What follows belongs to an exercise in optimizing a design on an open flow for small area, a short achievable clock period and few clock cycles; a production flow would make more cautious choices.
At most, simulation tests tie the RTL to the original design; equivalence was not proved.
Not every run is shown, and edits may drop behaviour that the tests do not exercise.
For runs 2 and 3, only the layout was checked, not whether the RTL still works.

==> run_1/hierarchy.png <==
Other sequential cells in the stronger grey, the rest of the logic in the fainter grey.
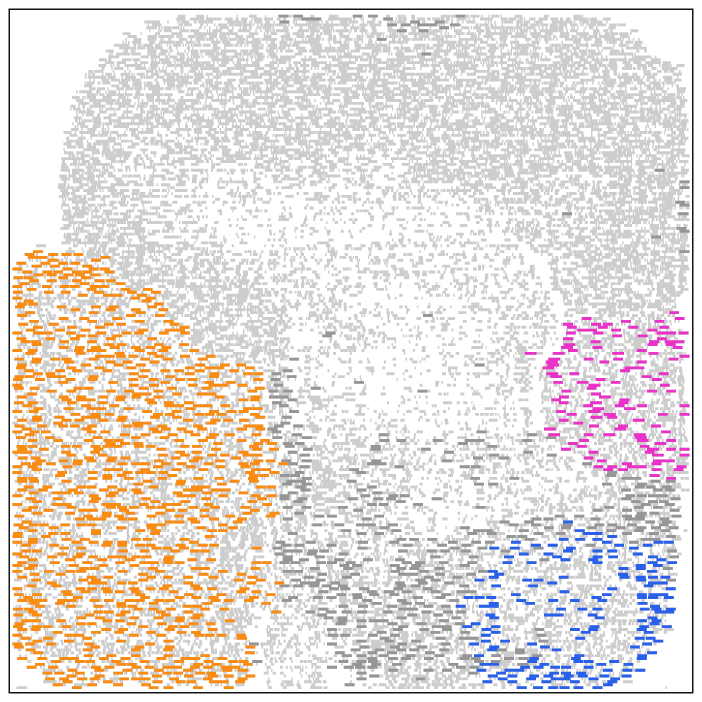
==> run_1/registers.png <==
Bar = 200 um. Other sequential cells in the stronger grey, the rest of the logic in the fainter grey.
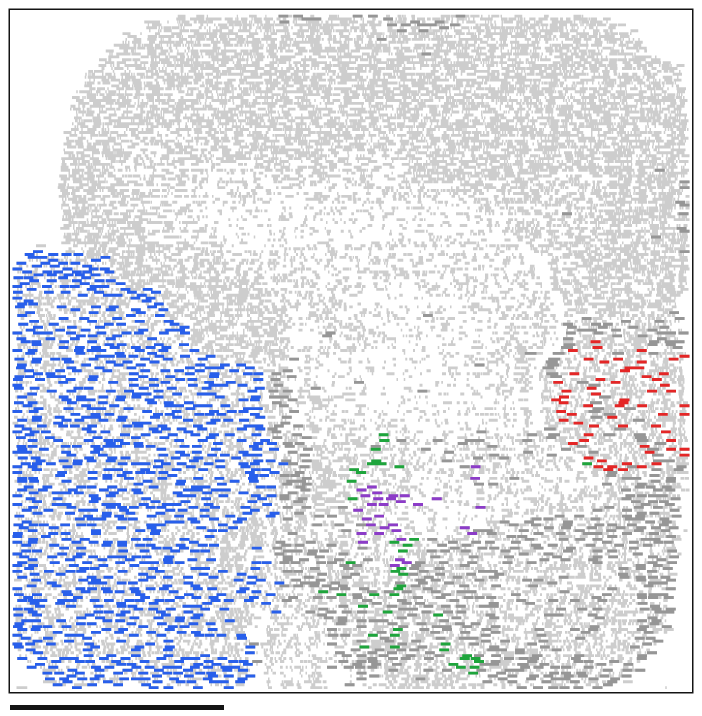
==> run_1/metal_stack.png <==
Bar = 200 um. Only two layers are drawn.
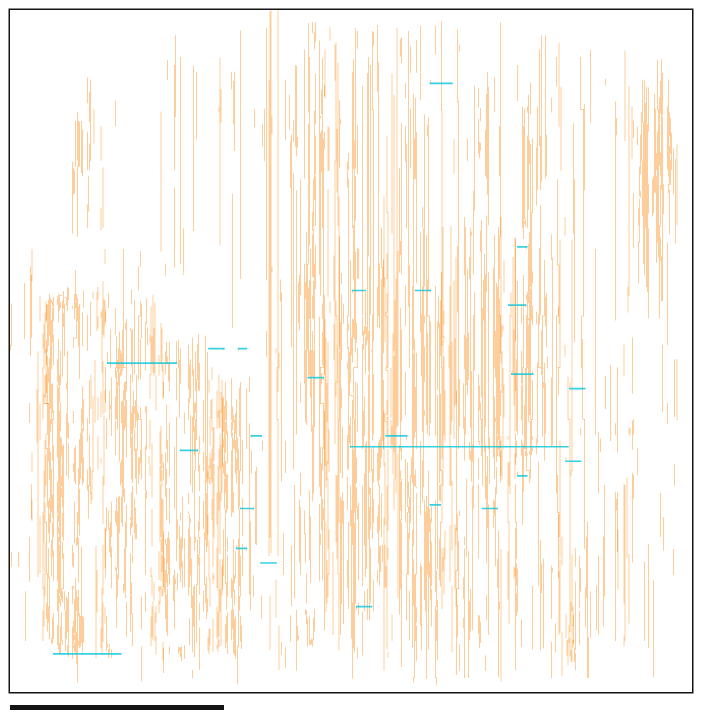
==> run_1/wire_density.png <==
32 x 32 tiles, from dark blue (low) to red (high), scaled to the fullest tile. Values are wire area over tile area, all layers added.
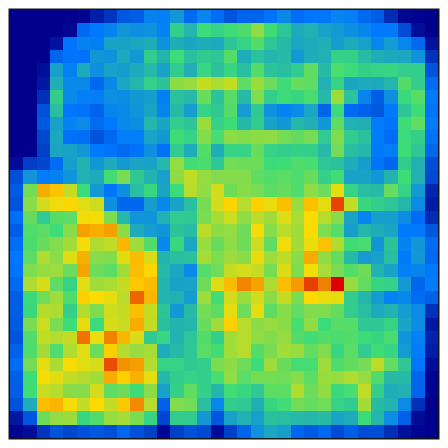
==> design/flow/design.v <==
package brv32p_pkg;
  typedef enum logic [6:0] {
    OP_LUI      = 7'b0110111,
    OP_AUIPC    = 7'b0010111,
    OP_JAL      = 7'b1101111,
    OP_JALR     = 7'b1100111,
    OP_BRANCH   = 7'b1100011,
    OP_LOAD     = 7'b0000011,
    OP_STORE    = 7'b0100011,
    OP_IMM      = 7'b0010011,
    OP_REG      = 7'b0110011,
    OP_FENCE    = 7'b0001111,
    OP_SYSTEM   = 7'b1110011
  } opcode_e;
  typedef enum logic [3:0] {
    ALU_ADD   = 4'b0000,
    ALU_SUB   = 4'b1000,
    ALU_SLL   = 4'b0001,
    ALU_SLT   = 4'b0010,
    ALU_SLTU  = 4'b0011,
    ALU_XOR   = 4'b0100,
    ALU_SRL   = 4'b0101,
    ALU_SRA   = 4'b1101,
    ALU_OR    = 4'b0110,
    ALU_AND   = 4'b0111,
    ALU_PASS_B = 4'b1111    
  } alu_op_e;
  typedef enum logic [2:0] {
    MD_MUL    = 3'b000,
    MD_MULH   = 3'b001,
    MD_MULHSU = 3'b010,
    MD_MULHU  = 3'b011,
    MD_DIV    = 3'b100,
    MD_DIVU   = 3'b101,
    MD_REM    = 3'b110,
    MD_REMU   = 3'b111
  } md_op_e;
  typedef enum logic [2:0] {
    WB_ALU    = 3'd0,
    WB_MEM    = 3'd1,
    WB_PC4    = 3'd2,   
    WB_CSR    = 3'd3,
    WB_MULDIV = 3'd4
  } wb_sel_e;
  typedef enum logic [1:0] {
    MEM_BYTE = 2'b00,
    MEM_HALF = 2'b01,
    MEM_WORD = 2'b10
  } mem_width_e;
  typedef enum logic [2:0] {
    BR_NONE = 3'b000,
    BR_EQ   = 3'b001,
    BR_NE   = 3'b010,
    BR_LT   = 3'b011,
    BR_GE   = 3'b100,
    BR_LTU  = 3'b101,
    BR_GEU  = 3'b110
  } branch_type_e;
  typedef enum logic [1:0] {
    FWD_NONE  = 2'b00,
    FWD_EX_MEM = 2'b01,
    FWD_MEM_WB = 2'b10
  } fwd_sel_e;
  typedef struct packed {
    alu_op_e      alu_op;
    logic         alu_src;         
    logic         muldiv_en;
    md_op_e       muldiv_op;
    logic         mem_rd;
    logic         mem_wr;
    mem_width_e   mem_width;
    logic         mem_sign_ext;
    logic         reg_wr;
    wb_sel_e      wb_sel;
    branch_type_e branch_type;
    logic         jal;
    logic         jalr;
    logic         auipc;           
    logic         csr_en;
    logic [2:0]   csr_op;
    logic [11:0]  csr_addr;
    logic         ecall;
    logic         ebreak;
    logic         mret;
    logic         fence;
    logic         illegal;
  } ctrl_t;
  localparam logic [11:0] CSR_MSTATUS   = 12'h300;
  localparam logic [11:0] CSR_MIE       = 12'h304;
  localparam logic [11:0] CSR_MTVEC     = 12'h305;
  localparam logic [11:0] CSR_MSCRATCH  = 12'h340;
  localparam logic [11:0] CSR_MEPC      = 12'h341;
  localparam logic [11:0] CSR_MCAUSE    = 12'h342;
  localparam logic [11:0] CSR_MTVAL     = 12'h343;
  localparam logic [11:0] CSR_MIP       = 12'h344;
  localparam logic [11:0] CSR_MCYCLE    = 12'hB00;
  localparam logic [11:0] CSR_MINSTRET  = 12'hB02;
  localparam logic [11:0] CSR_MHARTID   = 12'hF14;
  localparam logic [31:0] RESET_VECTOR  = 32'h0000_0000;
  localparam logic [31:0] IMEM_BASE     = 32'h0000_0000;
  localparam logic [31:0] DMEM_BASE     = 32'h1000_0000;
  localparam logic [31:0] PERIPH_BASE   = 32'h2000_0000;
  localparam logic [31:0] GPIO_BASE     = 32'h2000_0000;
  localparam logic [31:0] UART_BASE     = 32'h2000_0100;
  localparam logic [31:0] TIMER_BASE    = 32'h2000_0200;
  localparam int ICACHE_SETS     = 64;    
  localparam int ICACHE_WAYS     = 2;     
  localparam int ICACHE_LINE_W   = 128;   
  localparam int DCACHE_SETS     = 64;
  localparam int DCACHE_WAYS     = 2;
  localparam int DCACHE_LINE_W   = 128;
  localparam int AXI_ADDR_W = 32;
  localparam int AXI_DATA_W = 32;
  localparam int AXI_STRB_W = AXI_DATA_W / 8;
endpackage
module alu (
  input  logic [31:0] a,
  input  logic [31:0] b,
  input  brv32p_pkg::alu_op_e     op,
  output logic [31:0] result,
  output logic        zero
);
  always_comb begin
    case (op)
      brv32p_pkg::ALU_ADD:    result = a + b;
      brv32p_pkg::ALU_SUB:    result = a - b;
      brv32p_pkg::ALU_SLL:    result = a << b[4:0];
      brv32p_pkg::ALU_SLT:    result = {31'b0, $signed(a) < $signed(b)};
      brv32p_pkg::ALU_SLTU:   result = {31'b0, a < b};
      brv32p_pkg::ALU_XOR:    result = a ^ b;
      brv32p_pkg::ALU_SRL:    result = a >> b[4:0];
      brv32p_pkg::ALU_SRA:    result = $unsigned($signed(a) >>> b[4:0]);
      brv32p_pkg::ALU_OR:     result = a | b;
      brv32p_pkg::ALU_AND:    result = a & b;
      brv32p_pkg::ALU_PASS_B: result = b;
      default:    result = 32'b0;
    endcase
  end
  assign zero = (result == 32'b0);
endmodule
module compressed_decoder (
  input  logic [31:0] instr_in,      
  output logic [31:0] instr_out,     
  output logic        is_compressed,  
  output logic        illegal_c      
);
  logic [15:0] ci;   
  assign ci = instr_in[15:0];
  assign is_compressed = (ci[1:0] != 2'b11);
  function automatic logic [4:0] cr(input logic [2:0] r);
    cr = {2'b01, r};
  endfunction
  always_comb begin
    instr_out = instr_in;   
    illegal_c = 1'b0;
    if (is_compressed) begin
      instr_out = 32'h0000_0013;   
      illegal_c = 1'b0;
      case (ci[1:0])
        2'b00: begin
          case (ci[15:13])
            3'b000: begin  
              if (ci[12:5] == 8'b0) begin
                illegal_c = 1'b1;
              end else begin
                logic [9:0] nzuimm;
                nzuimm = {ci[10:7], ci[12:11], ci[5], ci[6], 2'b00};
                instr_out = {2'b0, nzuimm, 5'd2, 3'b000, cr(ci[4:2]), 7'b0010011};
              end
            end
            3'b010: begin  
              logic [6:0] off;
              off = {ci[5], ci[12:10], ci[6], 2'b00};
              instr_out = {5'b0, off, cr(ci[9:7]), 3'b010, cr(ci[4:2]), 7'b0000011};
            end
            3'b110: begin  
              logic [6:0] off;
              off = {ci[5], ci[12:10], ci[6], 2'b00};
              instr_out = {5'b0, off[6:5], cr(ci[4:2]), cr(ci[9:7]), 3'b010, off[4:0], 7'b0100011};
            end
            default: illegal_c = 1'b1;
          endcase
        end
        2'b01: begin
          case (ci[15:13])
            3'b000: begin  
              logic [5:0] imm;
              imm = {ci[12], ci[6:2]};
              instr_out = {{6{imm[5]}}, imm, ci[11:7], 3'b000, ci[11:7], 7'b0010011};
            end
            3'b001: begin  
              logic [20:0] jimm;
              jimm = {{10{ci[12]}}, ci[8], ci[10:9], ci[6], ci[7], ci[2], ci[11], ci[5:3], 1'b0};
              instr_out = {jimm[20], jimm[10:1], jimm[11], jimm[19:12], 5'd1, 7'b1101111};
            end
            3'b010: begin  
              logic [5:0] imm;
              imm = {ci[12], ci[6:2]};
              instr_out = {{6{imm[5]}}, imm, 5'd0, 3'b000, ci[11:7], 7'b0010011};
            end
            3'b011: begin
              if (ci[11:7] == 5'd2) begin  
                logic [9:0] nzimm;
                nzimm = {ci[12], ci[4:3], ci[5], ci[2], ci[6], 4'b0000};
                instr_out = {{2{nzimm[9]}}, nzimm, 5'd2, 3'b000, 5'd2, 7'b0010011};
              end else begin  
                logic [17:0] nzuimm;
                nzuimm = {ci[12], ci[6:2], 12'b0};
                instr_out = {{14{ci[12]}}, ci[12], ci[6:2], ci[11:7], 7'b0110111};
              end
            end
            3'b100: begin  
              case (ci[11:10])
                2'b00: begin  
                  instr_out = {7'b0000000, ci[6:2], cr(ci[9:7]), 3'b101, cr(ci[9:7]), 7'b0010011};
                end
                2'b01: begin  
                  instr_out = {7'b0100000, ci[6:2], cr(ci[9:7]), 3'b101, cr(ci[9:7]), 7'b0010011};
                end
                2'b10: begin  
                  logic [5:0] imm;
                  imm = {ci[12], ci[6:2]};
                  instr_out = {{6{imm[5]}}, imm, cr(ci[9:7]), 3'b111, cr(ci[9:7]), 7'b0010011};
                end
                2'b11: begin
                  case ({ci[12], ci[6:5]})
                    3'b000: instr_out = {7'b0100000, cr(ci[4:2]), cr(ci[9:7]), 3'b000, cr(ci[9:7]), 7'b0110011};  
                    3'b001: instr_out = {7'b0000000, cr(ci[4:2]), cr(ci[9:7]), 3'b100, cr(ci[9:7]), 7'b0110011};  
                    3'b010: instr_out = {7'b0000000, cr(ci[4:2]), cr(ci[9:7]), 3'b110, cr(ci[9:7]), 7'b0110011};  
                    3'b011: instr_out = {7'b0000000, cr(ci[4:2]), cr(ci[9:7]), 3'b111, cr(ci[9:7]), 7'b0110011};  
                    default: illegal_c = 1'b1;
                  endcase
                end
              endcase
            end
            3'b101: begin  
              logic [20:0] jimm;
              jimm = {{10{ci[12]}}, ci[8], ci[10:9], ci[6], ci[7], ci[2], ci[11], ci[5:3], 1'b0};
              instr_out = {jimm[20], jimm[10:1], jimm[11], jimm[19:12], 5'd0, 7'b1101111};
            end
            3'b110: begin  
              logic [8:0] boff;
              boff = {ci[12], ci[6:5], ci[2], ci[11:10], ci[4:3], 1'b0};
              instr_out = {boff[8], {3{boff[8]}}, boff[7:5], 5'd0, cr(ci[9:7]), 3'b000, boff[4:1], boff[8], 7'b1100011};
            end
            3'b111: begin  
              logic [8:0] boff;
              boff = {ci[12], ci[6:5], ci[2], ci[11:10], ci[4:3], 1'b0};
              instr_out = {boff[8], {3{boff[8]}}, boff[7:5], 5'd0, cr(ci[9:7]), 3'b001, boff[4:1], boff[8], 7'b1100011};
            end
            default: illegal_c = 1'b1;
          endcase
        end
        2'b10: begin
          case (ci[15:13])
            3'b000: begin  
              instr_out = {7'b0000000, ci[6:2], ci[11:7], 3'b001, ci[11:7], 7'b0010011};
            end
            3'b010: begin  
              logic [7:0] off;
              off = {ci[3:2], ci[12], ci[6:4], 2'b00};
              instr_out = {4'b0, off, 5'd2, 3'b010, ci[11:7], 7'b0000011};
            end
            3'b100: begin
              if (ci[12] == 1'b0) begin
                if (ci[6:2] == 5'b0) begin  
                  instr_out = {12'b0, ci[11:7], 3'b000, 5'd0, 7'b1100111};
                end else begin  
                  instr_out = {7'b0, ci[6:2], 5'd0, 3'b000, ci[11:7], 7'b0110011};
                end
              end else begin
                if (ci[6:2] == 5'b0) begin
                  if (ci[11:7] == 5'b0) begin  
                    instr_out = 32'h0010_0073;
                  end else begin  
                    instr_out = {12'b0, ci[11:7], 3'b000, 5'd1, 7'b1100111};
                  end
                end else begin  
                  instr_out = {7'b0, ci[6:2], ci[11:7], 3'b000, ci[11:7], 7'b0110011};
                end
              end
            end
            3'b110: begin  
              logic [7:0] off;
              off = {ci[8:7], ci[12:9], 2'b00};
              instr_out = {4'b0, off[7:5], ci[6:2], 5'd2, 3'b010, off[4:0], 7'b0100011};
            end
            default: illegal_c = 1'b1;
          endcase
        end
        default: begin
        end
      endcase
    end
  end
endmodule
module decoder (
  input  logic [31:0] instr,
  output logic [4:0]  rs1_addr,
  output logic [4:0]  rs2_addr,
  output logic [4:0]  rd_addr,
  output logic [31:0] imm,
  output brv32p_pkg::ctrl_t       ctrl
);
  brv32p_pkg::opcode_e opcode;
  logic [2:0] funct3;
  logic [6:0] funct7;
  assign opcode   = brv32p_pkg::opcode_e'(instr[6:0]);
  assign funct3   = instr[14:12];
  assign funct7   = instr[31:25];
  assign rs1_addr = instr[19:15];
  assign rs2_addr = instr[24:20];
  assign rd_addr  = instr[11:7];
  always_comb begin
    case (opcode)
      brv32p_pkg::OP_LOAD, brv32p_pkg::OP_JALR, brv32p_pkg::OP_IMM, brv32p_pkg::OP_SYSTEM:
        imm = {{20{instr[31]}}, instr[31:20]};
      brv32p_pkg::OP_STORE:
        imm = {{20{instr[31]}}, instr[31:25], instr[11:7]};
      brv32p_pkg::OP_BRANCH:
        imm = {{19{instr[31]}}, instr[31], instr[7], instr[30:25], instr[11:8], 1'b0};
      brv32p_pkg::OP_LUI, brv32p_pkg::OP_AUIPC:
        imm = {instr[31:12], 12'b0};
      brv32p_pkg::OP_JAL:
        imm = {{11{instr[31]}}, instr[31], instr[19:12], instr[20], instr[30:21], 1'b0};
      default:
        imm = 32'b0;
    endcase
  end
  always_comb begin
    ctrl = '0;
    case (opcode)
      brv32p_pkg::OP_LUI: begin
        ctrl.reg_wr  = 1'b1;
        ctrl.alu_op  = brv32p_pkg::ALU_PASS_B;
        ctrl.alu_src = 1'b1;
        ctrl.wb_sel  = brv32p_pkg::WB_ALU;
      end
      brv32p_pkg::OP_AUIPC: begin
        ctrl.reg_wr  = 1'b1;
        ctrl.alu_op  = brv32p_pkg::ALU_ADD;
        ctrl.alu_src = 1'b1;
        ctrl.auipc   = 1'b1;   
        ctrl.wb_sel  = brv32p_pkg::WB_ALU;
      end
      brv32p_pkg::OP_JAL: begin
        ctrl.jal     = 1'b1;
        ctrl.reg_wr  = 1'b1;
        ctrl.wb_sel  = brv32p_pkg::WB_PC4;
      end
      brv32p_pkg::OP_JALR: begin
        ctrl.jalr    = 1'b1;
        ctrl.reg_wr  = 1'b1;
        ctrl.alu_src = 1'b1;
        ctrl.alu_op  = brv32p_pkg::ALU_ADD;
        ctrl.wb_sel  = brv32p_pkg::WB_PC4;
      end
      brv32p_pkg::OP_BRANCH: begin
        case (funct3)
          3'b000: ctrl.branch_type = brv32p_pkg::BR_EQ;
          3'b001: ctrl.branch_type = brv32p_pkg::BR_NE;
          3'b100: ctrl.branch_type = brv32p_pkg::BR_LT;
          3'b101: ctrl.branch_type = brv32p_pkg::BR_GE;
          3'b110: ctrl.branch_type = brv32p_pkg::BR_LTU;
          3'b111: ctrl.branch_type = brv32p_pkg::BR_GEU;
          default: ctrl.illegal = 1'b1;
        endcase
      end
      brv32p_pkg::OP_LOAD: begin
        ctrl.mem_rd      = 1'b1;
        ctrl.reg_wr      = 1'b1;
        ctrl.alu_src     = 1'b1;
        ctrl.alu_op      = brv32p_pkg::ALU_ADD;
        ctrl.wb_sel      = brv32p_pkg::WB_MEM;
        ctrl.mem_width   = brv32p_pkg::mem_width_e'(funct3[1:0]);
        ctrl.mem_sign_ext = ~funct3[2];
      end
      brv32p_pkg::OP_STORE: begin
        ctrl.mem_wr    = 1'b1;
        ctrl.alu_src   = 1'b1;
        ctrl.alu_op    = brv32p_pkg::ALU_ADD;
        ctrl.mem_width = brv32p_pkg::mem_width_e'(funct3[1:0]);
      end
      brv32p_pkg::OP_IMM: begin
        ctrl.reg_wr  = 1'b1;
        ctrl.alu_src = 1'b1;
        ctrl.wb_sel  = brv32p_pkg::WB_ALU;
        case (funct3)
          3'b000: ctrl.alu_op = brv32p_pkg::ALU_ADD;
          3'b001: ctrl.alu_op = brv32p_pkg::ALU_SLL;
          3'b010: ctrl.alu_op = brv32p_pkg::ALU_SLT;
          3'b011: ctrl.alu_op = brv32p_pkg::ALU_SLTU;
          3'b100: ctrl.alu_op = brv32p_pkg::ALU_XOR;
          3'b101: ctrl.alu_op = funct7[5] ? brv32p_pkg::ALU_SRA : brv32p_pkg::ALU_SRL;
          3'b110: ctrl.alu_op = brv32p_pkg::ALU_OR;
          3'b111: ctrl.alu_op = brv32p_pkg::ALU_AND;
        endcase
      end
      brv32p_pkg::OP_REG: begin
        ctrl.reg_wr = 1'b1;
        ctrl.wb_sel = brv32p_pkg::WB_ALU;
        if (funct7 == 7'b0000001) begin
          ctrl.muldiv_en = 1'b1;
          ctrl.muldiv_op = brv32p_pkg::md_op_e'(funct3);
          ctrl.wb_sel    = brv32p_pkg::WB_MULDIV;
        end else begin
          case (funct3)
            3'b000: ctrl.alu_op = funct7[5] ? brv32p_pkg::ALU_SUB : brv32p_pkg::ALU_ADD;
            3'b001: ctrl.alu_op = brv32p_pkg::ALU_SLL;
            3'b010: ctrl.alu_op = brv32p_pkg::ALU_SLT;
            3'b011: ctrl.alu_op = brv32p_pkg::ALU_SLTU;
            3'b100: ctrl.alu_op = brv32p_pkg::ALU_XOR;
            3'b101: ctrl.alu_op = funct7[5] ? brv32p_pkg::ALU_SRA : brv32p_pkg::ALU_SRL;
            3'b110: ctrl.alu_op = brv32p_pkg::ALU_OR;
            3'b111: ctrl.alu_op = brv32p_pkg::ALU_AND;
          endcase
        end
      end
      brv32p_pkg::OP_SYSTEM: begin
        if (funct3 == 3'b000) begin
          case (instr[31:20])
            12'h000: ctrl.ecall  = 1'b1;
            12'h001: ctrl.ebreak = 1'b1;
            12'h302: ctrl.mret   = 1'b1;
            default: ctrl.illegal = 1'b1;
          endcase
        end else begin
          ctrl.csr_en   = 1'b1;
          ctrl.csr_op   = funct3;
          ctrl.csr_addr = instr[31:20];
          ctrl.reg_wr   = 1'b1;
          ctrl.wb_sel   = brv32p_pkg::WB_CSR;
        end
      end
      brv32p_pkg::OP_FENCE: begin
        ctrl.fence = 1'b1;
      end
      default: begin
        ctrl.illegal = 1'b1;
      end
    endcase
  end
endmodule
module regfile (
  input  logic        clk,
  input  logic        rst_n,
  input  logic [4:0]  rs1_addr,
  output logic [31:0] rs1_data,
  input  logic [4:0]  rs2_addr,
  output logic [31:0] rs2_data,
  input  logic        wr_en,
  input  logic [4:0]  rd_addr,
  input  logic [31:0] rd_data
);
  logic [31:0] regs [1:31];
  assign rs1_data = (rs1_addr == 5'd0) ? 32'd0 :
                    (wr_en && rd_addr == rs1_addr) ? rd_data : regs[rs1_addr];
  assign rs2_data = (rs2_addr == 5'd0) ? 32'd0 :
                    (wr_en && rd_addr == rs2_addr) ? rd_data : regs[rs2_addr];
  always_ff @(posedge clk or negedge rst_n) begin
    if (!rst_n) begin
      for (int i = 1; i < 32; i++)
        regs[i] <= 32'd0;
    end else if (wr_en && rd_addr != 5'd0) begin
      regs[rd_addr] <= rd_data;
    end
  end
endmodule
module muldiv (
  input  logic        clk,
  input  logic        rst_n,
  input  logic        start,
  input  logic        hold,        
  input  brv32p_pkg::md_op_e      op,
  input  logic [31:0] a,           
  input  logic [31:0] b,           
  output logic [31:0] result,
  output logic        busy,
  output logic        valid        
);
  logic signed [63:0] mul_ss;
  logic signed [63:0] mul_su;
  logic        [63:0] mul_uu;
  assign mul_ss = $signed(a) * $signed(b);
  assign mul_su = $signed(a) * $signed({1'b0, b});
  assign mul_uu = $unsigned(a) * $unsigned(b);
  logic        div_active;
  logic [5:0]  div_count;
  logic        div_signed;
  logic        div_rem;
  logic        negate_result;
  logic        negate_remainder;
  logic [31:0] dividend;
  logic [31:0] divisor_reg;
  logic [63:0] div_acc;     
  logic [31:0] div_result;
  logic        div_done;
  assign div_done = div_active && (div_count == 6'd32);
  logic is_div_op;
  logic div_launch;
  assign is_div_op  = (op == brv32p_pkg::MD_DIV || op == brv32p_pkg::MD_DIVU || op == brv32p_pkg::MD_REM || op == brv32p_pkg::MD_REMU);
  assign div_launch = start && !div_active && is_div_op;
  always_ff @(posedge clk or negedge rst_n) begin
    if (!rst_n) begin
      div_active       <= 1'b0;
      div_count        <= 6'd0;
      div_acc          <= 64'd0;
      divisor_reg      <= 32'd0;
      div_signed       <= 1'b0;
      div_rem          <= 1'b0;
      negate_result    <= 1'b0;
      negate_remainder <= 1'b0;
    end else if (div_launch) begin
      div_active <= 1'b1;
      div_count  <= 6'd0;
      div_signed <= (op == brv32p_pkg::MD_DIV) || (op == brv32p_pkg::MD_REM);
      div_rem    <= (op == brv32p_pkg::MD_REM) || (op == brv32p_pkg::MD_REMU);
      if ((op == brv32p_pkg::MD_DIV) || (op == brv32p_pkg::MD_REM)) begin
        logic [31:0] abs_a, abs_b;
        abs_a = a[31] ? (~a + 1) : a;
        abs_b = b[31] ? (~b + 1) : b;
        div_acc     <= {32'd0, abs_a};
        divisor_reg <= abs_b;
        negate_result    <= a[31] ^ b[31];
        negate_remainder <= a[31];
      end else begin
        div_acc     <= {32'd0, a};
        divisor_reg <= b;
        negate_result    <= 1'b0;
        negate_remainder <= 1'b0;
      end
    end else if (div_active) begin
      if (div_count < 6'd32) begin
        logic [32:0] rem_sh;
        logic [33:0] diff;
        rem_sh = {div_acc[63:32], div_acc[31]};
        diff   = {1'b0, rem_sh} - {2'b0, divisor_reg};
        if (!diff[33]) begin
          div_acc <= {diff[31:0], div_acc[30:0], 1'b1};
        end else begin
          div_acc <= {rem_sh[31:0], div_acc[30:0], 1'b0};
        end
        div_count <= div_count + 1'b1;
      end else if (!hold) begin
        div_active <= 1'b0;
      end
    end
  end
  always_comb begin
    if (div_rem) begin
      div_result = negate_remainder ? (~div_acc[63:32] + 1) : div_acc[63:32];
    end else begin
      div_result = negate_result ? (~div_acc[31:0] + 1) : div_acc[31:0];
    end
    if (divisor_reg == 32'd0) begin
      if (div_rem)
        div_result = dividend;
      else
        div_result = 32'hFFFF_FFFF;
    end
  end
  logic is_mul;
  assign is_mul = (op == brv32p_pkg::MD_MUL || op == brv32p_pkg::MD_MULH || op == brv32p_pkg::MD_MULHSU || op == brv32p_pkg::MD_MULHU);
  always_comb begin
    valid  = 1'b0;
    busy   = div_launch || (div_active && !div_done);
    result = 32'b0;
    if (start && !div_active && is_mul) begin
      valid = 1'b1;
      case (op)
        brv32p_pkg::MD_MUL:    result = mul_ss[31:0];
        brv32p_pkg::MD_MULH:   result = mul_ss[63:32];
        brv32p_pkg::MD_MULHSU: result = mul_su[63:32];
        brv32p_pkg::MD_MULHU:  result = mul_uu[63:32];
        default:   result = 32'b0;
      endcase
    end else if (div_done) begin
      valid  = 1'b1;
      result = div_result;
    end
  end
  always_ff @(posedge clk) begin
    if (div_launch)
      dividend <= a;
  end
endmodule
module hazard_unit (
  input  logic [4:0]  id_rs1,
  input  logic [4:0]  id_rs2,
  input  logic [4:0]  ex_rs1,
  input  logic [4:0]  ex_rs2,
  input  logic [4:0]  ex_rd,
  input  logic        ex_reg_wr,
  input  logic        ex_mem_rd,      
  input  brv32p_pkg::wb_sel_e     ex_wb_sel,
  input  logic [4:0]  mem_rd,
  input  logic        mem_reg_wr,
  input  logic [4:0]  wb_rd,
  input  logic        wb_reg_wr,
  input  logic        branch_mispredict,
  input  logic        mem_redirect,    
  input  logic        jump_ex,         
  input  logic        muldiv_busy,
  output brv32p_pkg::fwd_sel_e    fwd_rs1,
  output brv32p_pkg::fwd_sel_e    fwd_rs2,
  output logic        stall_if,
  output logic        stall_id,
  output logic        stall_ex,
  output logic        flush_id,
  output logic        flush_ex,
  output logic        flush_mem
);
  logic load_use_hazard;
  assign load_use_hazard = ex_mem_rd && (ex_rd != 5'd0) &&
                           ((ex_rd == id_rs1) || (ex_rd == id_rs2));
  always_comb begin
    if (mem_reg_wr && (mem_rd != 5'd0) && (mem_rd == ex_rs1))
      fwd_rs1 = brv32p_pkg::FWD_EX_MEM;
    else if (wb_reg_wr && (wb_rd != 5'd0) && (wb_rd == ex_rs1))
      fwd_rs1 = brv32p_pkg::FWD_MEM_WB;
    else
      fwd_rs1 = brv32p_pkg::FWD_NONE;
    if (mem_reg_wr && (mem_rd != 5'd0) && (mem_rd == ex_rs2))
      fwd_rs2 = brv32p_pkg::FWD_EX_MEM;
    else if (wb_reg_wr && (wb_rd != 5'd0) && (wb_rd == ex_rs2))
      fwd_rs2 = brv32p_pkg::FWD_MEM_WB;
    else
      fwd_rs2 = brv32p_pkg::FWD_NONE;
  end
  always_comb begin
    stall_if  = 1'b0;
    stall_id  = 1'b0;
    stall_ex  = 1'b0;
    flush_id  = 1'b0;
    flush_ex  = 1'b0;
    flush_mem = 1'b0;
    if (muldiv_busy) begin
      stall_if = 1'b1;
      stall_id = 1'b1;
      stall_ex = 1'b1;
    end
    else if (load_use_hazard) begin
      stall_if = 1'b1;
      stall_id = 1'b1;
      flush_ex = 1'b1;    
    end
    if (branch_mispredict) begin
      flush_id  = 1'b1;
      flush_ex  = 1'b1;
      stall_if  = 1'b0;
      stall_id  = 1'b0;
    end
    if (mem_redirect)
      flush_mem = 1'b1;
  end
endmodule
module csr (
  input  logic        clk,
  input  logic        rst_n,
  input  logic        csr_en,
  input  logic [11:0] csr_addr,
  input  logic [2:0]  csr_op,
  input  logic [31:0] csr_wdata,
  output logic [31:0] csr_rdata,
  input  logic        trap_enter,
  input  logic [31:0] trap_cause,
  input  logic [31:0] trap_val,
  input  logic [31:0] trap_pc,
  output logic [31:0] mtvec_out,
  output logic [31:0] mepc_out,
  input  logic        mret
);
  logic [31:0] mstatus, mie, mtvec, mscratch, mepc, mcause, mtval;
  assign mtvec_out = mtvec;
  assign mepc_out  = mepc;
  always_comb begin
    csr_rdata = 32'b0;
    case (csr_addr)
      brv32p_pkg::CSR_MSTATUS:  csr_rdata = mstatus;
      brv32p_pkg::CSR_MIE:      csr_rdata = mie;
      brv32p_pkg::CSR_MTVEC:    csr_rdata = mtvec;
      brv32p_pkg::CSR_MSCRATCH: csr_rdata = mscratch;
      brv32p_pkg::CSR_MEPC:     csr_rdata = mepc;
      brv32p_pkg::CSR_MCAUSE:   csr_rdata = mcause;
      brv32p_pkg::CSR_MTVAL:    csr_rdata = mtval;
      brv32p_pkg::CSR_MHARTID:  csr_rdata = 32'd0;
      default:      csr_rdata = 32'b0;
    endcase
  end
  always_ff @(posedge clk or negedge rst_n) begin
    if (!rst_n) begin
      mstatus  <= 32'b0;
      mie      <= 32'b0;
      mtvec    <= 32'b0;
      mscratch <= 32'b0;
      mepc     <= 32'b0;
      mcause   <= 32'b0;
      mtval    <= 32'b0;
    end else begin
      if (trap_enter) begin
        mepc       <= trap_pc;
        mcause     <= trap_cause;
        mtval      <= trap_val;
        mstatus[7] <= mstatus[3];
        mstatus[3] <= 1'b0;
      end else if (mret) begin
        mstatus[3] <= mstatus[7];
        mstatus[7] <= 1'b1;
      end else if (csr_en) begin
        logic [31:0] nv;
        case (csr_op[1:0])
          2'b01: nv = csr_wdata;
          2'b10: nv = csr_rdata | csr_wdata;
          2'b11: nv = csr_rdata & ~csr_wdata;
          default: nv = csr_rdata;
        endcase
        case (csr_addr)
          brv32p_pkg::CSR_MSTATUS:  mstatus  <= nv & 32'h88;
          brv32p_pkg::CSR_MIE:      mie      <= nv;
          brv32p_pkg::CSR_MTVEC:    mtvec    <= {nv[31:2], 2'b00};
          brv32p_pkg::CSR_MSCRATCH: mscratch <= nv;
          brv32p_pkg::CSR_MEPC:     mepc     <= {nv[31:1], 1'b0};
          brv32p_pkg::CSR_MCAUSE:   mcause   <= nv;
          brv32p_pkg::CSR_MTVAL:    mtval    <= nv;
          default: ;
        endcase
      end
    end
  end
endmodule
module brv32p_core (
  input  logic        clk,
  input  logic        rst_n,
  output logic [31:0] imem_addr,
  output logic        imem_rd,
  input  logic [31:0] imem_rdata,
  input  logic        imem_ready,
  output logic [31:0] dmem_addr,
  output logic        dmem_rd,
  output logic        dmem_wr,
  output logic [1:0]  dmem_width,
  output logic        dmem_sign_ext,
  output logic [31:0] dmem_wdata,
  input  logic [31:0] dmem_rdata,
  input  logic        dmem_ready
);
  logic stall_if, stall_id, stall_ex;
  logic flush_id, flush_ex, flush_mem;
  brv32p_pkg::fwd_sel_e fwd_rs1, fwd_rs2;
  logic mem_stall;
  logic dmem_stall;
  logic imem_stall;
  assign dmem_stall = (dmem_rd | dmem_wr) & ~dmem_ready;
  assign imem_stall = imem_rd & ~imem_ready;
  assign mem_stall  = dmem_stall | imem_stall;
  logic [31:0] pc_if, pc_next;
  logic [31:0] instr_raw_if;
  logic        is_compressed_if;
  always_ff @(posedge clk or negedge rst_n) begin
    if (!rst_n)
      pc_if <= brv32p_pkg::RESET_VECTOR;
    else if (!stall_if && !mem_stall)
      pc_if <= pc_next;
  end
  assign imem_addr = pc_if;
  assign imem_rd   = 1'b1;
  assign instr_raw_if = imem_rdata;
  logic [31:0] instr_expanded_if;
  logic        illegal_c_if;
  compressed_decoder u_cdec (
    .instr_in      (instr_raw_if),
    .instr_out     (instr_expanded_if),
    .is_compressed (is_compressed_if),
    .illegal_c     (illegal_c_if)
  );
  logic        branch_mispredict_ex;
  logic [31:0] branch_target_ex;
  logic        trap_enter;
  logic [31:0] mtvec_out, mepc_out;
  logic        mret_ex;
  logic [31:0] pc_inc;
  assign pc_inc = is_compressed_if ? 32'd2 : 32'd4;
  always_comb begin
    if (trap_enter)
      pc_next = mtvec_out;
    else if (mret_ex)
      pc_next = mepc_out;
    else if (branch_mispredict_ex)
      pc_next = branch_target_ex;
    else
      pc_next = pc_if + pc_inc;
  end
  logic [31:0] pc_id, instr_id;
  logic [31:0] pc_inc_id;
  logic        illegal_c_id;
  always_ff @(posedge clk or negedge rst_n) begin
    if (!rst_n) begin
      pc_id         <= 32'b0;
      instr_id      <= 32'h0000_0013;  
      pc_inc_id     <= 32'd4;
      illegal_c_id  <= 1'b0;
    end else if (flush_id && !mem_stall) begin
      pc_id         <= 32'b0;
      instr_id      <= 32'h0000_0013;  
      pc_inc_id     <= 32'd4;
      illegal_c_id  <= 1'b0;
    end else if (!stall_id && !mem_stall) begin
      pc_id         <= pc_if;
      instr_id      <= instr_expanded_if;
      pc_inc_id     <= pc_inc;
      illegal_c_id  <= illegal_c_if;
    end
  end
  logic [4:0]  rs1_addr_id, rs2_addr_id, rd_addr_id;
  logic [31:0] imm_id;
  brv32p_pkg::ctrl_t       ctrl_id;
  logic [31:0] rs1_data_raw, rs2_data_raw;
  decoder u_decoder (
    .instr    (instr_id),
    .rs1_addr (rs1_addr_id),
    .rs2_addr (rs2_addr_id),
    .rd_addr  (rd_addr_id),
    .imm      (imm_id),
    .ctrl     (ctrl_id)
  );
  logic        wb_wr_en;
  logic [4:0]  wb_rd_addr;
  logic [31:0] wb_rd_data;
  regfile u_regfile (
    .clk      (clk),
    .rst_n    (rst_n),
    .rs1_addr (rs1_addr_id),
    .rs1_data (rs1_data_raw),
    .rs2_addr (rs2_addr_id),
    .rs2_data (rs2_data_raw),
    .wr_en    (wb_wr_en),
    .rd_addr  (wb_rd_addr),
    .rd_data  (wb_rd_data)
  );
  logic [31:0] pc_ex, rs1_data_ex, rs2_data_ex, imm_ex;
  logic [31:0] pc_inc_ex;
  logic [4:0]  rs1_addr_ex, rs2_addr_ex, rd_addr_ex;
  brv32p_pkg::ctrl_t       ctrl_ex;
  always_ff @(posedge clk or negedge rst_n) begin
    if (!rst_n) begin
      ctrl_ex       <= '0;
      pc_ex         <= 32'b0;
      rs1_data_ex   <= 32'b0;
      rs2_data_ex   <= 32'b0;
      imm_ex        <= 32'b0;
      pc_inc_ex     <= 32'd4;
      rs1_addr_ex   <= 5'b0;
      rs2_addr_ex   <= 5'b0;
      rd_addr_ex    <= 5'b0;
    end else if (flush_ex && !stall_ex && !mem_stall) begin
      ctrl_ex       <= '0;
      pc_ex         <= 32'b0;
      rs1_data_ex   <= 32'b0;
      rs2_data_ex   <= 32'b0;
      imm_ex        <= 32'b0;
      pc_inc_ex     <= 32'd4;
      rs1_addr_ex   <= 5'b0;
      rs2_addr_ex   <= 5'b0;
      rd_addr_ex    <= 5'b0;
    end else if (!stall_ex && !mem_stall) begin
      ctrl_ex       <= ctrl_id;
      pc_ex         <= pc_id;
      rs1_data_ex   <= rs1_data_raw;
      rs2_data_ex   <= rs2_data_raw;
      imm_ex        <= imm_id;
      pc_inc_ex     <= pc_inc_id;
      rs1_addr_ex   <= rs1_addr_id;
      rs2_addr_ex   <= rs2_addr_id;
      rd_addr_ex    <= rd_addr_id;
    end
  end
  logic [31:0] rs1_fwd, rs2_fwd;
  logic [31:0] alu_result_mem;   
  logic [31:0] wb_data_fwd;      
  always_comb begin
    case (fwd_rs1)
      brv32p_pkg::FWD_EX_MEM:  rs1_fwd = alu_result_mem;
      brv32p_pkg::FWD_MEM_WB:  rs1_fwd = wb_data_fwd;
      default:     rs1_fwd = rs1_data_ex;
    endcase
    case (fwd_rs2)
      brv32p_pkg::FWD_EX_MEM:  rs2_fwd = alu_result_mem;
      brv32p_pkg::FWD_MEM_WB:  rs2_fwd = wb_data_fwd;
      default:     rs2_fwd = rs2_data_ex;
    endcase
  end
  logic [31:0] alu_a, alu_b, alu_result_ex;
  logic        alu_zero;
  assign alu_a = rs1_fwd;
  assign alu_b = ctrl_ex.alu_src ? imm_ex : rs2_fwd;
  alu u_alu (
    .a      (alu_a),
    .b      (alu_b),
    .op     (ctrl_ex.alu_op),
    .result (alu_result_ex),
    .zero   (alu_zero)
  );
  logic [31:0] auipc_result;
  assign auipc_result = pc_ex + imm_ex;
  logic [31:0] muldiv_result;
  logic        muldiv_busy, muldiv_valid;
  muldiv u_muldiv (
    .clk    (clk),
    .rst_n  (rst_n),
    .start  (ctrl_ex.muldiv_en && !flush_mem),
    .hold   (mem_stall),
    .op     (ctrl_ex.muldiv_op),
    .a      (rs1_fwd),
    .b      (rs2_fwd),
    .result (muldiv_result),
    .busy   (muldiv_busy),
    .valid  (muldiv_valid)
  );
  logic branch_taken_ex;
  logic [31:0] branch_target_computed;
  always_comb begin
    branch_taken_ex = 1'b0;
    case (ctrl_ex.branch_type)
      brv32p_pkg::BR_EQ:  branch_taken_ex = (rs1_fwd == rs2_fwd);
      brv32p_pkg::BR_NE:  branch_taken_ex = (rs1_fwd != rs2_fwd);
      brv32p_pkg::BR_LT:  branch_taken_ex = ($signed(rs1_fwd) < $signed(rs2_fwd));
      brv32p_pkg::BR_GE:  branch_taken_ex = ($signed(rs1_fwd) >= $signed(rs2_fwd));
      brv32p_pkg::BR_LTU: branch_taken_ex = (rs1_fwd < rs2_fwd);
      brv32p_pkg::BR_GEU: branch_taken_ex = (rs1_fwd >= rs2_fwd);
      default: branch_taken_ex = 1'b0;
    endcase
  end
  assign branch_target_computed = ctrl_ex.jalr ?
    {alu_result_ex[31:1], 1'b0} : (pc_ex + imm_ex);
  logic actual_taken;
  assign actual_taken = branch_taken_ex || ctrl_ex.jal || ctrl_ex.jalr;
  assign branch_mispredict_ex = actual_taken;
  assign branch_target_ex = actual_taken ? branch_target_computed :
                            (pc_ex + pc_inc_ex);  
  assign mret_ex = ctrl_mem.mret;
  logic [31:0] ex_result;
  always_comb begin
    case (ctrl_ex.wb_sel)
      brv32p_pkg::WB_ALU:    ex_result = alu_result_ex;
      brv32p_pkg::WB_PC4:    ex_result = pc_ex + pc_inc_ex;
      brv32p_pkg::WB_MULDIV: ex_result = muldiv_result;
      default:   ex_result = alu_result_ex;
    endcase
    if (ctrl_ex.auipc)
      ex_result = auipc_result;
    if (ctrl_ex.csr_en)
      ex_result = ctrl_ex.csr_op[2] ? {27'b0, rs1_addr_ex} : rs1_fwd;
  end
  logic [31:0] pc_mem;
  logic [31:0] ex_result_mem, rs2_data_mem;
  logic [4:0]  rd_addr_mem;
  brv32p_pkg::ctrl_t       ctrl_mem;
  assign alu_result_mem = (ctrl_mem.wb_sel == brv32p_pkg::WB_CSR) ? csr_rdata : ex_result_mem;
  always_ff @(posedge clk or negedge rst_n) begin
    if (!rst_n) begin
      ctrl_mem       <= '0;
      pc_mem         <= 32'b0;
      ex_result_mem  <= 32'b0;
      rs2_data_mem   <= 32'b0;
      rd_addr_mem    <= 5'b0;
    end else if ((flush_mem || stall_ex) && !mem_stall) begin
      ctrl_mem       <= '0;
      pc_mem         <= 32'b0;
      ex_result_mem  <= 32'b0;
      rs2_data_mem   <= 32'b0;
      rd_addr_mem    <= 5'b0;
    end else if (!mem_stall) begin
      ctrl_mem       <= ctrl_ex;
      pc_mem         <= pc_ex;
      ex_result_mem  <= ex_result;
      rs2_data_mem   <= rs2_fwd;
      rd_addr_mem    <= rd_addr_ex;
    end
  end
  assign dmem_addr     = ex_result_mem;
  assign dmem_rd       = ctrl_mem.mem_rd;
  assign dmem_wr       = ctrl_mem.mem_wr;
  assign dmem_width    = ctrl_mem.mem_width;
  assign dmem_sign_ext = ctrl_mem.mem_sign_ext;
  assign dmem_wdata    = rs2_data_mem;
  logic [31:0] mem_result;
  assign mem_result = ctrl_mem.mem_rd ? dmem_rdata : ex_result_mem;
  logic [31:0] csr_rdata;
  assign trap_enter = ctrl_mem.ecall || ctrl_mem.ebreak ||
                      ctrl_mem.illegal;
  logic [31:0] trap_cause, trap_val;
  always_comb begin
    trap_cause = 32'b0;
    trap_val   = 32'b0;
    if (ctrl_mem.illegal) begin
      trap_cause = 32'd2;
    end else if (ctrl_mem.ecall) begin
      trap_cause = 32'd11;
    end else if (ctrl_mem.ebreak) begin
      trap_cause = 32'd3;
    end
  end
  logic [31:0] mem_result_wb;
  logic [31:0] csr_rdata_wb;
  logic [4:0]  rd_addr_wb;
  brv32p_pkg::ctrl_t       ctrl_wb;
  always_ff @(posedge clk or negedge rst_n) begin
    if (!rst_n) begin
      ctrl_wb      <= '0;
      mem_result_wb <= 32'b0;
      csr_rdata_wb <= 32'b0;
      rd_addr_wb   <= 5'b0;
    end else if (!mem_stall) begin
      ctrl_wb      <= ctrl_mem;
      mem_result_wb <= mem_result;
      csr_rdata_wb <= csr_rdata;
      rd_addr_wb   <= rd_addr_mem;
    end
  end
  always_comb begin
    case (ctrl_wb.wb_sel)
      brv32p_pkg::WB_MEM:    wb_rd_data = mem_result_wb;
      brv32p_pkg::WB_CSR:    wb_rd_data = csr_rdata_wb;
      default:   wb_rd_data = mem_result_wb;
    endcase
  end
  assign wb_wr_en  = ctrl_wb.reg_wr;
  assign wb_rd_addr = rd_addr_wb;
  assign wb_data_fwd = wb_rd_data;   
  logic [31:0] csr_wdata;
  assign csr_wdata = ex_result_mem;    
  csr u_csr (
    .clk           (clk),
    .rst_n         (rst_n),
    .csr_en        (ctrl_mem.csr_en && !trap_enter && !mem_stall),
    .csr_addr      (ctrl_mem.csr_addr),
    .csr_op        (ctrl_mem.csr_op),
    .csr_wdata     (csr_wdata),
    .csr_rdata     (csr_rdata),
    .trap_enter    (trap_enter && !mem_stall),
    .trap_cause    (trap_cause),
    .trap_val      (trap_val),
    .trap_pc       (pc_mem),
    .mtvec_out     (mtvec_out),
    .mepc_out      (mepc_out),
    .mret          (mret_ex && !mem_stall)
  );
  hazard_unit u_hazard (
    .id_rs1           (rs1_addr_id),
    .id_rs2           (rs2_addr_id),
    .ex_rs1           (rs1_addr_ex),
    .ex_rs2           (rs2_addr_ex),
    .ex_rd            (rd_addr_ex),
    .ex_reg_wr        (ctrl_ex.reg_wr),
    .ex_mem_rd        (ctrl_ex.mem_rd),
    .ex_wb_sel        (ctrl_ex.wb_sel),
    .mem_rd           (rd_addr_mem),
    .mem_reg_wr       (ctrl_mem.reg_wr),
    .wb_rd            (rd_addr_wb),
    .wb_reg_wr        (ctrl_wb.reg_wr),
    .branch_mispredict(branch_mispredict_ex || trap_enter || mret_ex),
    .mem_redirect     (trap_enter || mret_ex),
    .jump_ex          (ctrl_ex.jal || ctrl_ex.jalr),
    .muldiv_busy      (muldiv_busy),
    .fwd_rs1          (fwd_rs1),
    .fwd_rs2          (fwd_rs2),
    .stall_if         (stall_if),
    .stall_id         (stall_id),
    .stall_ex         (stall_ex),
    .flush_id         (flush_id),
    .flush_ex         (flush_ex),
    .flush_mem        (flush_mem)
  );
endmodule
==> design/flow/run.sh <==
#!/bin/bash
# synth_recipe.tcl (not shown) runs the flow's synth.tcl, then flattens the netlist and writes it again
# the make line also repeats each setting of config.mk as NAME=value (left out here)
make -C /OpenROAD-flow-scripts/flow DESIGN_CONFIG=/design/flow/config.mk WORK_HOME=/design/flow/orfs CLKGATE_MAP_FILE= SYNTH_SCRIPT=/design/flow/synth_recipe.tcl finish
==> design/flow/config.mk <==
export PLATFORM = sky130hd
export DESIGN_NAME = brv32p_core
export DESIGN_NICKNAME = brv32p_core
export VERILOG_FILES = /design/flow/design.v
export SDC_FILE = /design/flow/constraint.sdc
export NUM_CORES = 8
export LEC_CHECK = 0
export CAP_MARGIN = 20
export CORE_MARGIN = 2
export CORE_UTILIZATION = 45
export PLACE_DENSITY = 0.6
export SLEW_MARGIN = 20
==> design/flow/constraint.sdc <==
create_clock -name core_clock -period 15.0 [get_ports {clk}]
set_input_delay 3.0000 -clock core_clock [delete_from_list [all_inputs] [get_ports {clk}]]
set_output_delay 3.0000 -clock core_clock [all_outputs]
set_load 0.01 [all_outputs]
==> out/metrics.yaml, run 1 <==
synthCells: 20230
yosys_warnings: 9
cp-start-kind: "flip-flop"
largest_reg_flops: 992
ys_ff_latch: 1811
ant_nets: 0
multiInputGateArea_sq_um: 121400
synth_cell_types: 115
die_w_um: 638.2
synth-edff-count: 32
hold_class: "flip-flop to flip-flop"
hpwl_um: 683300
clock_path_buffers: 4
synth_most_common_cell: "inv_1"
coreArea_sq_um: 399700
syn-num-nets: 23471
fp-row-count: 232
cpMostUsedCell: "fa_1"
ff2ff_setup_slack_ps: 800
grt_overflow: 0
synth_common_cells: "inv_1, fa_1, nand2_1, dfrtp_1, nor2_1"
fin_crit_sh_pct: 94.64
rr_worst_depth: 36
regMostFlops: "u_regfile.regs"
port_buffers: 168
drive_gt1_share_pct: 7.354
stdcell_area_sq_um: 199000
r2r-end: "ex_result_mem[29]$_DFFE_PN0P_"
grt_max_degree: 169
ys_top_cells_by_area: "fa_1, dfrtp_1, ha_1"
synth_top_area_share_pct: 25.23
drt_iter0_drc: 26933
slew_violations: 0
setup_viol: 0
tightestPinTransition_ps: 1351
status: "complete, no violations"
grt_most_used_layer: "met2"
worstSetupPathType: "flip-flop to flip-flop"
routedLengthMet1_um: 360200
slew_headroom_pct: 9.381
grt_antenna_before_repair: 100
clock-sinks: 1811
slowest_stage: "a31oi_1"
min_to: "pc_ex[22]$_DFFE_PN0P_"
end_kind: "flip-flop"
crit_start: "ctrl_mem[8]$_DFFE_PN0P_"
yosysSeqAreaShare_pct: 25.13
wl_met3_um: 124000
grt_use_met2_pct: 62.62
met2_length_um: 375600
grt_util_met1_pct: 60.27
top_regs: "u_regfile.regs: 992 flops, u_muldiv.div_acc: 64 flops, ctrl_ex: 44 flops"
netlist_area_sq_um: 181000
rsz0062_at_grt: "false"
ctsResizeCount: 0
fillers: 38105
r2r-start: "ctrl_mem[8]$_DFFE_PN0P_"
cpPeakStageDelay_ps: 900
numCtsBuffers: 210
syn2layout_area_growth_pct: 9.974
grtUsageMet3_pct: 15.82
die_h_um: 638.2
synth_top_cell_by_area: "fa_1"
start_util_pct: 45.27
final_hold_viol_count: 0
maxCapViolations: 0
clk_pin_slew_ps: 60
fmax_mhz: 70.44
clock-root-buffer: "clkbuf_16"
grt_pass1_wl_um: 1300000
arrival_ps: 15010
postCtsSetupBuffers: 0
gp_congestion: 1.078
insertion_delay_ps: 1090
io_pins: 170
hold_path_depth: 1
grt_pass1_vias: 161774
worstPathRequired_ps: 15820
ctsHoldBuffers: 0
synth-main-ff-cell: "dfrtp_1"
drc: 0
dr.pass1.iters: 10
h-tree-depth: 4
async_reset_ff_share_pct: 98.23
post_synth.cell_area_avg_sq_um: 8.946
Testbench counts for the RTL of run 1, summed over its fixed seeds: cycles 679,071.
-- hierarchy.png (at the start) --
scope	colour	placed flops
`u_csr`	blue	192
`u_regfile`	orange	992
`u_muldiv`	magenta	138
Final Core Density: 49.79%
final non-filler cell total: 25,435
Die ar.: 407,200 sq um

-- registers.png (at the start) --
name in the netlist	colour	placed flops
`u_regfile.regs`	blue	992
`u_muldiv.div_acc`	red	64
`ctrl_ex`	green	44
`imm_ex`	purple	32
not coloured	679
sequential cell area share: 22.86%
FF/Latch Area: 45,490 sq um

-- metal_stack.png (at the start) --
layer	colour	wire length
met5	cyan	606 um
met4	orange	76.9 mm
Routed wire per std cell: 36.85 um
Routed WL: 937,300 um

-- wire_density.png (at the start) --
tiles over half the peak	41%
emptiest ninth of the die	top left
fullest tile	0.94
nearly empty tiles	4.2%
GRT Util Overall: 45.50%
via count: 167,039

==> run 1: cell usage in the layout (no fill, tap or decap), types with 385 or more instances in the layout <==
| cell | instances |
|---|---|
| o21ai_0 | 1262 |
| ha_1 | 892 |
| dfrtp_1 | 1769 |
| fa_1 | 2280 |
| inv_1 | 2909 |
| nor2_1 | 1681 |
| buf_4 | 620 |
| a21oi_1 | 1184 |
| nand2_1 | 2088 |
| a22oi_1 | 477 |
| a22o_1 | 385 |
==> run 1: layout make-up <==
cell class,instances,share of cell area [%]
sequential,1811,22.86
timing repair buffer,817,3.433
inverter,2958,5.580
clock buffer,297,3.078
multi-input combinational,14093,61.01
tap,5265,3.310
clock inverter,94,0.6092
antenna,100,0.1257
==> run 1: stage by stage <==
stage | hold WS (ps) | cells | worst slack, ps
after floorplan | 436.9 | 20230 | 4275
after global placement | 455.2 | 24933 | 597.0
after detailed placement | 455.6 | 24940 | 1016
after CTS | 422.8 | 25331 | 1012
after global routing | 477.3 | 25376 | 583.5
final | 431.4 | 25435 | 803.7
==> run 1: worst max-delay path: cells and delay by family, from the launching register on <==
family,cells,cell delay [ps]
AO/OA/AOI/OAI,9,3810
XOR/XNOR,2,340
adder cells (fa/ha/maj),9,4210
buffers and inverters,6,1460
flip-flops,1,460
AND/OR/NAND/NOR,10,3750
==> run 1: cells by family after synthesis <==
group	Yosys count	synth area share (%)
flip-flops	1811	25.13
XOR/XNOR	398	1.926
AND/OR/NAND/NOR	5289	12.76
buffers and inverters	4326	9.053
adder cells (fa/ha/maj)	3173	31.40
other	1	0.002072
multiplexers	255	1.485
AO/OA/AOI/OAI	4977	18.24
==> run 1: worst max path at each step <==
stage                                                to  slack, ps  depth (start not counted)
after floorplan           ex_result_mem[18]$_DFFE_PN0P_       4280                         38
after global placement    ex_result_mem[24]$_DFFE_PN0P_        600                         35
after detailed placement  ex_result_mem[29]$_DFFE_PN0P_       1020                         33
final                     ex_result_mem[29]$_DFFE_PN0P_        800                         36
after CTS                 ex_result_mem[28]$_DFFE_PN0P_       1010                         36
after global routing      ex_result_mem[28]$_DFFE_PN0P_        580                         37
==> run_1/final_congestion.png <==
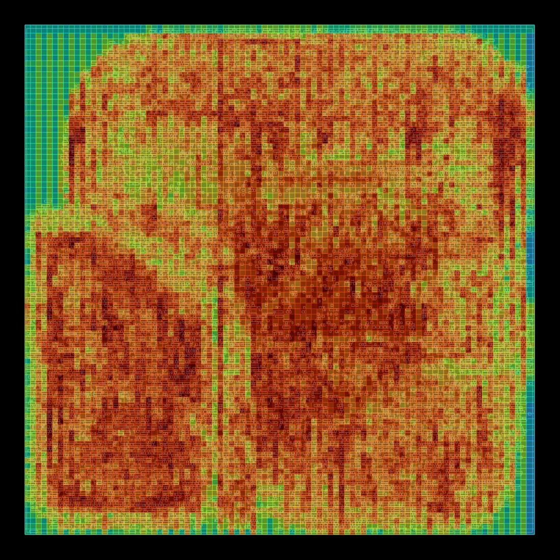

==> run 2: a larger rewrite; changed files in full <==
==> design/flow/design.v <==
package brv32p_pkg;
  typedef enum logic [6:0] {
    OP_LUI      = 7'b0110111,
    OP_AUIPC    = 7'b0010111,
    OP_JAL      = 7'b1101111,
    OP_JALR     = 7'b1100111,
    OP_BRANCH   = 7'b1100011,
    OP_LOAD     = 7'b0000011,
    OP_STORE    = 7'b0100011,
    OP_IMM      = 7'b0010011,
    OP_REG      = 7'b0110011,
    OP_FENCE    = 7'b0001111,
    OP_SYSTEM   = 7'b1110011
  } opcode_e;
  typedef enum logic [3:0] {
    ALU_ADD   = 4'b0000,
    ALU_SUB   = 4'b1000,
    ALU_SLL   = 4'b0001,
    ALU_SLT   = 4'b0010,
    ALU_SLTU  = 4'b0011,
    ALU_XOR   = 4'b0100,
    ALU_SRL   = 4'b0101,
    ALU_SRA   = 4'b1101,
    ALU_OR    = 4'b0110,
    ALU_AND   = 4'b0111,
    ALU_PASS_B = 4'b1111    
  } alu_op_e;
  typedef enum logic [2:0] {
    MD_MUL    = 3'b000,
    MD_MULH   = 3'b001,
    MD_MULHSU = 3'b010,
    MD_MULHU  = 3'b011,
    MD_DIV    = 3'b100,
    MD_DIVU   = 3'b101,
    MD_REM    = 3'b110,
    MD_REMU   = 3'b111
  } md_op_e;
  typedef enum logic [2:0] {
    WB_ALU    = 3'd0,
    WB_MEM    = 3'd1,
    WB_PC4    = 3'd2,   
    WB_CSR    = 3'd3,
    WB_MULDIV = 3'd4
  } wb_sel_e;
  typedef enum logic [1:0] {
    MEM_BYTE = 2'b00,
    MEM_HALF = 2'b01,
    MEM_WORD = 2'b10
  } mem_width_e;
  typedef enum logic [2:0] {
    BR_NONE = 3'b000,
    BR_EQ   = 3'b001,
    BR_NE   = 3'b010,
    BR_LT   = 3'b011,
    BR_GE   = 3'b100,
    BR_LTU  = 3'b101,
    BR_GEU  = 3'b110
  } branch_type_e;
  typedef enum logic [1:0] {
    FWD_NONE  = 2'b00,
    FWD_EX_MEM = 2'b01,
    FWD_MEM_WB = 2'b10
  } fwd_sel_e;
  typedef struct packed {
    alu_op_e      alu_op;
    logic         alu_src;         
    logic         muldiv_en;
    md_op_e       muldiv_op;
    logic         mem_rd;
    logic         mem_wr;
    mem_width_e   mem_width;
    logic         mem_sign_ext;
    logic         reg_wr;
    wb_sel_e      wb_sel;
    branch_type_e branch_type;
    logic         jal;
    logic         jalr;
    logic         auipc;           
    logic         csr_en;
    logic [2:0]   csr_op;
    logic [11:0]  csr_addr;
    logic         ecall;
    logic         ebreak;
    logic         mret;
    logic         fence;
    logic         illegal;
  } ctrl_t;
  localparam logic [11:0] CSR_MSTATUS   = 12'h300;
  localparam logic [11:0] CSR_MIE       = 12'h304;
  localparam logic [11:0] CSR_MTVEC     = 12'h305;
  localparam logic [11:0] CSR_MSCRATCH  = 12'h340;
  localparam logic [11:0] CSR_MEPC      = 12'h341;
  localparam logic [11:0] CSR_MCAUSE    = 12'h342;
  localparam logic [11:0] CSR_MTVAL     = 12'h343;
  localparam logic [11:0] CSR_MIP       = 12'h344;
  localparam logic [11:0] CSR_MCYCLE    = 12'hB00;
  localparam logic [11:0] CSR_MINSTRET  = 12'hB02;
  localparam logic [11:0] CSR_MHARTID   = 12'hF14;
  localparam logic [31:0] RESET_VECTOR  = 32'h0000_0000;
  localparam logic [31:0] IMEM_BASE     = 32'h0000_0000;
  localparam logic [31:0] DMEM_BASE     = 32'h1000_0000;
  localparam logic [31:0] PERIPH_BASE   = 32'h2000_0000;
  localparam logic [31:0] GPIO_BASE     = 32'h2000_0000;
  localparam logic [31:0] UART_BASE     = 32'h2000_0100;
  localparam logic [31:0] TIMER_BASE    = 32'h2000_0200;
  localparam int ICACHE_SETS     = 64;    
  localparam int ICACHE_WAYS     = 2;     
  localparam int ICACHE_LINE_W   = 128;   
  localparam int DCACHE_SETS     = 64;
  localparam int DCACHE_WAYS     = 2;
  localparam int DCACHE_LINE_W   = 128;
  localparam int AXI_ADDR_W = 32;
  localparam int AXI_DATA_W = 32;
  localparam int AXI_STRB_W = AXI_DATA_W / 8;
endpackage
module compressed_decoder (
  input  logic [31:0] instr_in,      
  output logic [31:0] instr_out,     
  output logic        is_compressed,  
  output logic        illegal_c      
);
  logic [15:0] ci;   
  assign ci = instr_in[15:0];
  assign is_compressed = (ci[1:0] != 2'b11);
  function automatic logic [4:0] cr(input logic [2:0] r);
    cr = {2'b01, r};
  endfunction
  always_comb begin
    instr_out = instr_in;   
    illegal_c = 1'b0;
    if (is_compressed) begin
      instr_out = 32'h0000_0013;   
      illegal_c = 1'b0;
      case (ci[1:0])
        2'b00: begin
          case (ci[15:13])
            3'b000: begin  
              if (ci[12:5] == 8'b0) begin
                illegal_c = 1'b1;
              end else begin
                logic [9:0] nzuimm;
                nzuimm = {ci[10:7], ci[12:11], ci[5], ci[6], 2'b00};
                instr_out = {2'b0, nzuimm, 5'd2, 3'b000, cr(ci[4:2]), 7'b0010011};
              end
            end
            3'b010: begin  
              logic [6:0] off;
              off = {ci[5], ci[12:10], ci[6], 2'b00};
              instr_out = {5'b0, off, cr(ci[9:7]), 3'b010, cr(ci[4:2]), 7'b0000011};
            end
            3'b110: begin  
              logic [6:0] off;
              off = {ci[5], ci[12:10], ci[6], 2'b00};
              instr_out = {5'b0, off[6:5], cr(ci[4:2]), cr(ci[9:7]), 3'b010, off[4:0], 7'b0100011};
            end
            default: illegal_c = 1'b1;
          endcase
        end
        2'b01: begin
          case (ci[15:13])
            3'b000: begin  
              logic [5:0] imm;
              imm = {ci[12], ci[6:2]};
              instr_out = {{6{imm[5]}}, imm, ci[11:7], 3'b000, ci[11:7], 7'b0010011};
            end
            3'b001: begin  
              logic [20:0] jimm;
              jimm = {{10{ci[12]}}, ci[8], ci[10:9], ci[6], ci[7], ci[2], ci[11], ci[5:3], 1'b0};
              instr_out = {jimm[20], jimm[10:1], jimm[11], jimm[19:12], 5'd1, 7'b1101111};
            end
            3'b010: begin  
              logic [5:0] imm;
              imm = {ci[12], ci[6:2]};
              instr_out = {{6{imm[5]}}, imm, 5'd0, 3'b000, ci[11:7], 7'b0010011};
            end
            3'b011: begin
              if (ci[11:7] == 5'd2) begin  
                logic [9:0] nzimm;
                nzimm = {ci[12], ci[4:3], ci[5], ci[2], ci[6], 4'b0000};
                instr_out = {{2{nzimm[9]}}, nzimm, 5'd2, 3'b000, 5'd2, 7'b0010011};
              end else begin  
                logic [17:0] nzuimm;
                nzuimm = {ci[12], ci[6:2], 12'b0};
                instr_out = {{14{ci[12]}}, ci[12], ci[6:2], ci[11:7], 7'b0110111};
              end
            end
            3'b100: begin  
              case (ci[11:10])
                2'b00: begin  
                  instr_out = {7'b0000000, ci[6:2], cr(ci[9:7]), 3'b101, cr(ci[9:7]), 7'b0010011};
                end
                2'b01: begin  
                  instr_out = {7'b0100000, ci[6:2], cr(ci[9:7]), 3'b101, cr(ci[9:7]), 7'b0010011};
                end
                2'b10: begin  
                  logic [5:0] imm;
                  imm = {ci[12], ci[6:2]};
                  instr_out = {{6{imm[5]}}, imm, cr(ci[9:7]), 3'b111, cr(ci[9:7]), 7'b0010011};
                end
                2'b11: begin
                  case ({ci[12], ci[6:5]})
                    3'b000: instr_out = {7'b0100000, cr(ci[4:2]), cr(ci[9:7]), 3'b000, cr(ci[9:7]), 7'b0110011};  
                    3'b001: instr_out = {7'b0000000, cr(ci[4:2]), cr(ci[9:7]), 3'b100, cr(ci[9:7]), 7'b0110011};  
                    3'b010: instr_out = {7'b0000000, cr(ci[4:2]), cr(ci[9:7]), 3'b110, cr(ci[9:7]), 7'b0110011};  
                    3'b011: instr_out = {7'b0000000, cr(ci[4:2]), cr(ci[9:7]), 3'b111, cr(ci[9:7]), 7'b0110011};  
                    default: illegal_c = 1'b1;
                  endcase
                end
              endcase
            end
            3'b101: begin  
              logic [20:0] jimm;
              jimm = {{10{ci[12]}}, ci[8], ci[10:9], ci[6], ci[7], ci[2], ci[11], ci[5:3], 1'b0};
              instr_out = {jimm[20], jimm[10:1], jimm[11], jimm[19:12], 5'd0, 7'b1101111};
            end
            3'b110: begin  
              logic [8:0] boff;
              boff = {ci[12], ci[6:5], ci[2], ci[11:10], ci[4:3], 1'b0};
              instr_out = {boff[8], {3{boff[8]}}, boff[7:5], 5'd0, cr(ci[9:7]), 3'b000, boff[4:1], boff[8], 7'b1100011};
            end
            3'b111: begin  
              logic [8:0] boff;
              boff = {ci[12], ci[6:5], ci[2], ci[11:10], ci[4:3], 1'b0};
              instr_out = {boff[8], {3{boff[8]}}, boff[7:5], 5'd0, cr(ci[9:7]), 3'b001, boff[4:1], boff[8], 7'b1100011};
            end
            default: illegal_c = 1'b1;
          endcase
        end
        2'b10: begin
          case (ci[15:13])
            3'b000: begin  
              instr_out = {7'b0000000, ci[6:2], ci[11:7], 3'b001, ci[11:7], 7'b0010011};
            end
            3'b010: begin  
              logic [7:0] off;
              off = {ci[3:2], ci[12], ci[6:4], 2'b00};
              instr_out = {4'b0, off, 5'd2, 3'b010, ci[11:7], 7'b0000011};
            end
            3'b100: begin
              if (ci[12] == 1'b0) begin
                if (ci[6:2] == 5'b0) begin  
                  instr_out = {12'b0, ci[11:7], 3'b000, 5'd0, 7'b1100111};
                end else begin  
                  instr_out = {7'b0, ci[6:2], 5'd0, 3'b000, ci[11:7], 7'b0110011};
                end
              end else begin
                if (ci[6:2] == 5'b0) begin
                  if (ci[11:7] == 5'b0) begin  
                    instr_out = 32'h0010_0073;
                  end else begin  
                    instr_out = {12'b0, ci[11:7], 3'b000, 5'd1, 7'b1100111};
                  end
                end else begin  
                  instr_out = {7'b0, ci[6:2], ci[11:7], 3'b000, ci[11:7], 7'b0110011};
                end
              end
            end
            3'b110: begin  
              logic [7:0] off;
              off = {ci[8:7], ci[12:9], 2'b00};
              instr_out = {4'b0, off[7:5], ci[6:2], 5'd2, 3'b010, off[4:0], 7'b0100011};
            end
            default: illegal_c = 1'b1;
          endcase
        end
        default: begin
        end
      endcase
    end
  end
endmodule
module muldiv (
  input  logic        clk,
  input  logic        rst_n,
  input  logic        en,       
  input  logic        req,      
  input  logic [2:0]  op,
  input  logic [31:0] a,
  input  logic [31:0] b,
  output logic        hold,     
  output logic [31:0] result    
);
  localparam logic [2:0] PH_IDLE = 3'd0, PH_NEGA = 3'd1, PH_NEGB = 3'd2,
                         PH_DIV  = 3'd3, PH_NEGR = 3'd4, PH_MUL  = 3'd5,
                         PH_MULH = 3'd6;
  logic [2:0]  ph;
  logic [31:0] H, L, D;
  logic [5:0]  cnt;
  logic        lead;       
  logic        negb_pend;  
  logic        neg_res;    
  logic        rem;        
  logic        msa, msb;   
  logic [33:0] x_sub, y_sub, diff;
  logic        q;
  always_comb begin
    x_sub = {1'b0, H, L[31]};
    y_sub = {2'b0, D};
    case (ph)
      PH_NEGA: begin x_sub = '0; y_sub = {2'b0, L}; end
      PH_NEGB: begin x_sub = '0; y_sub = {2'b0, D}; end
      PH_NEGR: begin x_sub = '0; y_sub = {2'b0, rem ? H : L}; end
      default: ;
    endcase
  end
  assign diff = x_sub - y_sub;
  assign q    = ~diff[33];
  logic [31:0] h_step, l_step;
  assign h_step = q ? diff[31:0] : {H[30:0], L[31]};
  assign l_step = {L[30:0], q};
  logic [35:0] hx, dx, r0, r1, r2, r3, s;
  logic        neg3;
  assign hx   = (ph == PH_MULH && msa) ? {{4{H[31]}}, H} : {4'b0, H};
  assign dx   = (ph == PH_MULH && msa) ? {{4{D[31]}}, D} : {4'b0, D};
  assign neg3 = (ph == PH_MULH) && msb && (cnt == 6'd0);
  assign r0   = L[0] ? dx : 36'b0;
  assign r1   = L[1] ? {dx[34:0], 1'b0} : 36'b0;
  assign r2   = L[2] ? {dx[33:0], 2'b0} : 36'b0;
  assign r3   = L[3] ? {dx[32:0], 3'b0} : 36'b0;
  assign s    = hx + r0 + r1 + r2 + (neg3 ? ~r3 : r3) + {35'b0, neg3};
  logic mul_last;
  assign mul_last = (L[31:4] == 28'b0);
  logic fin;
  always_comb begin
    case (ph)
      PH_MUL:  fin = mul_last;
      PH_MULH: fin = (cnt == 6'd0);
      PH_NEGR: fin = 1'b1;
      PH_DIV:  fin = (cnt == 6'd1) && !neg_res;
      default: fin = 1'b0;
    endcase
  end
  assign hold = req && !fin;
  always_comb begin
    case (ph)
      PH_MUL:  result = s[31:0];
      PH_MULH: result = s[35:4];
      PH_NEGR: result = diff[31:0];
      default: result = rem ? h_step : l_step;
    endcase
  end
  logic is_div, dsgn, a_neg, b_neg, b_zero;
  assign is_div = op[2];
  assign dsgn   = ~op[0];
  assign a_neg  = dsgn & a[31];
  assign b_neg  = dsgn & b[31];
  assign b_zero = (b == 32'b0);
  always_ff @(posedge clk or negedge rst_n) begin
    if (!rst_n) begin
      ph <= PH_IDLE;
    end else if (en) begin
      case (ph)
        PH_IDLE: if (req) begin
          if (!is_div)
            ph <= (op[1:0] == 2'b00) ? PH_MUL : PH_MULH;
          else if (b_zero)
            ph <= PH_DIV;
          else
            ph <= a_neg ? PH_NEGA : (b_neg ? PH_NEGB : PH_DIV);
        end
        PH_NEGA: ph <= negb_pend ? PH_NEGB : PH_DIV;
        PH_NEGB: ph <= PH_DIV;
        PH_DIV:  if (cnt == 6'd1) ph <= neg_res ? PH_NEGR : PH_IDLE;
        default: if (fin) ph <= PH_IDLE;
      endcase
    end
  end
  always_ff @(posedge clk) begin
    if (en) begin
      case (ph)
        PH_IDLE: if (req) begin
          D    <= is_div ? b : a;
          rem  <= op[1];
          msa  <= (op[1:0] == 2'b01) || (op[1:0] == 2'b10);
          msb  <= (op[1:0] == 2'b01);
          lead <= 1'b1;
          negb_pend <= b_neg;
          if (!is_div) begin
            H   <= 32'b0;
            L   <= b;
            cnt <= 6'd7;
            neg_res <= 1'b0;
          end else if (b_zero) begin
            H   <= {1'b0, a[31:1]};
            L   <= {op[1] ? a[0] : 1'b1, 31'h7FFF_FFFF};
            cnt <= 6'd1;
            lead <= 1'b0;
            neg_res <= 1'b0;
          end else begin
            H   <= 32'b0;
            L   <= a;
            cnt <= 6'd32;
            neg_res <= op[1] ? a_neg : (a_neg ^ b_neg);
          end
        end
        PH_NEGA: L <= diff[31:0];
        PH_NEGB: D <= diff[31:0];
        PH_DIV: begin
          if (lead && cnt > 6'd8 && L[31:24] == 8'b0) begin
            L   <= {L[23:0], 8'b0};
            cnt <= cnt - 6'd8;
          end else if (lead && cnt > 6'd4 && L[31:28] == 4'b0) begin
            L   <= {L[27:0], 4'b0};
            cnt <= cnt - 6'd4;
          end else begin
            lead <= 1'b0;
            H    <= h_step;
            L    <= l_step;
            cnt  <= cnt - 6'd1;
          end
        end
        PH_MUL: begin
          H <= s[31:0];
          D <= {D[27:0], 4'b0};
          L <= {4'b0, L[31:4]};
        end
        PH_MULH: begin
          H   <= s[35:4];
          L   <= {s[3:0], L[31:4]};
          cnt <= cnt - 6'd1;
        end
        default: ;
      endcase
    end
  end
endmodule
module brv32p_core (
  input  logic        clk,
  input  logic        rst_n,
  output logic [31:0] imem_addr,
  output logic        imem_rd,
  input  logic [31:0] imem_rdata,
  input  logic        imem_ready,
  output logic [31:0] dmem_addr,
  output logic        dmem_rd,
  output logic        dmem_wr,
  output logic [1:0]  dmem_width,
  output logic        dmem_sign_ext,
  output logic [31:0] dmem_wdata,
  input  logic [31:0] dmem_rdata,
  input  logic        dmem_ready
);
  logic m_rdq, m_wrq;
  logic adv;
  assign adv = imem_ready & ~((m_rdq | m_wrq) & ~dmem_ready);
  logic redirect;
  logic [31:0] redir_pc;
  logic md_hold, load_use, id_hold;
  assign id_hold = md_hold | load_use;
  logic [31:1] pc_if;
  assign imem_addr = {pc_if, 1'b0};
  assign imem_rd   = 1'b1;
  logic [31:0] raw;
  assign raw = imem_rdata;
  logic is_c_if;
  logic [31:0] instr_exp;
  logic        illegal_c_unused;
  compressed_decoder u_cdec (
    .instr_in      (raw),
    .instr_out     (instr_exp),
    .is_compressed (is_c_if),
    .illegal_c     (illegal_c_unused)
  );
  logic q1, cj, cb, j32, b32, pred_if;
  assign q1  = (raw[1:0] == 2'b01);
  assign cj  = q1 & (raw[14:13] == 2'b01);    
  assign cb  = q1 & (raw[15:14] == 2'b11);    
  assign j32 = (raw[6:0] == 7'b1101111);
  assign b32 = (raw[6:0] == 7'b1100011);
  assign pred_if = j32 | cj | (b32 & raw[31]) | (cb & raw[12]);
  logic [20:1] pimm;
  always_comb begin
    if (j32)
      pimm = {raw[31], raw[19:12], raw[20], raw[30:21]};
    else if (b32)
      pimm = {{9{raw[31]}}, raw[7], raw[30:25], raw[11:8]};
    else if (cj)
      pimm = {{10{raw[12]}}, raw[8], raw[10:9], raw[6], raw[7], raw[2], raw[11], raw[5:3]};
    else
      pimm = {{13{raw[12]}}, raw[6:5], raw[2], raw[11:10], raw[4:3]};
  end
  logic [31:1] pc_seq, pc_pred;
  assign pc_seq  = pc_if + {29'b0, ~is_c_if, is_c_if};
  assign pc_pred = pc_if + {{11{pimm[20]}}, pimm};
  always_ff @(posedge clk or negedge rst_n) begin
    if (!rst_n)
      pc_if <= 31'b0;
    else if (adv) begin
      if (redirect)
        pc_if <= redir_pc[31:1];
      else if (!id_hold)
        pc_if <= pred_if ? pc_pred : pc_seq;
    end
  end
  logic        id_valid;
  logic [31:2] id_instr;
  logic [31:1] id_pc;
  logic        id_c, id_pred;
  always_ff @(posedge clk or negedge rst_n) begin
    if (!rst_n)
      id_valid <= 1'b0;
    else if (adv && !id_hold)
      id_valid <= !redirect;
  end
  always_ff @(posedge clk) begin
    if (adv && !id_hold) begin
      id_instr <= instr_exp[31:2];
      id_pc    <= pc_if;
      id_c     <= is_c_if;
      id_pred  <= pred_if;
    end
  end
  logic [31:0] ins;
  assign ins = {id_instr, 2'b11};
  logic [6:0] opc;
  logic [2:0] f3;
  logic [4:0] rs1, rs2, rd;
  assign opc = ins[6:0];
  assign f3  = ins[14:12];
  assign rs1 = ins[19:15];
  assign rs2 = ins[24:20];
  assign rd  = ins[11:7];
  logic o_lui, o_auipc, o_jal, o_jalr, o_br, o_load, o_store, o_imm, o_reg, o_fence, o_sys;
  assign o_lui   = (opc == 7'b0110111);
  assign o_auipc = (opc == 7'b0010111);
  assign o_jal   = (opc == 7'b1101111);
  assign o_jalr  = (opc == 7'b1100111);
  assign o_br    = (opc == 7'b1100011);
  assign o_load  = (opc == 7'b0000011);
  assign o_store = (opc == 7'b0100011);
  assign o_imm   = (opc == 7'b0010011);
  assign o_reg   = (opc == 7'b0110011);
  assign o_fence = (opc == 7'b0001111);
  assign o_sys   = (opc == 7'b1110011);
  logic d_md, d_csr, d_ecall, d_ebreak, d_mret, d_ill, d_brok;
  assign d_md     = o_reg & (ins[31:25] == 7'b0000001);
  assign d_csr    = o_sys & (f3 != 3'b000);
  assign d_ecall  = o_sys & (f3 == 3'b000) & (ins[31:20] == 12'h000);
  assign d_ebreak = o_sys & (f3 == 3'b000) & (ins[31:20] == 12'h001);
  assign d_mret   = o_sys & (f3 == 3'b000) & (ins[31:20] == 12'h302);
  assign d_brok   = o_br & (f3[2:1] != 2'b01);
  assign d_ill    = (o_sys & (f3 == 3'b000) & !d_ecall & !d_ebreak & !d_mret) |
                    (o_br & !d_brok) |
                    !(o_lui | o_auipc | o_jal | o_jalr | o_br | o_load | o_store |
                      o_imm | o_reg | o_fence | o_sys);
  logic d_regwr, use1, use2;
  assign d_regwr = o_lui | o_auipc | o_jal | o_jalr | o_load | o_imm | o_reg | d_csr;
  assign use1    = o_jalr | o_br | o_load | o_store | o_imm | o_reg | (d_csr & !f3[2]);
  assign use2    = o_br | o_store | o_reg;
  logic d_alu, d_sub, d_slt, d_sltu, d_log, d_sh, d_sleft, d_sarith;
  logic [1:0] d_lop;
  assign d_alu    = (o_imm | o_reg) & !d_md;
  assign d_sub    = (o_reg & (f3 == 3'b000) & ins[30]) | o_br |
                    (d_alu & (f3 == 3'b010 || f3 == 3'b011));
  assign d_slt    = d_alu & (f3 == 3'b010);
  assign d_sltu   = d_alu & (f3 == 3'b011);
  assign d_log    = d_alu & f3[2] & (f3[1:0] != 2'b01);
  assign d_lop    = f3[1:0];
  assign d_sh     = d_alu & (f3[1:0] == 2'b01);
  assign d_sleft  = !f3[2];
  assign d_sarith = ins[30];
  logic d_radd;
  assign d_radd   = (d_alu & (f3 == 3'b000)) | o_load | o_store;
  logic [31:0] d_immv;
  always_comb begin
    if (o_store)
      d_immv = {{20{ins[31]}}, ins[31:25], ins[11:7]};
    else if (o_br)
      d_immv = {{19{ins[31]}}, ins[31], ins[7], ins[30:25], ins[11:8], 1'b0};
    else if (o_lui | o_auipc)
      d_immv = {ins[31:12], 12'b0};
    else if (o_jal)
      d_immv = {{11{ins[31]}}, ins[31], ins[19:12], ins[20], ins[30:21], 1'b0};
    else if (o_sys)
      d_immv = {27'b0, ins[19:15]};
    else
      d_immv = {{20{ins[31]}}, ins[31:20]};
  end
  logic [6:0] d_csel;
  always_comb begin
    d_csel = 7'b0;
    case (ins[31:20])
      12'h300: d_csel[0] = 1'b1;   
      12'h304: d_csel[1] = 1'b1;   
      12'h305: d_csel[2] = 1'b1;   
      12'h340: d_csel[3] = 1'b1;   
      12'h341: d_csel[4] = 1'b1;   
      12'h342: d_csel[5] = 1'b1;   
      12'h343: d_csel[6] = 1'b1;   
      default: ;
    endcase
  end
  logic        rf_we;
  logic [4:0]  rf_wa;
  logic [31:0] rf_wd;
  logic [31:0] regs [1:31];
  always_ff @(posedge clk) begin
    if (rf_we)
      regs[rf_wa] <= rf_wd;
  end
  logic [31:0] rs1_v, rs2_v;
  assign rs1_v = (rs1 == 5'd0) ? 32'd0 : (rf_we && rf_wa == rs1) ? rf_wd : regs[rs1];
  assign rs2_v = (rs2 == 5'd0) ? 32'd0 : (rf_we && rf_wa == rs2) ? rf_wd : regs[rs2];
  logic e_rfwe, e_load;
  logic [4:0] e_rd;
  assign load_use = e_load & id_valid &
                    (((e_rd == rs1) & use1) | ((e_rd == rs2) & use2));
  logic id_go;
  assign id_go = id_valid & !redirect & !load_use;
  logic e_store, e_md, e_csr, e_trap, e_mret, e_br, e_jalr;
  logic [31:0] e_rs1v, e_rs2v, e_imm;
  logic [31:1] e_pc;
  logic        e_c, e_pred, e_fwd1, e_fwd2, e_alusrc, e_xinc;
  logic        e_sub, e_slt, e_sltu, e_log, e_sh, e_sleft, e_sarith;
  logic        e_radd, e_rimm, e_rpc, e_rcsr, e_rmd;
  logic [1:0]  e_lop;
  logic [2:0]  e_f3;
  logic [1:0]  e_width;
  logic        e_sext;
  logic [3:0]  e_cause;
  logic [6:0]  e_csel;
  always_ff @(posedge clk or negedge rst_n) begin
    if (!rst_n) begin
      e_rfwe <= 1'b0; e_load <= 1'b0; e_store <= 1'b0; e_md <= 1'b0;
      e_csr  <= 1'b0; e_trap <= 1'b0; e_mret  <= 1'b0; e_br <= 1'b0;
      e_jalr <= 1'b0;
    end else if (adv && !md_hold) begin
      e_rfwe  <= id_go & d_regwr & (rd != 5'd0);
      e_load  <= id_go & o_load;
      e_store <= id_go & o_store;
      e_md    <= id_go & d_md;
      e_csr   <= id_go & d_csr;
      e_trap  <= id_go & (d_ecall | d_ebreak | d_ill);
      e_mret  <= id_go & d_mret;
      e_br    <= id_go & d_brok;
      e_jalr  <= id_go & o_jalr;
    end
  end
  always_ff @(posedge clk) begin
    if (adv && !md_hold) begin
      e_rs1v   <= rs1_v;
      e_rs2v   <= rs2_v;
      e_imm    <= d_immv;
      e_pc     <= id_pc;
      e_c      <= id_c;
      e_pred   <= id_pred;
      e_rd     <= rd;
      e_fwd1   <= e_rfwe & (e_rd == rs1) & use1;
      e_fwd2   <= e_rfwe & (e_rd == rs2) & use2;
      e_alusrc <= !(o_reg | o_br);
      e_xinc   <= o_jal | o_jalr | (o_br & id_pred);
      e_sub    <= d_sub;
      e_slt    <= d_slt;
      e_sltu   <= d_sltu;
      e_log    <= d_log;
      e_lop    <= d_lop;
      e_sh     <= d_sh;
      e_sleft  <= d_sleft;
      e_sarith <= d_sarith;
      e_radd   <= d_radd;
      e_rimm   <= o_lui;
      e_rpc    <= o_auipc | o_jal | o_jalr;
      e_rcsr   <= d_csr;
      e_rmd    <= d_md;
      e_f3     <= f3;
      e_width  <= f3[1:0];
      e_sext   <= !f3[2];
      e_cause  <= d_ill ? 4'd2 : d_ecall ? 4'd11 : 4'd3;
      e_csel   <= d_csel;
    end
  end
  logic [31:0] m_result;
  logic [31:0] opa, opb, alub;
  assign opa  = e_fwd1 ? m_result : e_rs1v;
  assign opb  = e_fwd2 ? m_result : e_rs2v;
  assign alub = e_alusrc ? e_imm : opb;
  logic [32:0] sum;
  assign sum = {1'b0, opa} + {1'b0, alub ^ {32{e_sub}}} + {32'b0, e_sub};
  logic lt, ltu, eq;
  assign ltu = ~sum[32];
  assign lt  = (opa[31] ^ alub[31]) ? opa[31] : sum[31];
  assign eq  = (opa == opb);
  logic [31:0] logv;
  always_comb begin
    case (e_lop)
      2'b00:   logv = opa ^ alub;
      2'b10:   logv = opa | alub;
      default: logv = opa & alub;
    endcase
  end
  logic [31:0] sh_in, sh_r, shv;
  always_comb begin
    for (int i = 0; i < 32; i++) sh_in[i] = e_sleft ? opa[31 - i] : opa[i];
  end
  assign sh_r = 32'($signed({e_sarith & !e_sleft & opa[31], sh_in}) >>> alub[4:0]);
  always_comb begin
    for (int i = 0; i < 32; i++) shv[i] = e_sleft ? sh_r[31 - i] : sh_r[i];
  end
  logic [31:0] pcadd;
  assign pcadd = {e_pc, 1'b0} + (e_xinc ? {29'b0, ~e_c, e_c, 1'b0} : e_imm);
  logic taken;
  assign taken = (e_f3[2] ? (e_f3[1] ? ltu : lt) : eq) ^ e_f3[0];
  logic        mie_b, mpie_b;
  logic [31:0] csr_mie, csr_mscratch, csr_mcause, csr_mtval;
  logic [31:2] csr_mtvec;
  logic [31:1] csr_mepc;
  logic [31:0] csr_rd;
  assign csr_rd = ({32{e_csel[0]}} & {24'b0, mpie_b, 3'b0, mie_b, 3'b0}) |
                  ({32{e_csel[1]}} & csr_mie) |
                  ({32{e_csel[2]}} & {csr_mtvec, 2'b0}) |
                  ({32{e_csel[3]}} & csr_mscratch) |
                  ({32{e_csel[4]}} & {csr_mepc, 1'b0}) |
                  ({32{e_csel[5]}} & csr_mcause) |
                  ({32{e_csel[6]}} & csr_mtval);
  logic [31:0] csr_wv, csr_nv;
  assign csr_wv = e_f3[2] ? e_imm : opa;
  always_comb begin
    case (e_f3[1:0])
      2'b01:   csr_nv = csr_wv;
      2'b10:   csr_nv = csr_rd | csr_wv;
      2'b11:   csr_nv = csr_rd & ~csr_wv;
      default: csr_nv = csr_rd;
    endcase
  end
  always_ff @(posedge clk or negedge rst_n) begin
    if (!rst_n) begin
      mie_b <= 1'b0; mpie_b <= 1'b0;
      csr_mie <= '0; csr_mtvec <= '0; csr_mscratch <= '0; csr_mepc <= '0;
      csr_mcause <= '0; csr_mtval <= '0;
    end else if (adv) begin
      if (e_trap) begin
        csr_mepc   <= e_pc;
        csr_mcause <= {28'b0, e_cause};
        csr_mtval  <= 32'b0;
        mpie_b     <= mie_b;
        mie_b      <= 1'b0;
      end else if (e_mret) begin
        mie_b  <= mpie_b;
        mpie_b <= 1'b1;
      end else if (e_csr) begin
        if (e_csel[0]) begin mie_b <= csr_nv[3]; mpie_b <= csr_nv[7]; end
        if (e_csel[1]) csr_mie      <= csr_nv;
        if (e_csel[2]) csr_mtvec    <= csr_nv[31:2];
        if (e_csel[3]) csr_mscratch <= csr_nv;
        if (e_csel[4]) csr_mepc     <= csr_nv[31:1];
        if (e_csel[5]) csr_mcause   <= csr_nv;
        if (e_csel[6]) csr_mtval    <= csr_nv;
      end
    end
  end
  logic [31:0] md_res;
  muldiv u_md (
    .clk    (clk),
    .rst_n  (rst_n),
    .en     (adv),
    .req    (e_md),
    .op     (e_f3),
    .a      (opa),
    .b      (opb),
    .hold   (md_hold),
    .result (md_res)
  );
  assign redirect = (e_br & (taken ^ e_pred)) | e_jalr | e_trap | e_mret;
  always_comb begin
    if (e_trap)      redir_pc = {csr_mtvec, 2'b0};
    else if (e_mret) redir_pc = {csr_mepc, 1'b0};
    else if (e_jalr) redir_pc = {sum[31:1], 1'b0};
    else             redir_pc = pcadd;
  end
  logic [31:0] ex_res;
  assign ex_res = ({32{e_radd}} & sum[31:0]) |
                  ({32{e_log}}  & logv) |
                  ({32{e_sh}}   & shv) |
                  {31'b0, (e_slt & lt) | (e_sltu & ltu)} |
                  ({32{e_rimm}} & e_imm) |
                  ({32{e_rpc}}  & pcadd) |
                  ({32{e_rcsr}} & csr_rd) |
                  ({32{e_rmd}}  & md_res);
  logic        m_rfwe;
  logic [4:0]  m_rd;
  logic [31:0] m_wdata;
  logic [1:0]  m_width;
  logic        m_sext;
  always_ff @(posedge clk or negedge rst_n) begin
    if (!rst_n) begin
      m_rfwe <= 1'b0; m_rdq <= 1'b0; m_wrq <= 1'b0;
    end else if (adv) begin
      m_rfwe <= e_rfwe & !md_hold;
      m_rdq  <= e_load;
      m_wrq  <= e_store;
    end
  end
  always_ff @(posedge clk) begin
    if (adv) begin
      m_rd     <= e_rd;
      m_result <= ex_res;
      m_wdata  <= opb;
      m_width  <= e_width;
      m_sext   <= e_sext;
    end
  end
  assign dmem_addr     = m_result;
  assign dmem_rd       = m_rdq;
  assign dmem_wr       = m_wrq;
  assign dmem_width    = m_width;
  assign dmem_sign_ext = m_sext;
  assign dmem_wdata    = m_wdata;
  assign rf_we = m_rfwe;
  assign rf_wa = m_rd;
  assign rf_wd = m_rdq ? dmem_rdata : m_result;
endmodule
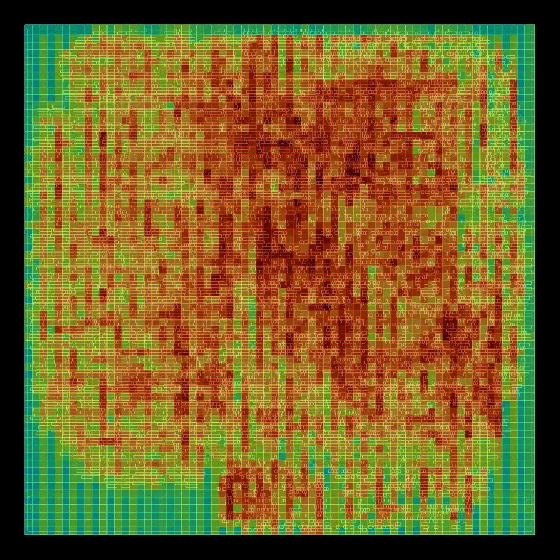
(run_2/final_congestion.png)
Routed wire per std cell: 35.56 um
met1 Use GR: 46.23%
Most Crowded Layer GR: met2
met2 GRT Util: 52.97%

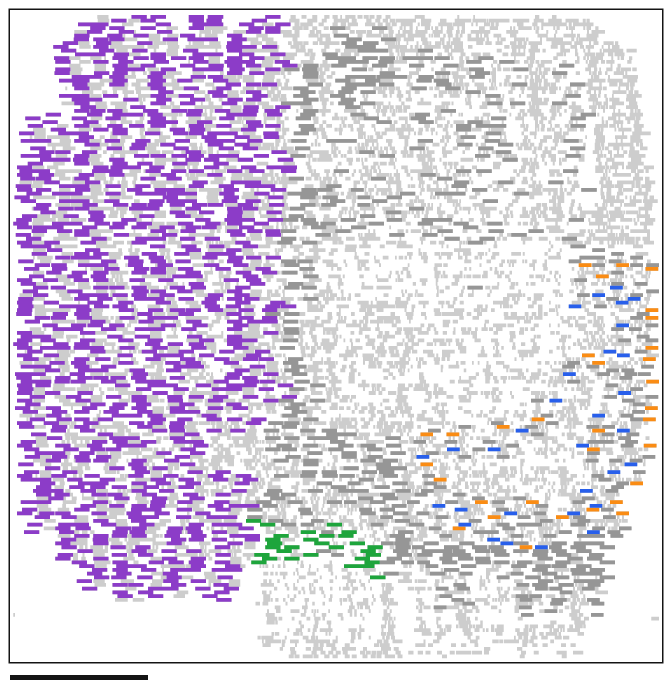
(run_2/registers.png)
Bar = 100 um. Other sequential cells in the stronger grey, the rest of the logic in the fainter grey.
name in the netlist	colour	placed flops
`id_instr`	green	30
`regs`	purple	992
`csr_mscratch`	orange	32
`csr_mepc`	blue	31
not coloured	550

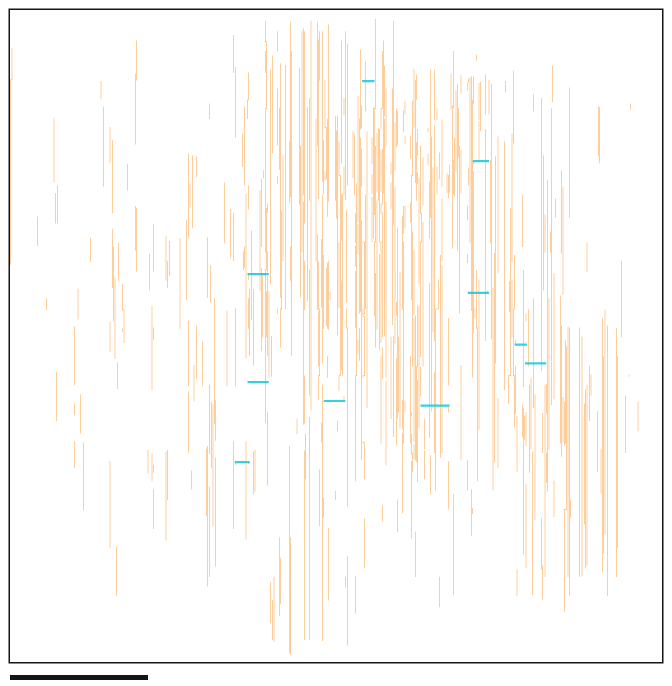
(run_2/metal_stack.png)
Bar = 100 um. Only two layers are drawn.
layer	colour	wire length
met5	cyan	122 um
met4	orange	28.0 mm

==> out/metrics.yaml, run 2 <==
ctsHoldBuffers: 0  # unchanged
fin_cells: 11153  # -56%
clock-sinks: 1635  # -9.7%
grtUsageTotal_pct: 35.06  # -10 points
stdcell_area_sq_um: 109300  # -45%
grt_pass1_vias: 73607  # -55%
worstSetupPathType: "primary input to flip-flop"
final_hold_viol_count: 0  # unchanged
hpwl_um: 266500  # -61%
h-tree-depth: 4  # unchanged
io_pins: 170  # unchanged
numCtsBuffers: 176  # -16%
insertion_delay_ps: 890  # -200 ps
grt_max_degree: 121  # -28%
slew_headroom_pct: 11.51  # +2.1 points
regMostFlops: "regs"
yosys_warnings: 3  # -6
async_reset_ff_share_pct: 14.56  # -84 points
mostFrequentLayoutCells: "edfxtp_1, nand2_1, o21ai_0, mux4_2, a21oi_1"
dp.cells: 10824  # -57%
rsz0062_at_grt: "false"
drt_iter0_drc: 10661  # -60%
drc: 0  # unchanged
slew_violations: 0  # unchanged
maxCapViolations: 0  # unchanged
cp_num_buf_inv: 3  # -3
arrival_ps: 10160  # -4850 ps
grt_pass1_wl_um: 558600  # -57%
synth_most_common_cell: "edfxtp_1"
ctsResizeCount: 0  # unchanged
tightestPinTransition_ps: 1314  # -37.63 ps
ant_nets: 0  # unchanged
ys_top_cells_by_area: "edfxtp_1, mux4_2, dfrtp_1"
clock-root-buffer: "clkbuf_16"
netlist_area_sq_um: 98300  # -46%
layout_commonest_cell: "edfxtp_1"
utilization_pct: 50.32  # +0.53 points
die_w_um: 471.4  # -26%
grt_overflow: 0  # unchanged
synth_top_area_share_pct: 42.67  # +17 points
end_kind: "flip-flop"
grt_antenna_before_repair: 24  # -76%
synth_common_cells: "edfxtp_1, nand2_1, o21ai_0, mux4_2, clkbuf_1"
synth_top_cell_by_area: "edfxtp_1"
synth-main-ff-cell: "edfxtp_1"
fp-row-count: 171  # -26%
fmax_mhz: 106.2  # +51%
largest_reg_flops: 992  # unchanged
postCtsSetupBuffers: 0  # unchanged
port_buffers: 167  # -0.60%
clock_path_buffers: 3  # -1
dp_slack_ps: 4888  # +3872 ps
status: "complete, no violations"
gp_congestion: 1.023  # -5.2%
vias: 75824  # -55%
slowest_stage: "clkdlybuf4s50_1"
fin_crit_sh_pct: 62.75  # -32 points
post_synth.cell_area_avg_sq_um: 12.00  # +34%
cp_top_family: "compound AO/OA/AOI/OAI gates"
synth-edff-count: 1397  # +4300%
cpPeakStageDelay_ps: 990  # +90 ps
yosysSeqAreaShare_pct: 48.73  # +24 points
drive_gt1_share_pct: 14.83  # +7.5 points
ys_ff_latch: 1635  # -9.7%
worstPathRequired_ps: 15750  # -70 ps
run 2: cell count changes after synthesis, sizes merged, moves of 690 or more:
cell	previous run	this run
nor2	1759	472
o21ai	1292	563
clkbuf	1169	479
inv	2939	338
dfrtp	1774	238
nand2	2104	700
fa	2281	103
a21oi	1185	448
edfxtp	32	1397
run 2: cell type report:
cell class | count | area, sq um
Tap cell | 2854 | 3571
Sequential cell | 1635 | 47910
Multi-Input combinational cell | 5605 | 47200
Inverter | 344 | 1304
Clock buffer | 215 | 4653
Fill cell | 18850 | 107900
Antenna cell | 7 | 17.52
Clock inverter | 107 | 1192
Timing Repair Buffer | 386 | 3423
run 2: layer usage:
layer | GRT usage, % | wire length, um | up-vias
met1 | 46.23 | 151700 | 38581
met3 | 8.077 | 40920 | 1006
met2 | 52.97 | 175800 | 4616
li1 | - | - | 31601
met4 | 20.82 | 28000 | 20
met5 | 0 | 122 | -
run 2: cell families after synthesis:
logic type,count (synthesis),share of synthesized area [%]
muxes,940,16.28
and+or+nand+nor,1794,8.264
buffers and inverters,953,3.776
other,2,0.007640
AOI/OAI and AO/OA,2255,15.38
DFF,1635,48.73
adders and majority gates,341,5.127
xor gates and xnor gates,273,2.440
run 2: path summary, 6_finish.rpt:
check / start / to / slack, ps / cells past startpoint
max reg2reg: u_md.ph[0]$_DFFE_PN0P_ / m_result[22]$_DFFE_PP_ / 7060 / 27
max in group asynchronous: rst_n / csr_mtval[30]$_DFFE_PN0P_ / 11300 / 2
min: id_pc[13]$_DFFE_PP_ / e_pc[13]$_DFFE_PP_ / 420 / 0
min reg2reg: id_pc[13]$_DFFE_PP_ / e_pc[13]$_DFFE_PP_ / 420 / 0
max: imem_rdata[0] / pc_if[30]$_DFFE_PN0P_ / 5590 / 22
min in group asynchronous: rst_n / csr_mcause[22]$_DFFE_PN0P_ / 2170 / 1
run 2: worst register-to-register path, stage by stage, from the launching register on:
cell and delay [ps]:
dfrtp_1 350, buf_4 230, inv_1 420, nand2_1 200, nor2_4 120, nand2_1 90
nor2_4 80, buf_4 540, xnor2_1 290, ha_1 230, a31o_2 220, fa_1 510
inv_1 50, fa_1 430, inv_1 70, ha_1 170, inv_1 70, fa_1 460
nor2b_1 120, o21ai_0 90, a21oi_1 280, o31ai_1 190, a2111o_1 500, a21oi_1 510
xor2_1 360, a22oi_1 170, a21boi_0 180, o211ai_1 720
==> run_2/wire_density.png <==
24 x 24 tiles, from dark blue (low) to red (high), scaled to the fullest tile. Values are wire area over tile area, all layers added.
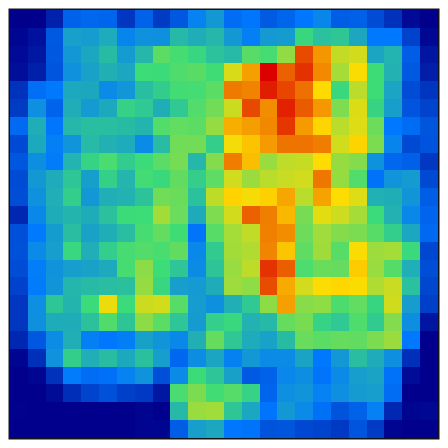

==> inputs of run 3 (changes only) <==
--- a/design/flow/design.v
+++ b/design/flow/design.v
@@ -291,33 +291,46 @@
   logic        neg_res;    
   logic        rem;        
   logic        msa, msb;   
-  logic [33:0] x_sub, y_sub, diff;
-  logic        q;
-  always_comb begin
-    x_sub = {1'b0, H, L[31]};
-    y_sub = {2'b0, D};
-    case (ph)
-      PH_NEGA: begin x_sub = '0; y_sub = {2'b0, L}; end
-      PH_NEGB: begin x_sub = '0; y_sub = {2'b0, D}; end
-      PH_NEGR: begin x_sub = '0; y_sub = {2'b0, rem ? H : L}; end
-      default: ;
-    endcase
+  logic [35:0] hx, dx, r0, r1, r2, r3;
+  logic        neg3, mulph;
+  assign hx    = msa ? {{4{H[31]}}, H} : {4'b0, H};
+  assign dx    = msa ? {{4{D[31]}}, D} : {4'b0, D};
+  assign neg3  = msb && (cnt == 6'd0);
+  assign mulph = (ph == PH_MUL) || (ph == PH_MULH);
+  assign r0    = L[0] ? dx : 36'b0;
+  assign r1    = L[1] ? {dx[34:0], 1'b0} : 36'b0;
+  assign r2    = L[2] ? {dx[33:0], 2'b0} : 36'b0;
+  assign r3    = (L[3] ? {dx[32:0], 3'b0} : 36'b0) ^ {36{neg3}};
+  logic [35:0] s1, c1, s2, c2, s3, c3;
+  assign s1 = hx ^ r0 ^ r1;
+  assign c1 = ((hx & r0) | (hx & r1) | (r0 & r1)) << 1;
+  assign s2 = s1 ^ c1 ^ r2;
+  assign c2 = ((s1 & c1) | (s1 & r2) | (c1 & r2)) << 1;
+  assign s3 = s2 ^ c2 ^ r3;
+  assign c3 = ((s2 & c2) | (s2 & r3) | (c2 & r3)) << 1;
+  logic [35:0] x_add, y_add, sum;
+  logic        cin;
+  always_comb begin
+    if (mulph) begin
+      x_add = s3;
+      y_add = c3;
+      cin   = neg3;
+    end else begin
+      x_add = (ph == PH_DIV) ? {3'b0, H, L[31]} : 36'b0;
+      case (ph)
+        PH_NEGA: y_add = ~{4'b0, L};
+        PH_NEGR: y_add = ~{4'b0, rem ? H : L};
+        default: y_add = ~{4'b0, D};
+      endcase
+      cin = 1'b1;
+    end
   end
-  assign diff = x_sub - y_sub;
-  assign q    = ~diff[33];
+  assign sum = x_add + y_add + {35'b0, cin};
+  logic        q;
   logic [31:0] h_step, l_step;
-  assign h_step = q ? diff[31:0] : {H[30:0], L[31]};
+  assign q      = ~sum[35];
+  assign h_step = q ? sum[31:0] : {H[30:0], L[31]};
   assign l_step = {L[30:0], q};
-  logic [35:0] hx, dx, r0, r1, r2, r3, s;
-  logic        neg3;
-  assign hx   = (ph == PH_MULH && msa) ? {{4{H[31]}}, H} : {4'b0, H};
-  assign dx   = (ph == PH_MULH && msa) ? {{4{D[31]}}, D} : {4'b0, D};
-  assign neg3 = (ph == PH_MULH) && msb && (cnt == 6'd0);
-  assign r0   = L[0] ? dx : 36'b0;
-  assign r1   = L[1] ? {dx[34:0], 1'b0} : 36'b0;
-  assign r2   = L[2] ? {dx[33:0], 2'b0} : 36'b0;
-  assign r3   = L[3] ? {dx[32:0], 3'b0} : 36'b0;
-  assign s    = hx + r0 + r1 + r2 + (neg3 ? ~r3 : r3) + {35'b0, neg3};
   logic mul_last;
   assign mul_last = (L[31:4] == 28'b0);
   logic fin;
@@ -333,9 +346,9 @@
   assign hold = req && !fin;
   always_comb begin
     case (ph)
-      PH_MUL:  result = s[31:0];
-      PH_MULH: result = s[35:4];
-      PH_NEGR: result = diff[31:0];
+      PH_MUL:  result = sum[31:0];
+      PH_MULH: result = sum[35:4];
+      PH_NEGR: result = sum[31:0];
       default: result = rem ? h_step : l_step;
     endcase
   end
@@ -371,8 +384,8 @@
         PH_IDLE: if (req) begin
           D    <= is_div ? b : a;
           rem  <= op[1];
-          msa  <= (op[1:0] == 2'b01) || (op[1:0] == 2'b10);
-          msb  <= (op[1:0] == 2'b01);
+          msa  <= !op[2] && ((op[1:0] == 2'b01) || (op[1:0] == 2'b10));
+          msb  <= !op[2] && (op[1:0] == 2'b01);
           lead <= 1'b1;
           negb_pend <= b_neg;
           if (!is_div) begin
@@ -393,8 +406,8 @@
             neg_res <= op[1] ? a_neg : (a_neg ^ b_neg);
           end
         end
-        PH_NEGA: L <= diff[31:0];
-        PH_NEGB: D <= diff[31:0];
+        PH_NEGA: L <= sum[31:0];
+        PH_NEGB: D <= sum[31:0];
         PH_DIV: begin
           if (lead && cnt > 6'd8 && L[31:24] == 8'b0) begin
             L   <= {L[23:0], 8'b0};
@@ -410,13 +423,13 @@
           end
         end
         PH_MUL: begin
-          H <= s[31:0];
+          H <= sum[31:0];
           D <= {D[27:0], 4'b0};
           L <= {4'b0, L[31:4]};
         end
         PH_MULH: begin
-          H   <= s[35:4];
-          L   <= {s[3:0], L[31:4]};
+          H   <= sum[35:4];
+          L   <= {sum[3:0], L[31:4]};
           cnt <= cnt - 6'd1;
         end
         default: ;
@@ -576,6 +589,11 @@
     else
       d_immv = {{20{ins[31]}}, ins[31:20]};
   end
+  logic d_xinc, d_trap;
+  logic [31:0] pcx;
+  assign d_xinc = o_jal | o_jalr | (o_br & id_pred);
+  assign d_trap = d_ecall | d_ebreak | d_ill;
+  assign pcx    = {id_pc, 1'b0} + (d_xinc ? {29'b0, ~id_c, id_c, 1'b0} : d_immv);
   logic [6:0] d_csel;
   always_comb begin
     d_csel = 7'b0;
@@ -593,14 +611,23 @@
   logic        rf_we;
   logic [4:0]  rf_wa;
   logic [31:0] rf_wd;
-  logic [31:0] regs [1:31];
+  logic [31:1][31:0] regs;
   always_ff @(posedge clk) begin
-    if (rf_we)
-      regs[rf_wa] <= rf_wd;
+    for (int i = 1; i < 32; i++)
+      if (rf_we && rf_wa == 5'(i))
+        regs[i] <= rf_wd;
+  end
+  logic [31:0] rs1_r, rs2_r, rs1_v, rs2_v;
+  always_comb begin
+    rs1_r = 32'b0;
+    rs2_r = 32'b0;
+    for (int i = 1; i < 32; i++) begin
+      rs1_r = rs1_r | (regs[i] & {32{rs1 == 5'(i)}});
+      rs2_r = rs2_r | (regs[i] & {32{rs2 == 5'(i)}});
+    end
   end
-  logic [31:0] rs1_v, rs2_v;
-  assign rs1_v = (rs1 == 5'd0) ? 32'd0 : (rf_we && rf_wa == rs1) ? rf_wd : regs[rs1];
-  assign rs2_v = (rs2 == 5'd0) ? 32'd0 : (rf_we && rf_wa == rs2) ? rf_wd : regs[rs2];
+  assign rs1_v = (rf_we && rf_wa == rs1) ? rf_wd : rs1_r;
+  assign rs2_v = (rf_we && rf_wa == rs2) ? rf_wd : rs2_r;
   logic e_rfwe, e_load;
   logic [4:0] e_rd;
   assign load_use = e_load & id_valid &
@@ -609,10 +636,9 @@
   assign id_go = id_valid & !redirect & !load_use;
   logic e_store, e_md, e_csr, e_trap, e_mret, e_br, e_jalr;
   logic [31:0] e_rs1v, e_rs2v, e_imm;
-  logic [31:1] e_pc;
-  logic        e_c, e_pred, e_fwd1, e_fwd2, e_alusrc, e_xinc;
+  logic        e_pred, e_fwd1, e_fwd2, e_alusrc;
   logic        e_sub, e_slt, e_sltu, e_log, e_sh, e_sleft, e_sarith;
-  logic        e_radd, e_rimm, e_rpc, e_rcsr, e_rmd;
+  logic        e_radd, e_rimm, e_rlink, e_rcsr, e_rmd;
   logic [1:0]  e_lop;
   logic [2:0]  e_f3;
   logic [1:0]  e_width;
@@ -630,7 +656,7 @@
       e_store <= id_go & o_store;
       e_md    <= id_go & d_md;
       e_csr   <= id_go & d_csr;
-      e_trap  <= id_go & (d_ecall | d_ebreak | d_ill);
+      e_trap  <= id_go & d_trap;
       e_mret  <= id_go & d_mret;
       e_br    <= id_go & d_brok;
       e_jalr  <= id_go & o_jalr;
@@ -639,16 +665,13 @@
   always_ff @(posedge clk) begin
     if (adv && !md_hold) begin
       e_rs1v   <= rs1_v;
-      e_rs2v   <= rs2_v;
-      e_imm    <= d_immv;
-      e_pc     <= id_pc;
-      e_c      <= id_c;
+      e_rs2v   <= (o_jal | o_jalr) ? pcx : rs2_v;
+      e_imm    <= d_trap ? {id_pc, 1'b0} : (o_auipc | o_br) ? pcx : d_immv;
       e_pred   <= id_pred;
       e_rd     <= rd;
       e_fwd1   <= e_rfwe & (e_rd == rs1) & use1;
       e_fwd2   <= e_rfwe & (e_rd == rs2) & use2;
       e_alusrc <= !(o_reg | o_br);
-      e_xinc   <= o_jal | o_jalr | (o_br & id_pred);
       e_sub    <= d_sub;
       e_slt    <= d_slt;
       e_sltu   <= d_sltu;
@@ -658,8 +681,8 @@
       e_sleft  <= d_sleft;
       e_sarith <= d_sarith;
       e_radd   <= d_radd;
-      e_rimm   <= o_lui;
-      e_rpc    <= o_auipc | o_jal | o_jalr;
+      e_rimm   <= o_lui | o_auipc;
+      e_rlink  <= o_jal | o_jalr;
       e_rcsr   <= d_csr;
       e_rmd    <= d_md;
       e_f3     <= f3;
@@ -696,22 +719,24 @@
   always_comb begin
     for (int i = 0; i < 32; i++) shv[i] = e_sleft ? sh_r[31 - i] : sh_r[i];
   end
-  logic [31:0] pcadd;
-  assign pcadd = {e_pc, 1'b0} + (e_xinc ? {29'b0, ~e_c, e_c, 1'b0} : e_imm);
   logic taken;
   assign taken = (e_f3[2] ? (e_f3[1] ? ltu : lt) : eq) ^ e_f3[0];
   logic        mie_b, mpie_b;
   logic [31:0] csr_mie, csr_mscratch, csr_mcause, csr_mtval;
   logic [31:2] csr_mtvec;
   logic [31:1] csr_mepc;
+  logic        v_mie, v_mtvec, v_mscratch, v_mepc, v_mcause, v_mtval;
+  logic [31:0] mtvec_q, mepc_q;
+  assign mtvec_q = {csr_mtvec & {30{v_mtvec}}, 2'b0};
+  assign mepc_q  = {csr_mepc & {31{v_mepc}}, 1'b0};
   logic [31:0] csr_rd;
   assign csr_rd = ({32{e_csel[0]}} & {24'b0, mpie_b, 3'b0, mie_b, 3'b0}) |
-                  ({32{e_csel[1]}} & csr_mie) |
-                  ({32{e_csel[2]}} & {csr_mtvec, 2'b0}) |
-                  ({32{e_csel[3]}} & csr_mscratch) |
-                  ({32{e_csel[4]}} & {csr_mepc, 1'b0}) |
-                  ({32{e_csel[5]}} & csr_mcause) |
-                  ({32{e_csel[6]}} & csr_mtval);
+                  ({32{e_csel[1] & v_mie}} & csr_mie) |
+                  ({32{e_csel[2]}} & mtvec_q) |
+                  ({32{e_csel[3] & v_mscratch}} & csr_mscratch) |
+                  ({32{e_csel[4]}} & mepc_q) |
+                  ({32{e_csel[5] & v_mcause}} & csr_mcause) |
+                  ({32{e_csel[6] & v_mtval}} & csr_mtval);
   logic [31:0] csr_wv, csr_nv;
   assign csr_wv = e_f3[2] ? e_imm : opa;
   always_comb begin
@@ -722,32 +747,47 @@
       default: csr_nv = csr_rd;
     endcase
   end
+  logic csr_wr;
+  assign csr_wr = adv & e_csr;
   always_ff @(posedge clk or negedge rst_n) begin
     if (!rst_n) begin
       mie_b <= 1'b0; mpie_b <= 1'b0;
-      csr_mie <= '0; csr_mtvec <= '0; csr_mscratch <= '0; csr_mepc <= '0;
-      csr_mcause <= '0; csr_mtval <= '0;
+      v_mie <= 1'b0; v_mtvec <= 1'b0; v_mscratch <= 1'b0; v_mepc <= 1'b0;
+      v_mcause <= 1'b0; v_mtval <= 1'b0;
     end else if (adv) begin
       if (e_trap) begin
-        csr_mepc   <= e_pc;
-        csr_mcause <= {28'b0, e_cause};
-        csr_mtval  <= 32'b0;
-        mpie_b     <= mie_b;
-        mie_b      <= 1'b0;
+        v_mepc   <= 1'b1;
+        v_mcause <= 1'b1;
+        v_mtval  <= 1'b0;    
+        mpie_b   <= mie_b;
+        mie_b    <= 1'b0;
       end else if (e_mret) begin
         mie_b  <= mpie_b;
         mpie_b <= 1'b1;
       end else if (e_csr) begin
         if (e_csel[0]) begin mie_b <= csr_nv[3]; mpie_b <= csr_nv[7]; end
-        if (e_csel[1]) csr_mie      <= csr_nv;
-        if (e_csel[2]) csr_mtvec    <= csr_nv[31:2];
-        if (e_csel[3]) csr_mscratch <= csr_nv;
-        if (e_csel[4]) csr_mepc     <= csr_nv[31:1];
-        if (e_csel[5]) csr_mcause   <= csr_nv;
-        if (e_csel[6]) csr_mtval    <= csr_nv;
+        if (e_csel[1]) v_mie      <= 1'b1;
+        if (e_csel[2]) v_mtvec    <= 1'b1;
+        if (e_csel[3]) v_mscratch <= 1'b1;
+        if (e_csel[4]) v_mepc     <= 1'b1;
+        if (e_csel[5]) v_mcause   <= 1'b1;
+        if (e_csel[6]) v_mtval    <= 1'b1;
       end
     end
   end
+  always_ff @(posedge clk) begin
+    if (adv & e_trap) begin
+      csr_mepc   <= e_imm[31:1];
+      csr_mcause <= {28'b0, e_cause};
+    end else begin
+      if (csr_wr & e_csel[4]) csr_mepc   <= csr_nv[31:1];
+      if (csr_wr & e_csel[5]) csr_mcause <= csr_nv;
+    end
+    if (csr_wr & e_csel[1]) csr_mie      <= csr_nv;
+    if (csr_wr & e_csel[2]) csr_mtvec    <= csr_nv[31:2];
+    if (csr_wr & e_csel[3]) csr_mscratch <= csr_nv;
+    if (csr_wr & e_csel[6]) csr_mtval    <= csr_nv;
+  end
   logic [31:0] md_res;
   muldiv u_md (
     .clk    (clk),
@@ -762,10 +802,10 @@
   );
   assign redirect = (e_br & (taken ^ e_pred)) | e_jalr | e_trap | e_mret;
   always_comb begin
-    if (e_trap)      redir_pc = {csr_mtvec, 2'b0};
-    else if (e_mret) redir_pc = {csr_mepc, 1'b0};
+    if (e_trap)      redir_pc = mtvec_q;
+    else if (e_mret) redir_pc = mepc_q;
     else if (e_jalr) redir_pc = {sum[31:1], 1'b0};
-    else             redir_pc = pcadd;
+    else             redir_pc = e_imm;
   end
   logic [31:0] ex_res;
   assign ex_res = ({32{e_radd}} & sum[31:0]) |
@@ -773,7 +813,7 @@
                   ({32{e_sh}}   & shv) |
                   {31'b0, (e_slt & lt) | (e_sltu & ltu)} |
                   ({32{e_rimm}} & e_imm) |
-                  ({32{e_rpc}}  & pcadd) |
+                  ({32{e_rlink}} & opb) |
                   ({32{e_rcsr}} & csr_rd) |
                   ({32{e_rmd}}  & md_res);
   logic        m_rfwe;
--- a/design/flow/config.mk
+++ b/design/flow/config.mk
@@ -9,4 +9,5 @@
 export CORE_MARGIN = 2
 export CORE_UTILIZATION = 45
 export PLACE_DENSITY = 0.6
+export SETUP_SLACK_MARGIN = 5
 export SLEW_MARGIN = 20
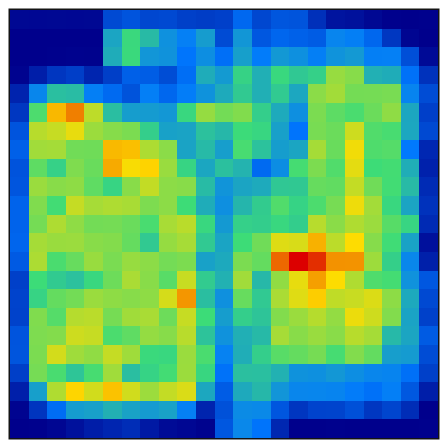
(run_3/wire_density.png)
23 x 23 tiles, from dark blue (low) to red (high), scaled to the fullest tile. Values are wire area over tile area, all layers added.
emptiest ninth of the die	top left
fullest tile	1.1
tiles over half the peak	42%
mean over tiles	0.44
nearly empty tiles	7.0%

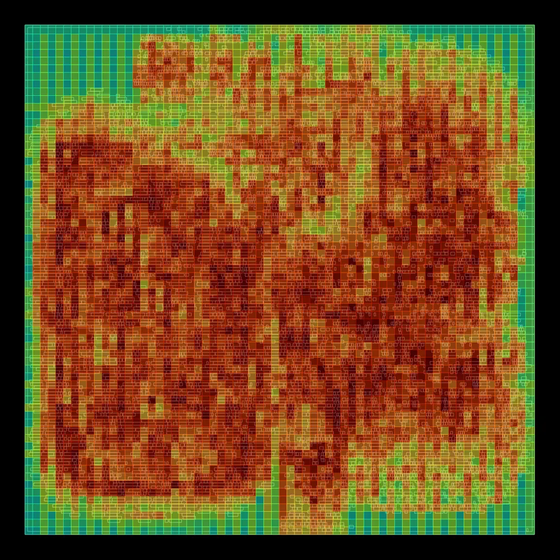
(run_3/final_congestion.png)
GRT Util Overall: 44.80%
Final Core Density: 50.95%

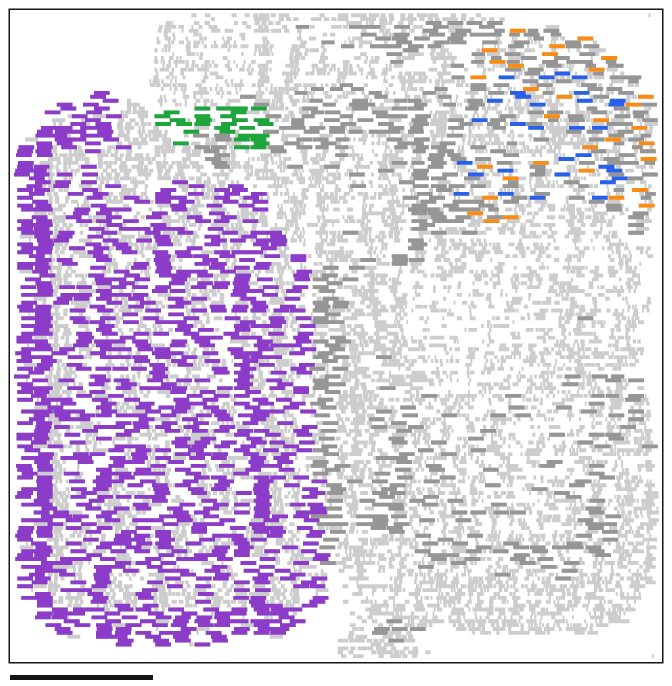
(run_3/registers.png)
Bar = 100 um. Other sequential cells in the stronger grey, the rest of the logic in the fainter grey.
name in the netlist	colour	placed flops
`csr_mepc`	blue	31
`csr_mscratch`	orange	32
`id_instr`	green	30
`regs`	purple	992
not coloured	523
sequential cell area share: 45.88%
FF/Latch Area: 47,730 sq um

==> out/metrics.yaml, run 3 <==
drt_iter0_drc: 18170  # +70%
holdCritStartpoint: "v_mie$_DFFE_PN0P_"
clock-root-buffer: "clkbuf_16"
cts_tree: "yes"
post_synth.cell_area_avg_sq_um: 11.05  # -7.9%
h-tree-depth: 4  # unchanged
grt_overflow: 0  # unchanged
status: "complete, no violations"
r2r-start: "u_md.ph[2]$_DFFE_PN0P_"
die_w_um: 456.5  # -3.1%
synthMuxAreaShare_pct: 3.548  # -13 points
start_util_pct: 45.14
dpl_cell_area_sq_um: 98000
ff2ff_setup_slack_ps: 7500  # +440 ps
slew_violations: 0  # unchanged
yosys_warnings: 3  # unchanged
rr_worst_depth: 21  # -22%
synth-xor-area-share_pct: 2.585  # +0.14 points
stdcell_area_sq_um: 104000  # -4.8%
ctsHoldBuffers: 0  # unchanged
hpwl_um: 306100  # +15%
final_hold_viol_count: 0  # unchanged
synth-main-ff-cell: "edfxtp_1"
grt_pass1_wl_um: 654200  # +17%
end_kind: "flip-flop"
synthSimpleGateAreaFrac_pct: 11.10  # +2.8 points
synth-edff-count: 1525  # +9.2%
synth_top_family_by_area: "compound AO/OA/AOI/OAI gates"
postCtsSetupBuffers: 0  # unchanged
synth_top_cell_by_area: "edfxtp_1"
fin_cells: 11245  # +0.82%
grt_max_degree: 69  # -43%
grt_pass1_vias: 79729  # +8.3%
drive_gt1_share_pct: 10.30  # -4.5 points
fmax_mhz: 112.6  # +6.0%
synth_common_cells: "edfxtp_1, nor2_1, nand2_1, clkbuf_1, a22oi_1"
arrival_ps: 9640  # -520 ps
ys_top_cells_by_area: "edfxtp_1, a22oi_1, a221oi_1"
worstSetupPathType: "primary input to flip-flop"
synth_top_area_share_pct: 49.69  # +7.0 points
min_to: "v_mie$_DFFE_PN0P_"
numCtsBuffers: 173  # -1.7%
slew_headroom_pct: 8.443  # -3.1 points
r2r-end: "m_result[7]$_DFFE_PP_"
dp.cells: 10885  # +0.56%
finClkSkew_ps: 85.80
maxCapViolations: 0  # unchanged
insertion_delay_ps: 880  # about the same
grt_antenna_before_repair: 50  # +110%
drt-vias-per-instance: 7.639
io_pins: 170  # unchanged
vias: 85905  # +13%
ys_ff_latch: 1608  # -1.7%
mostFrequentLayoutCells: "edfxtp_1, nor2_1, nand2_1, a22oi_1, a21oi_1"
syn-num-nets: 8717
yosysSeqAreaShare_pct: 51.79  # +3.1 points
ant_nets: 0  # unchanged
async_reset_ff_share_pct: 3.420  # -11 points
cp-endpoint: "pc_if[31]$_DFFE_PN0P_"
netlist_area_sq_um: 92160  # -6.2%
layout_commonest_cell: "edfxtp_1"
port_buffers: 167  # unchanged
clock-sinks: 1608  # -1.7%
dp_slack_ps: 5486  # +598.0 ps
regMostFlops: "regs"
worstPathRequired_ps: 15750  # about the same
synthAdderAreaFrac_pct: 5.029  # -0.098 points
==> run 3: kinds of logic (layout without fill, tap and decap cells) <==
| logic type | count (synthesis) | count (layout) |
|---|---|---|
| mux | 265 | 265 |
| flops | 1608 | 1608 |
| compound gates | 2794 | 2794 |
| buf+inv | 892 | 1072 |
| other cells | 2 | 38 |
| fa+ha+maj | 308 | 308 |
| simple gates | 2200 | 2200 |
| xor+xnor | 272 | 272 |
==> run 3: area by class of cell <==
cell class                 count  area (sq um)
tap                         2688          3363
sequential                  1608         47730
antenna                       36         90.09
inverter                     272          1028
fill                       17936        100100
timing repair buffer         479          3999
clock buffer                 209          4608
multi-input combinational   5841         41940
clock inverter               112          1269
==> run 3: per-layer routing <==
layer	up-vias	share of wire (%)	GRT usage, %
met5	-	0.11	0.7577
li1	33055	-	-
met2	8607	41	63.16
met3	2690	15	17.80
met4	50	11	38.46
met1	41503	33	53.09
==> run 3: worst max-delay path: stages <==
cell             delay [ps]
clkdlybuf4s50_1         930
inv_1                   400
nor2_1                  170
buf_4                   250
nand3_1                 140
nor3_1                  780
a21oi_1                 230
nor2b_1                 330
nand2_1                 130
o31ai_1                  70
ha_1                    250
fa_1                    460
a211oi_1                270
nor2_1                  130
nor3_1                  300
a21oi_1                 220
a22o_1                  310
o311a_1                 370
o211ai_1                220
nand4_1                 140
a31o_2                  290
a211oi_1                230
==> run 3: per-stage QoR <==
| stage | hold WS, ps | utilization, % |
|---|---|---|
| 6_report | 453.7 | 50.95 |
| 5_1_grt | 477.0 | 50.91 |
| 4_1_cts | 454.1 | 50.88 |
| 3_5_place_dp | 440.6 | 48.00 |
| 3_3_place_gp | 433.1 | 47.99 |
| 2_1_floorplan | 419.7 | - |

static timing again, ports no longer ideal:
How much do the figures lean on ideal ports? The routed layouts below were timed once more, with nothing changed but the port constraints.
Step 1 (the two cells are an assumption about what drives the block):
set clk [get_ports {clk}]
set_driving_cell -lib_cell sky130_fd_sc_hd__clkbuf_16 $clk
set_driving_cell -lib_cell sky130_fd_sc_hd__buf_2 [delete_from_list [all_inputs] $clk]
Step 2 moves the port delays by t, midway between the first and last clock arrival at a register: inputs arrive t later, outputs are due t later. That takes back most of the time a late clock gives input paths.
Three values: ideal, step 1, step 2; two values: the first two.
run | shift t [ns] | slack for setup (ns) | worst hold slack (ns) | pins driven straight from the clock port
run 1 | 1.079 | 0.804 / 0.804 / 0.804 | 0.431 / 0.431 / 0.431 | 1
run 2 | 0.926 | 5.588 / 5.649 / 4.723 | 0.418 / 0.418 / 0.418 | 1
run 3 | 0.929 | 6.117 / 6.188 / 5.259 | 0.454 / 0.454 / 0.454 | 1
After both steps every run listed still meets setup and hold. For run 2, which loses most, drivers alone change the setup slack by +0.061 ns; drivers and shift together by -0.865 ns.
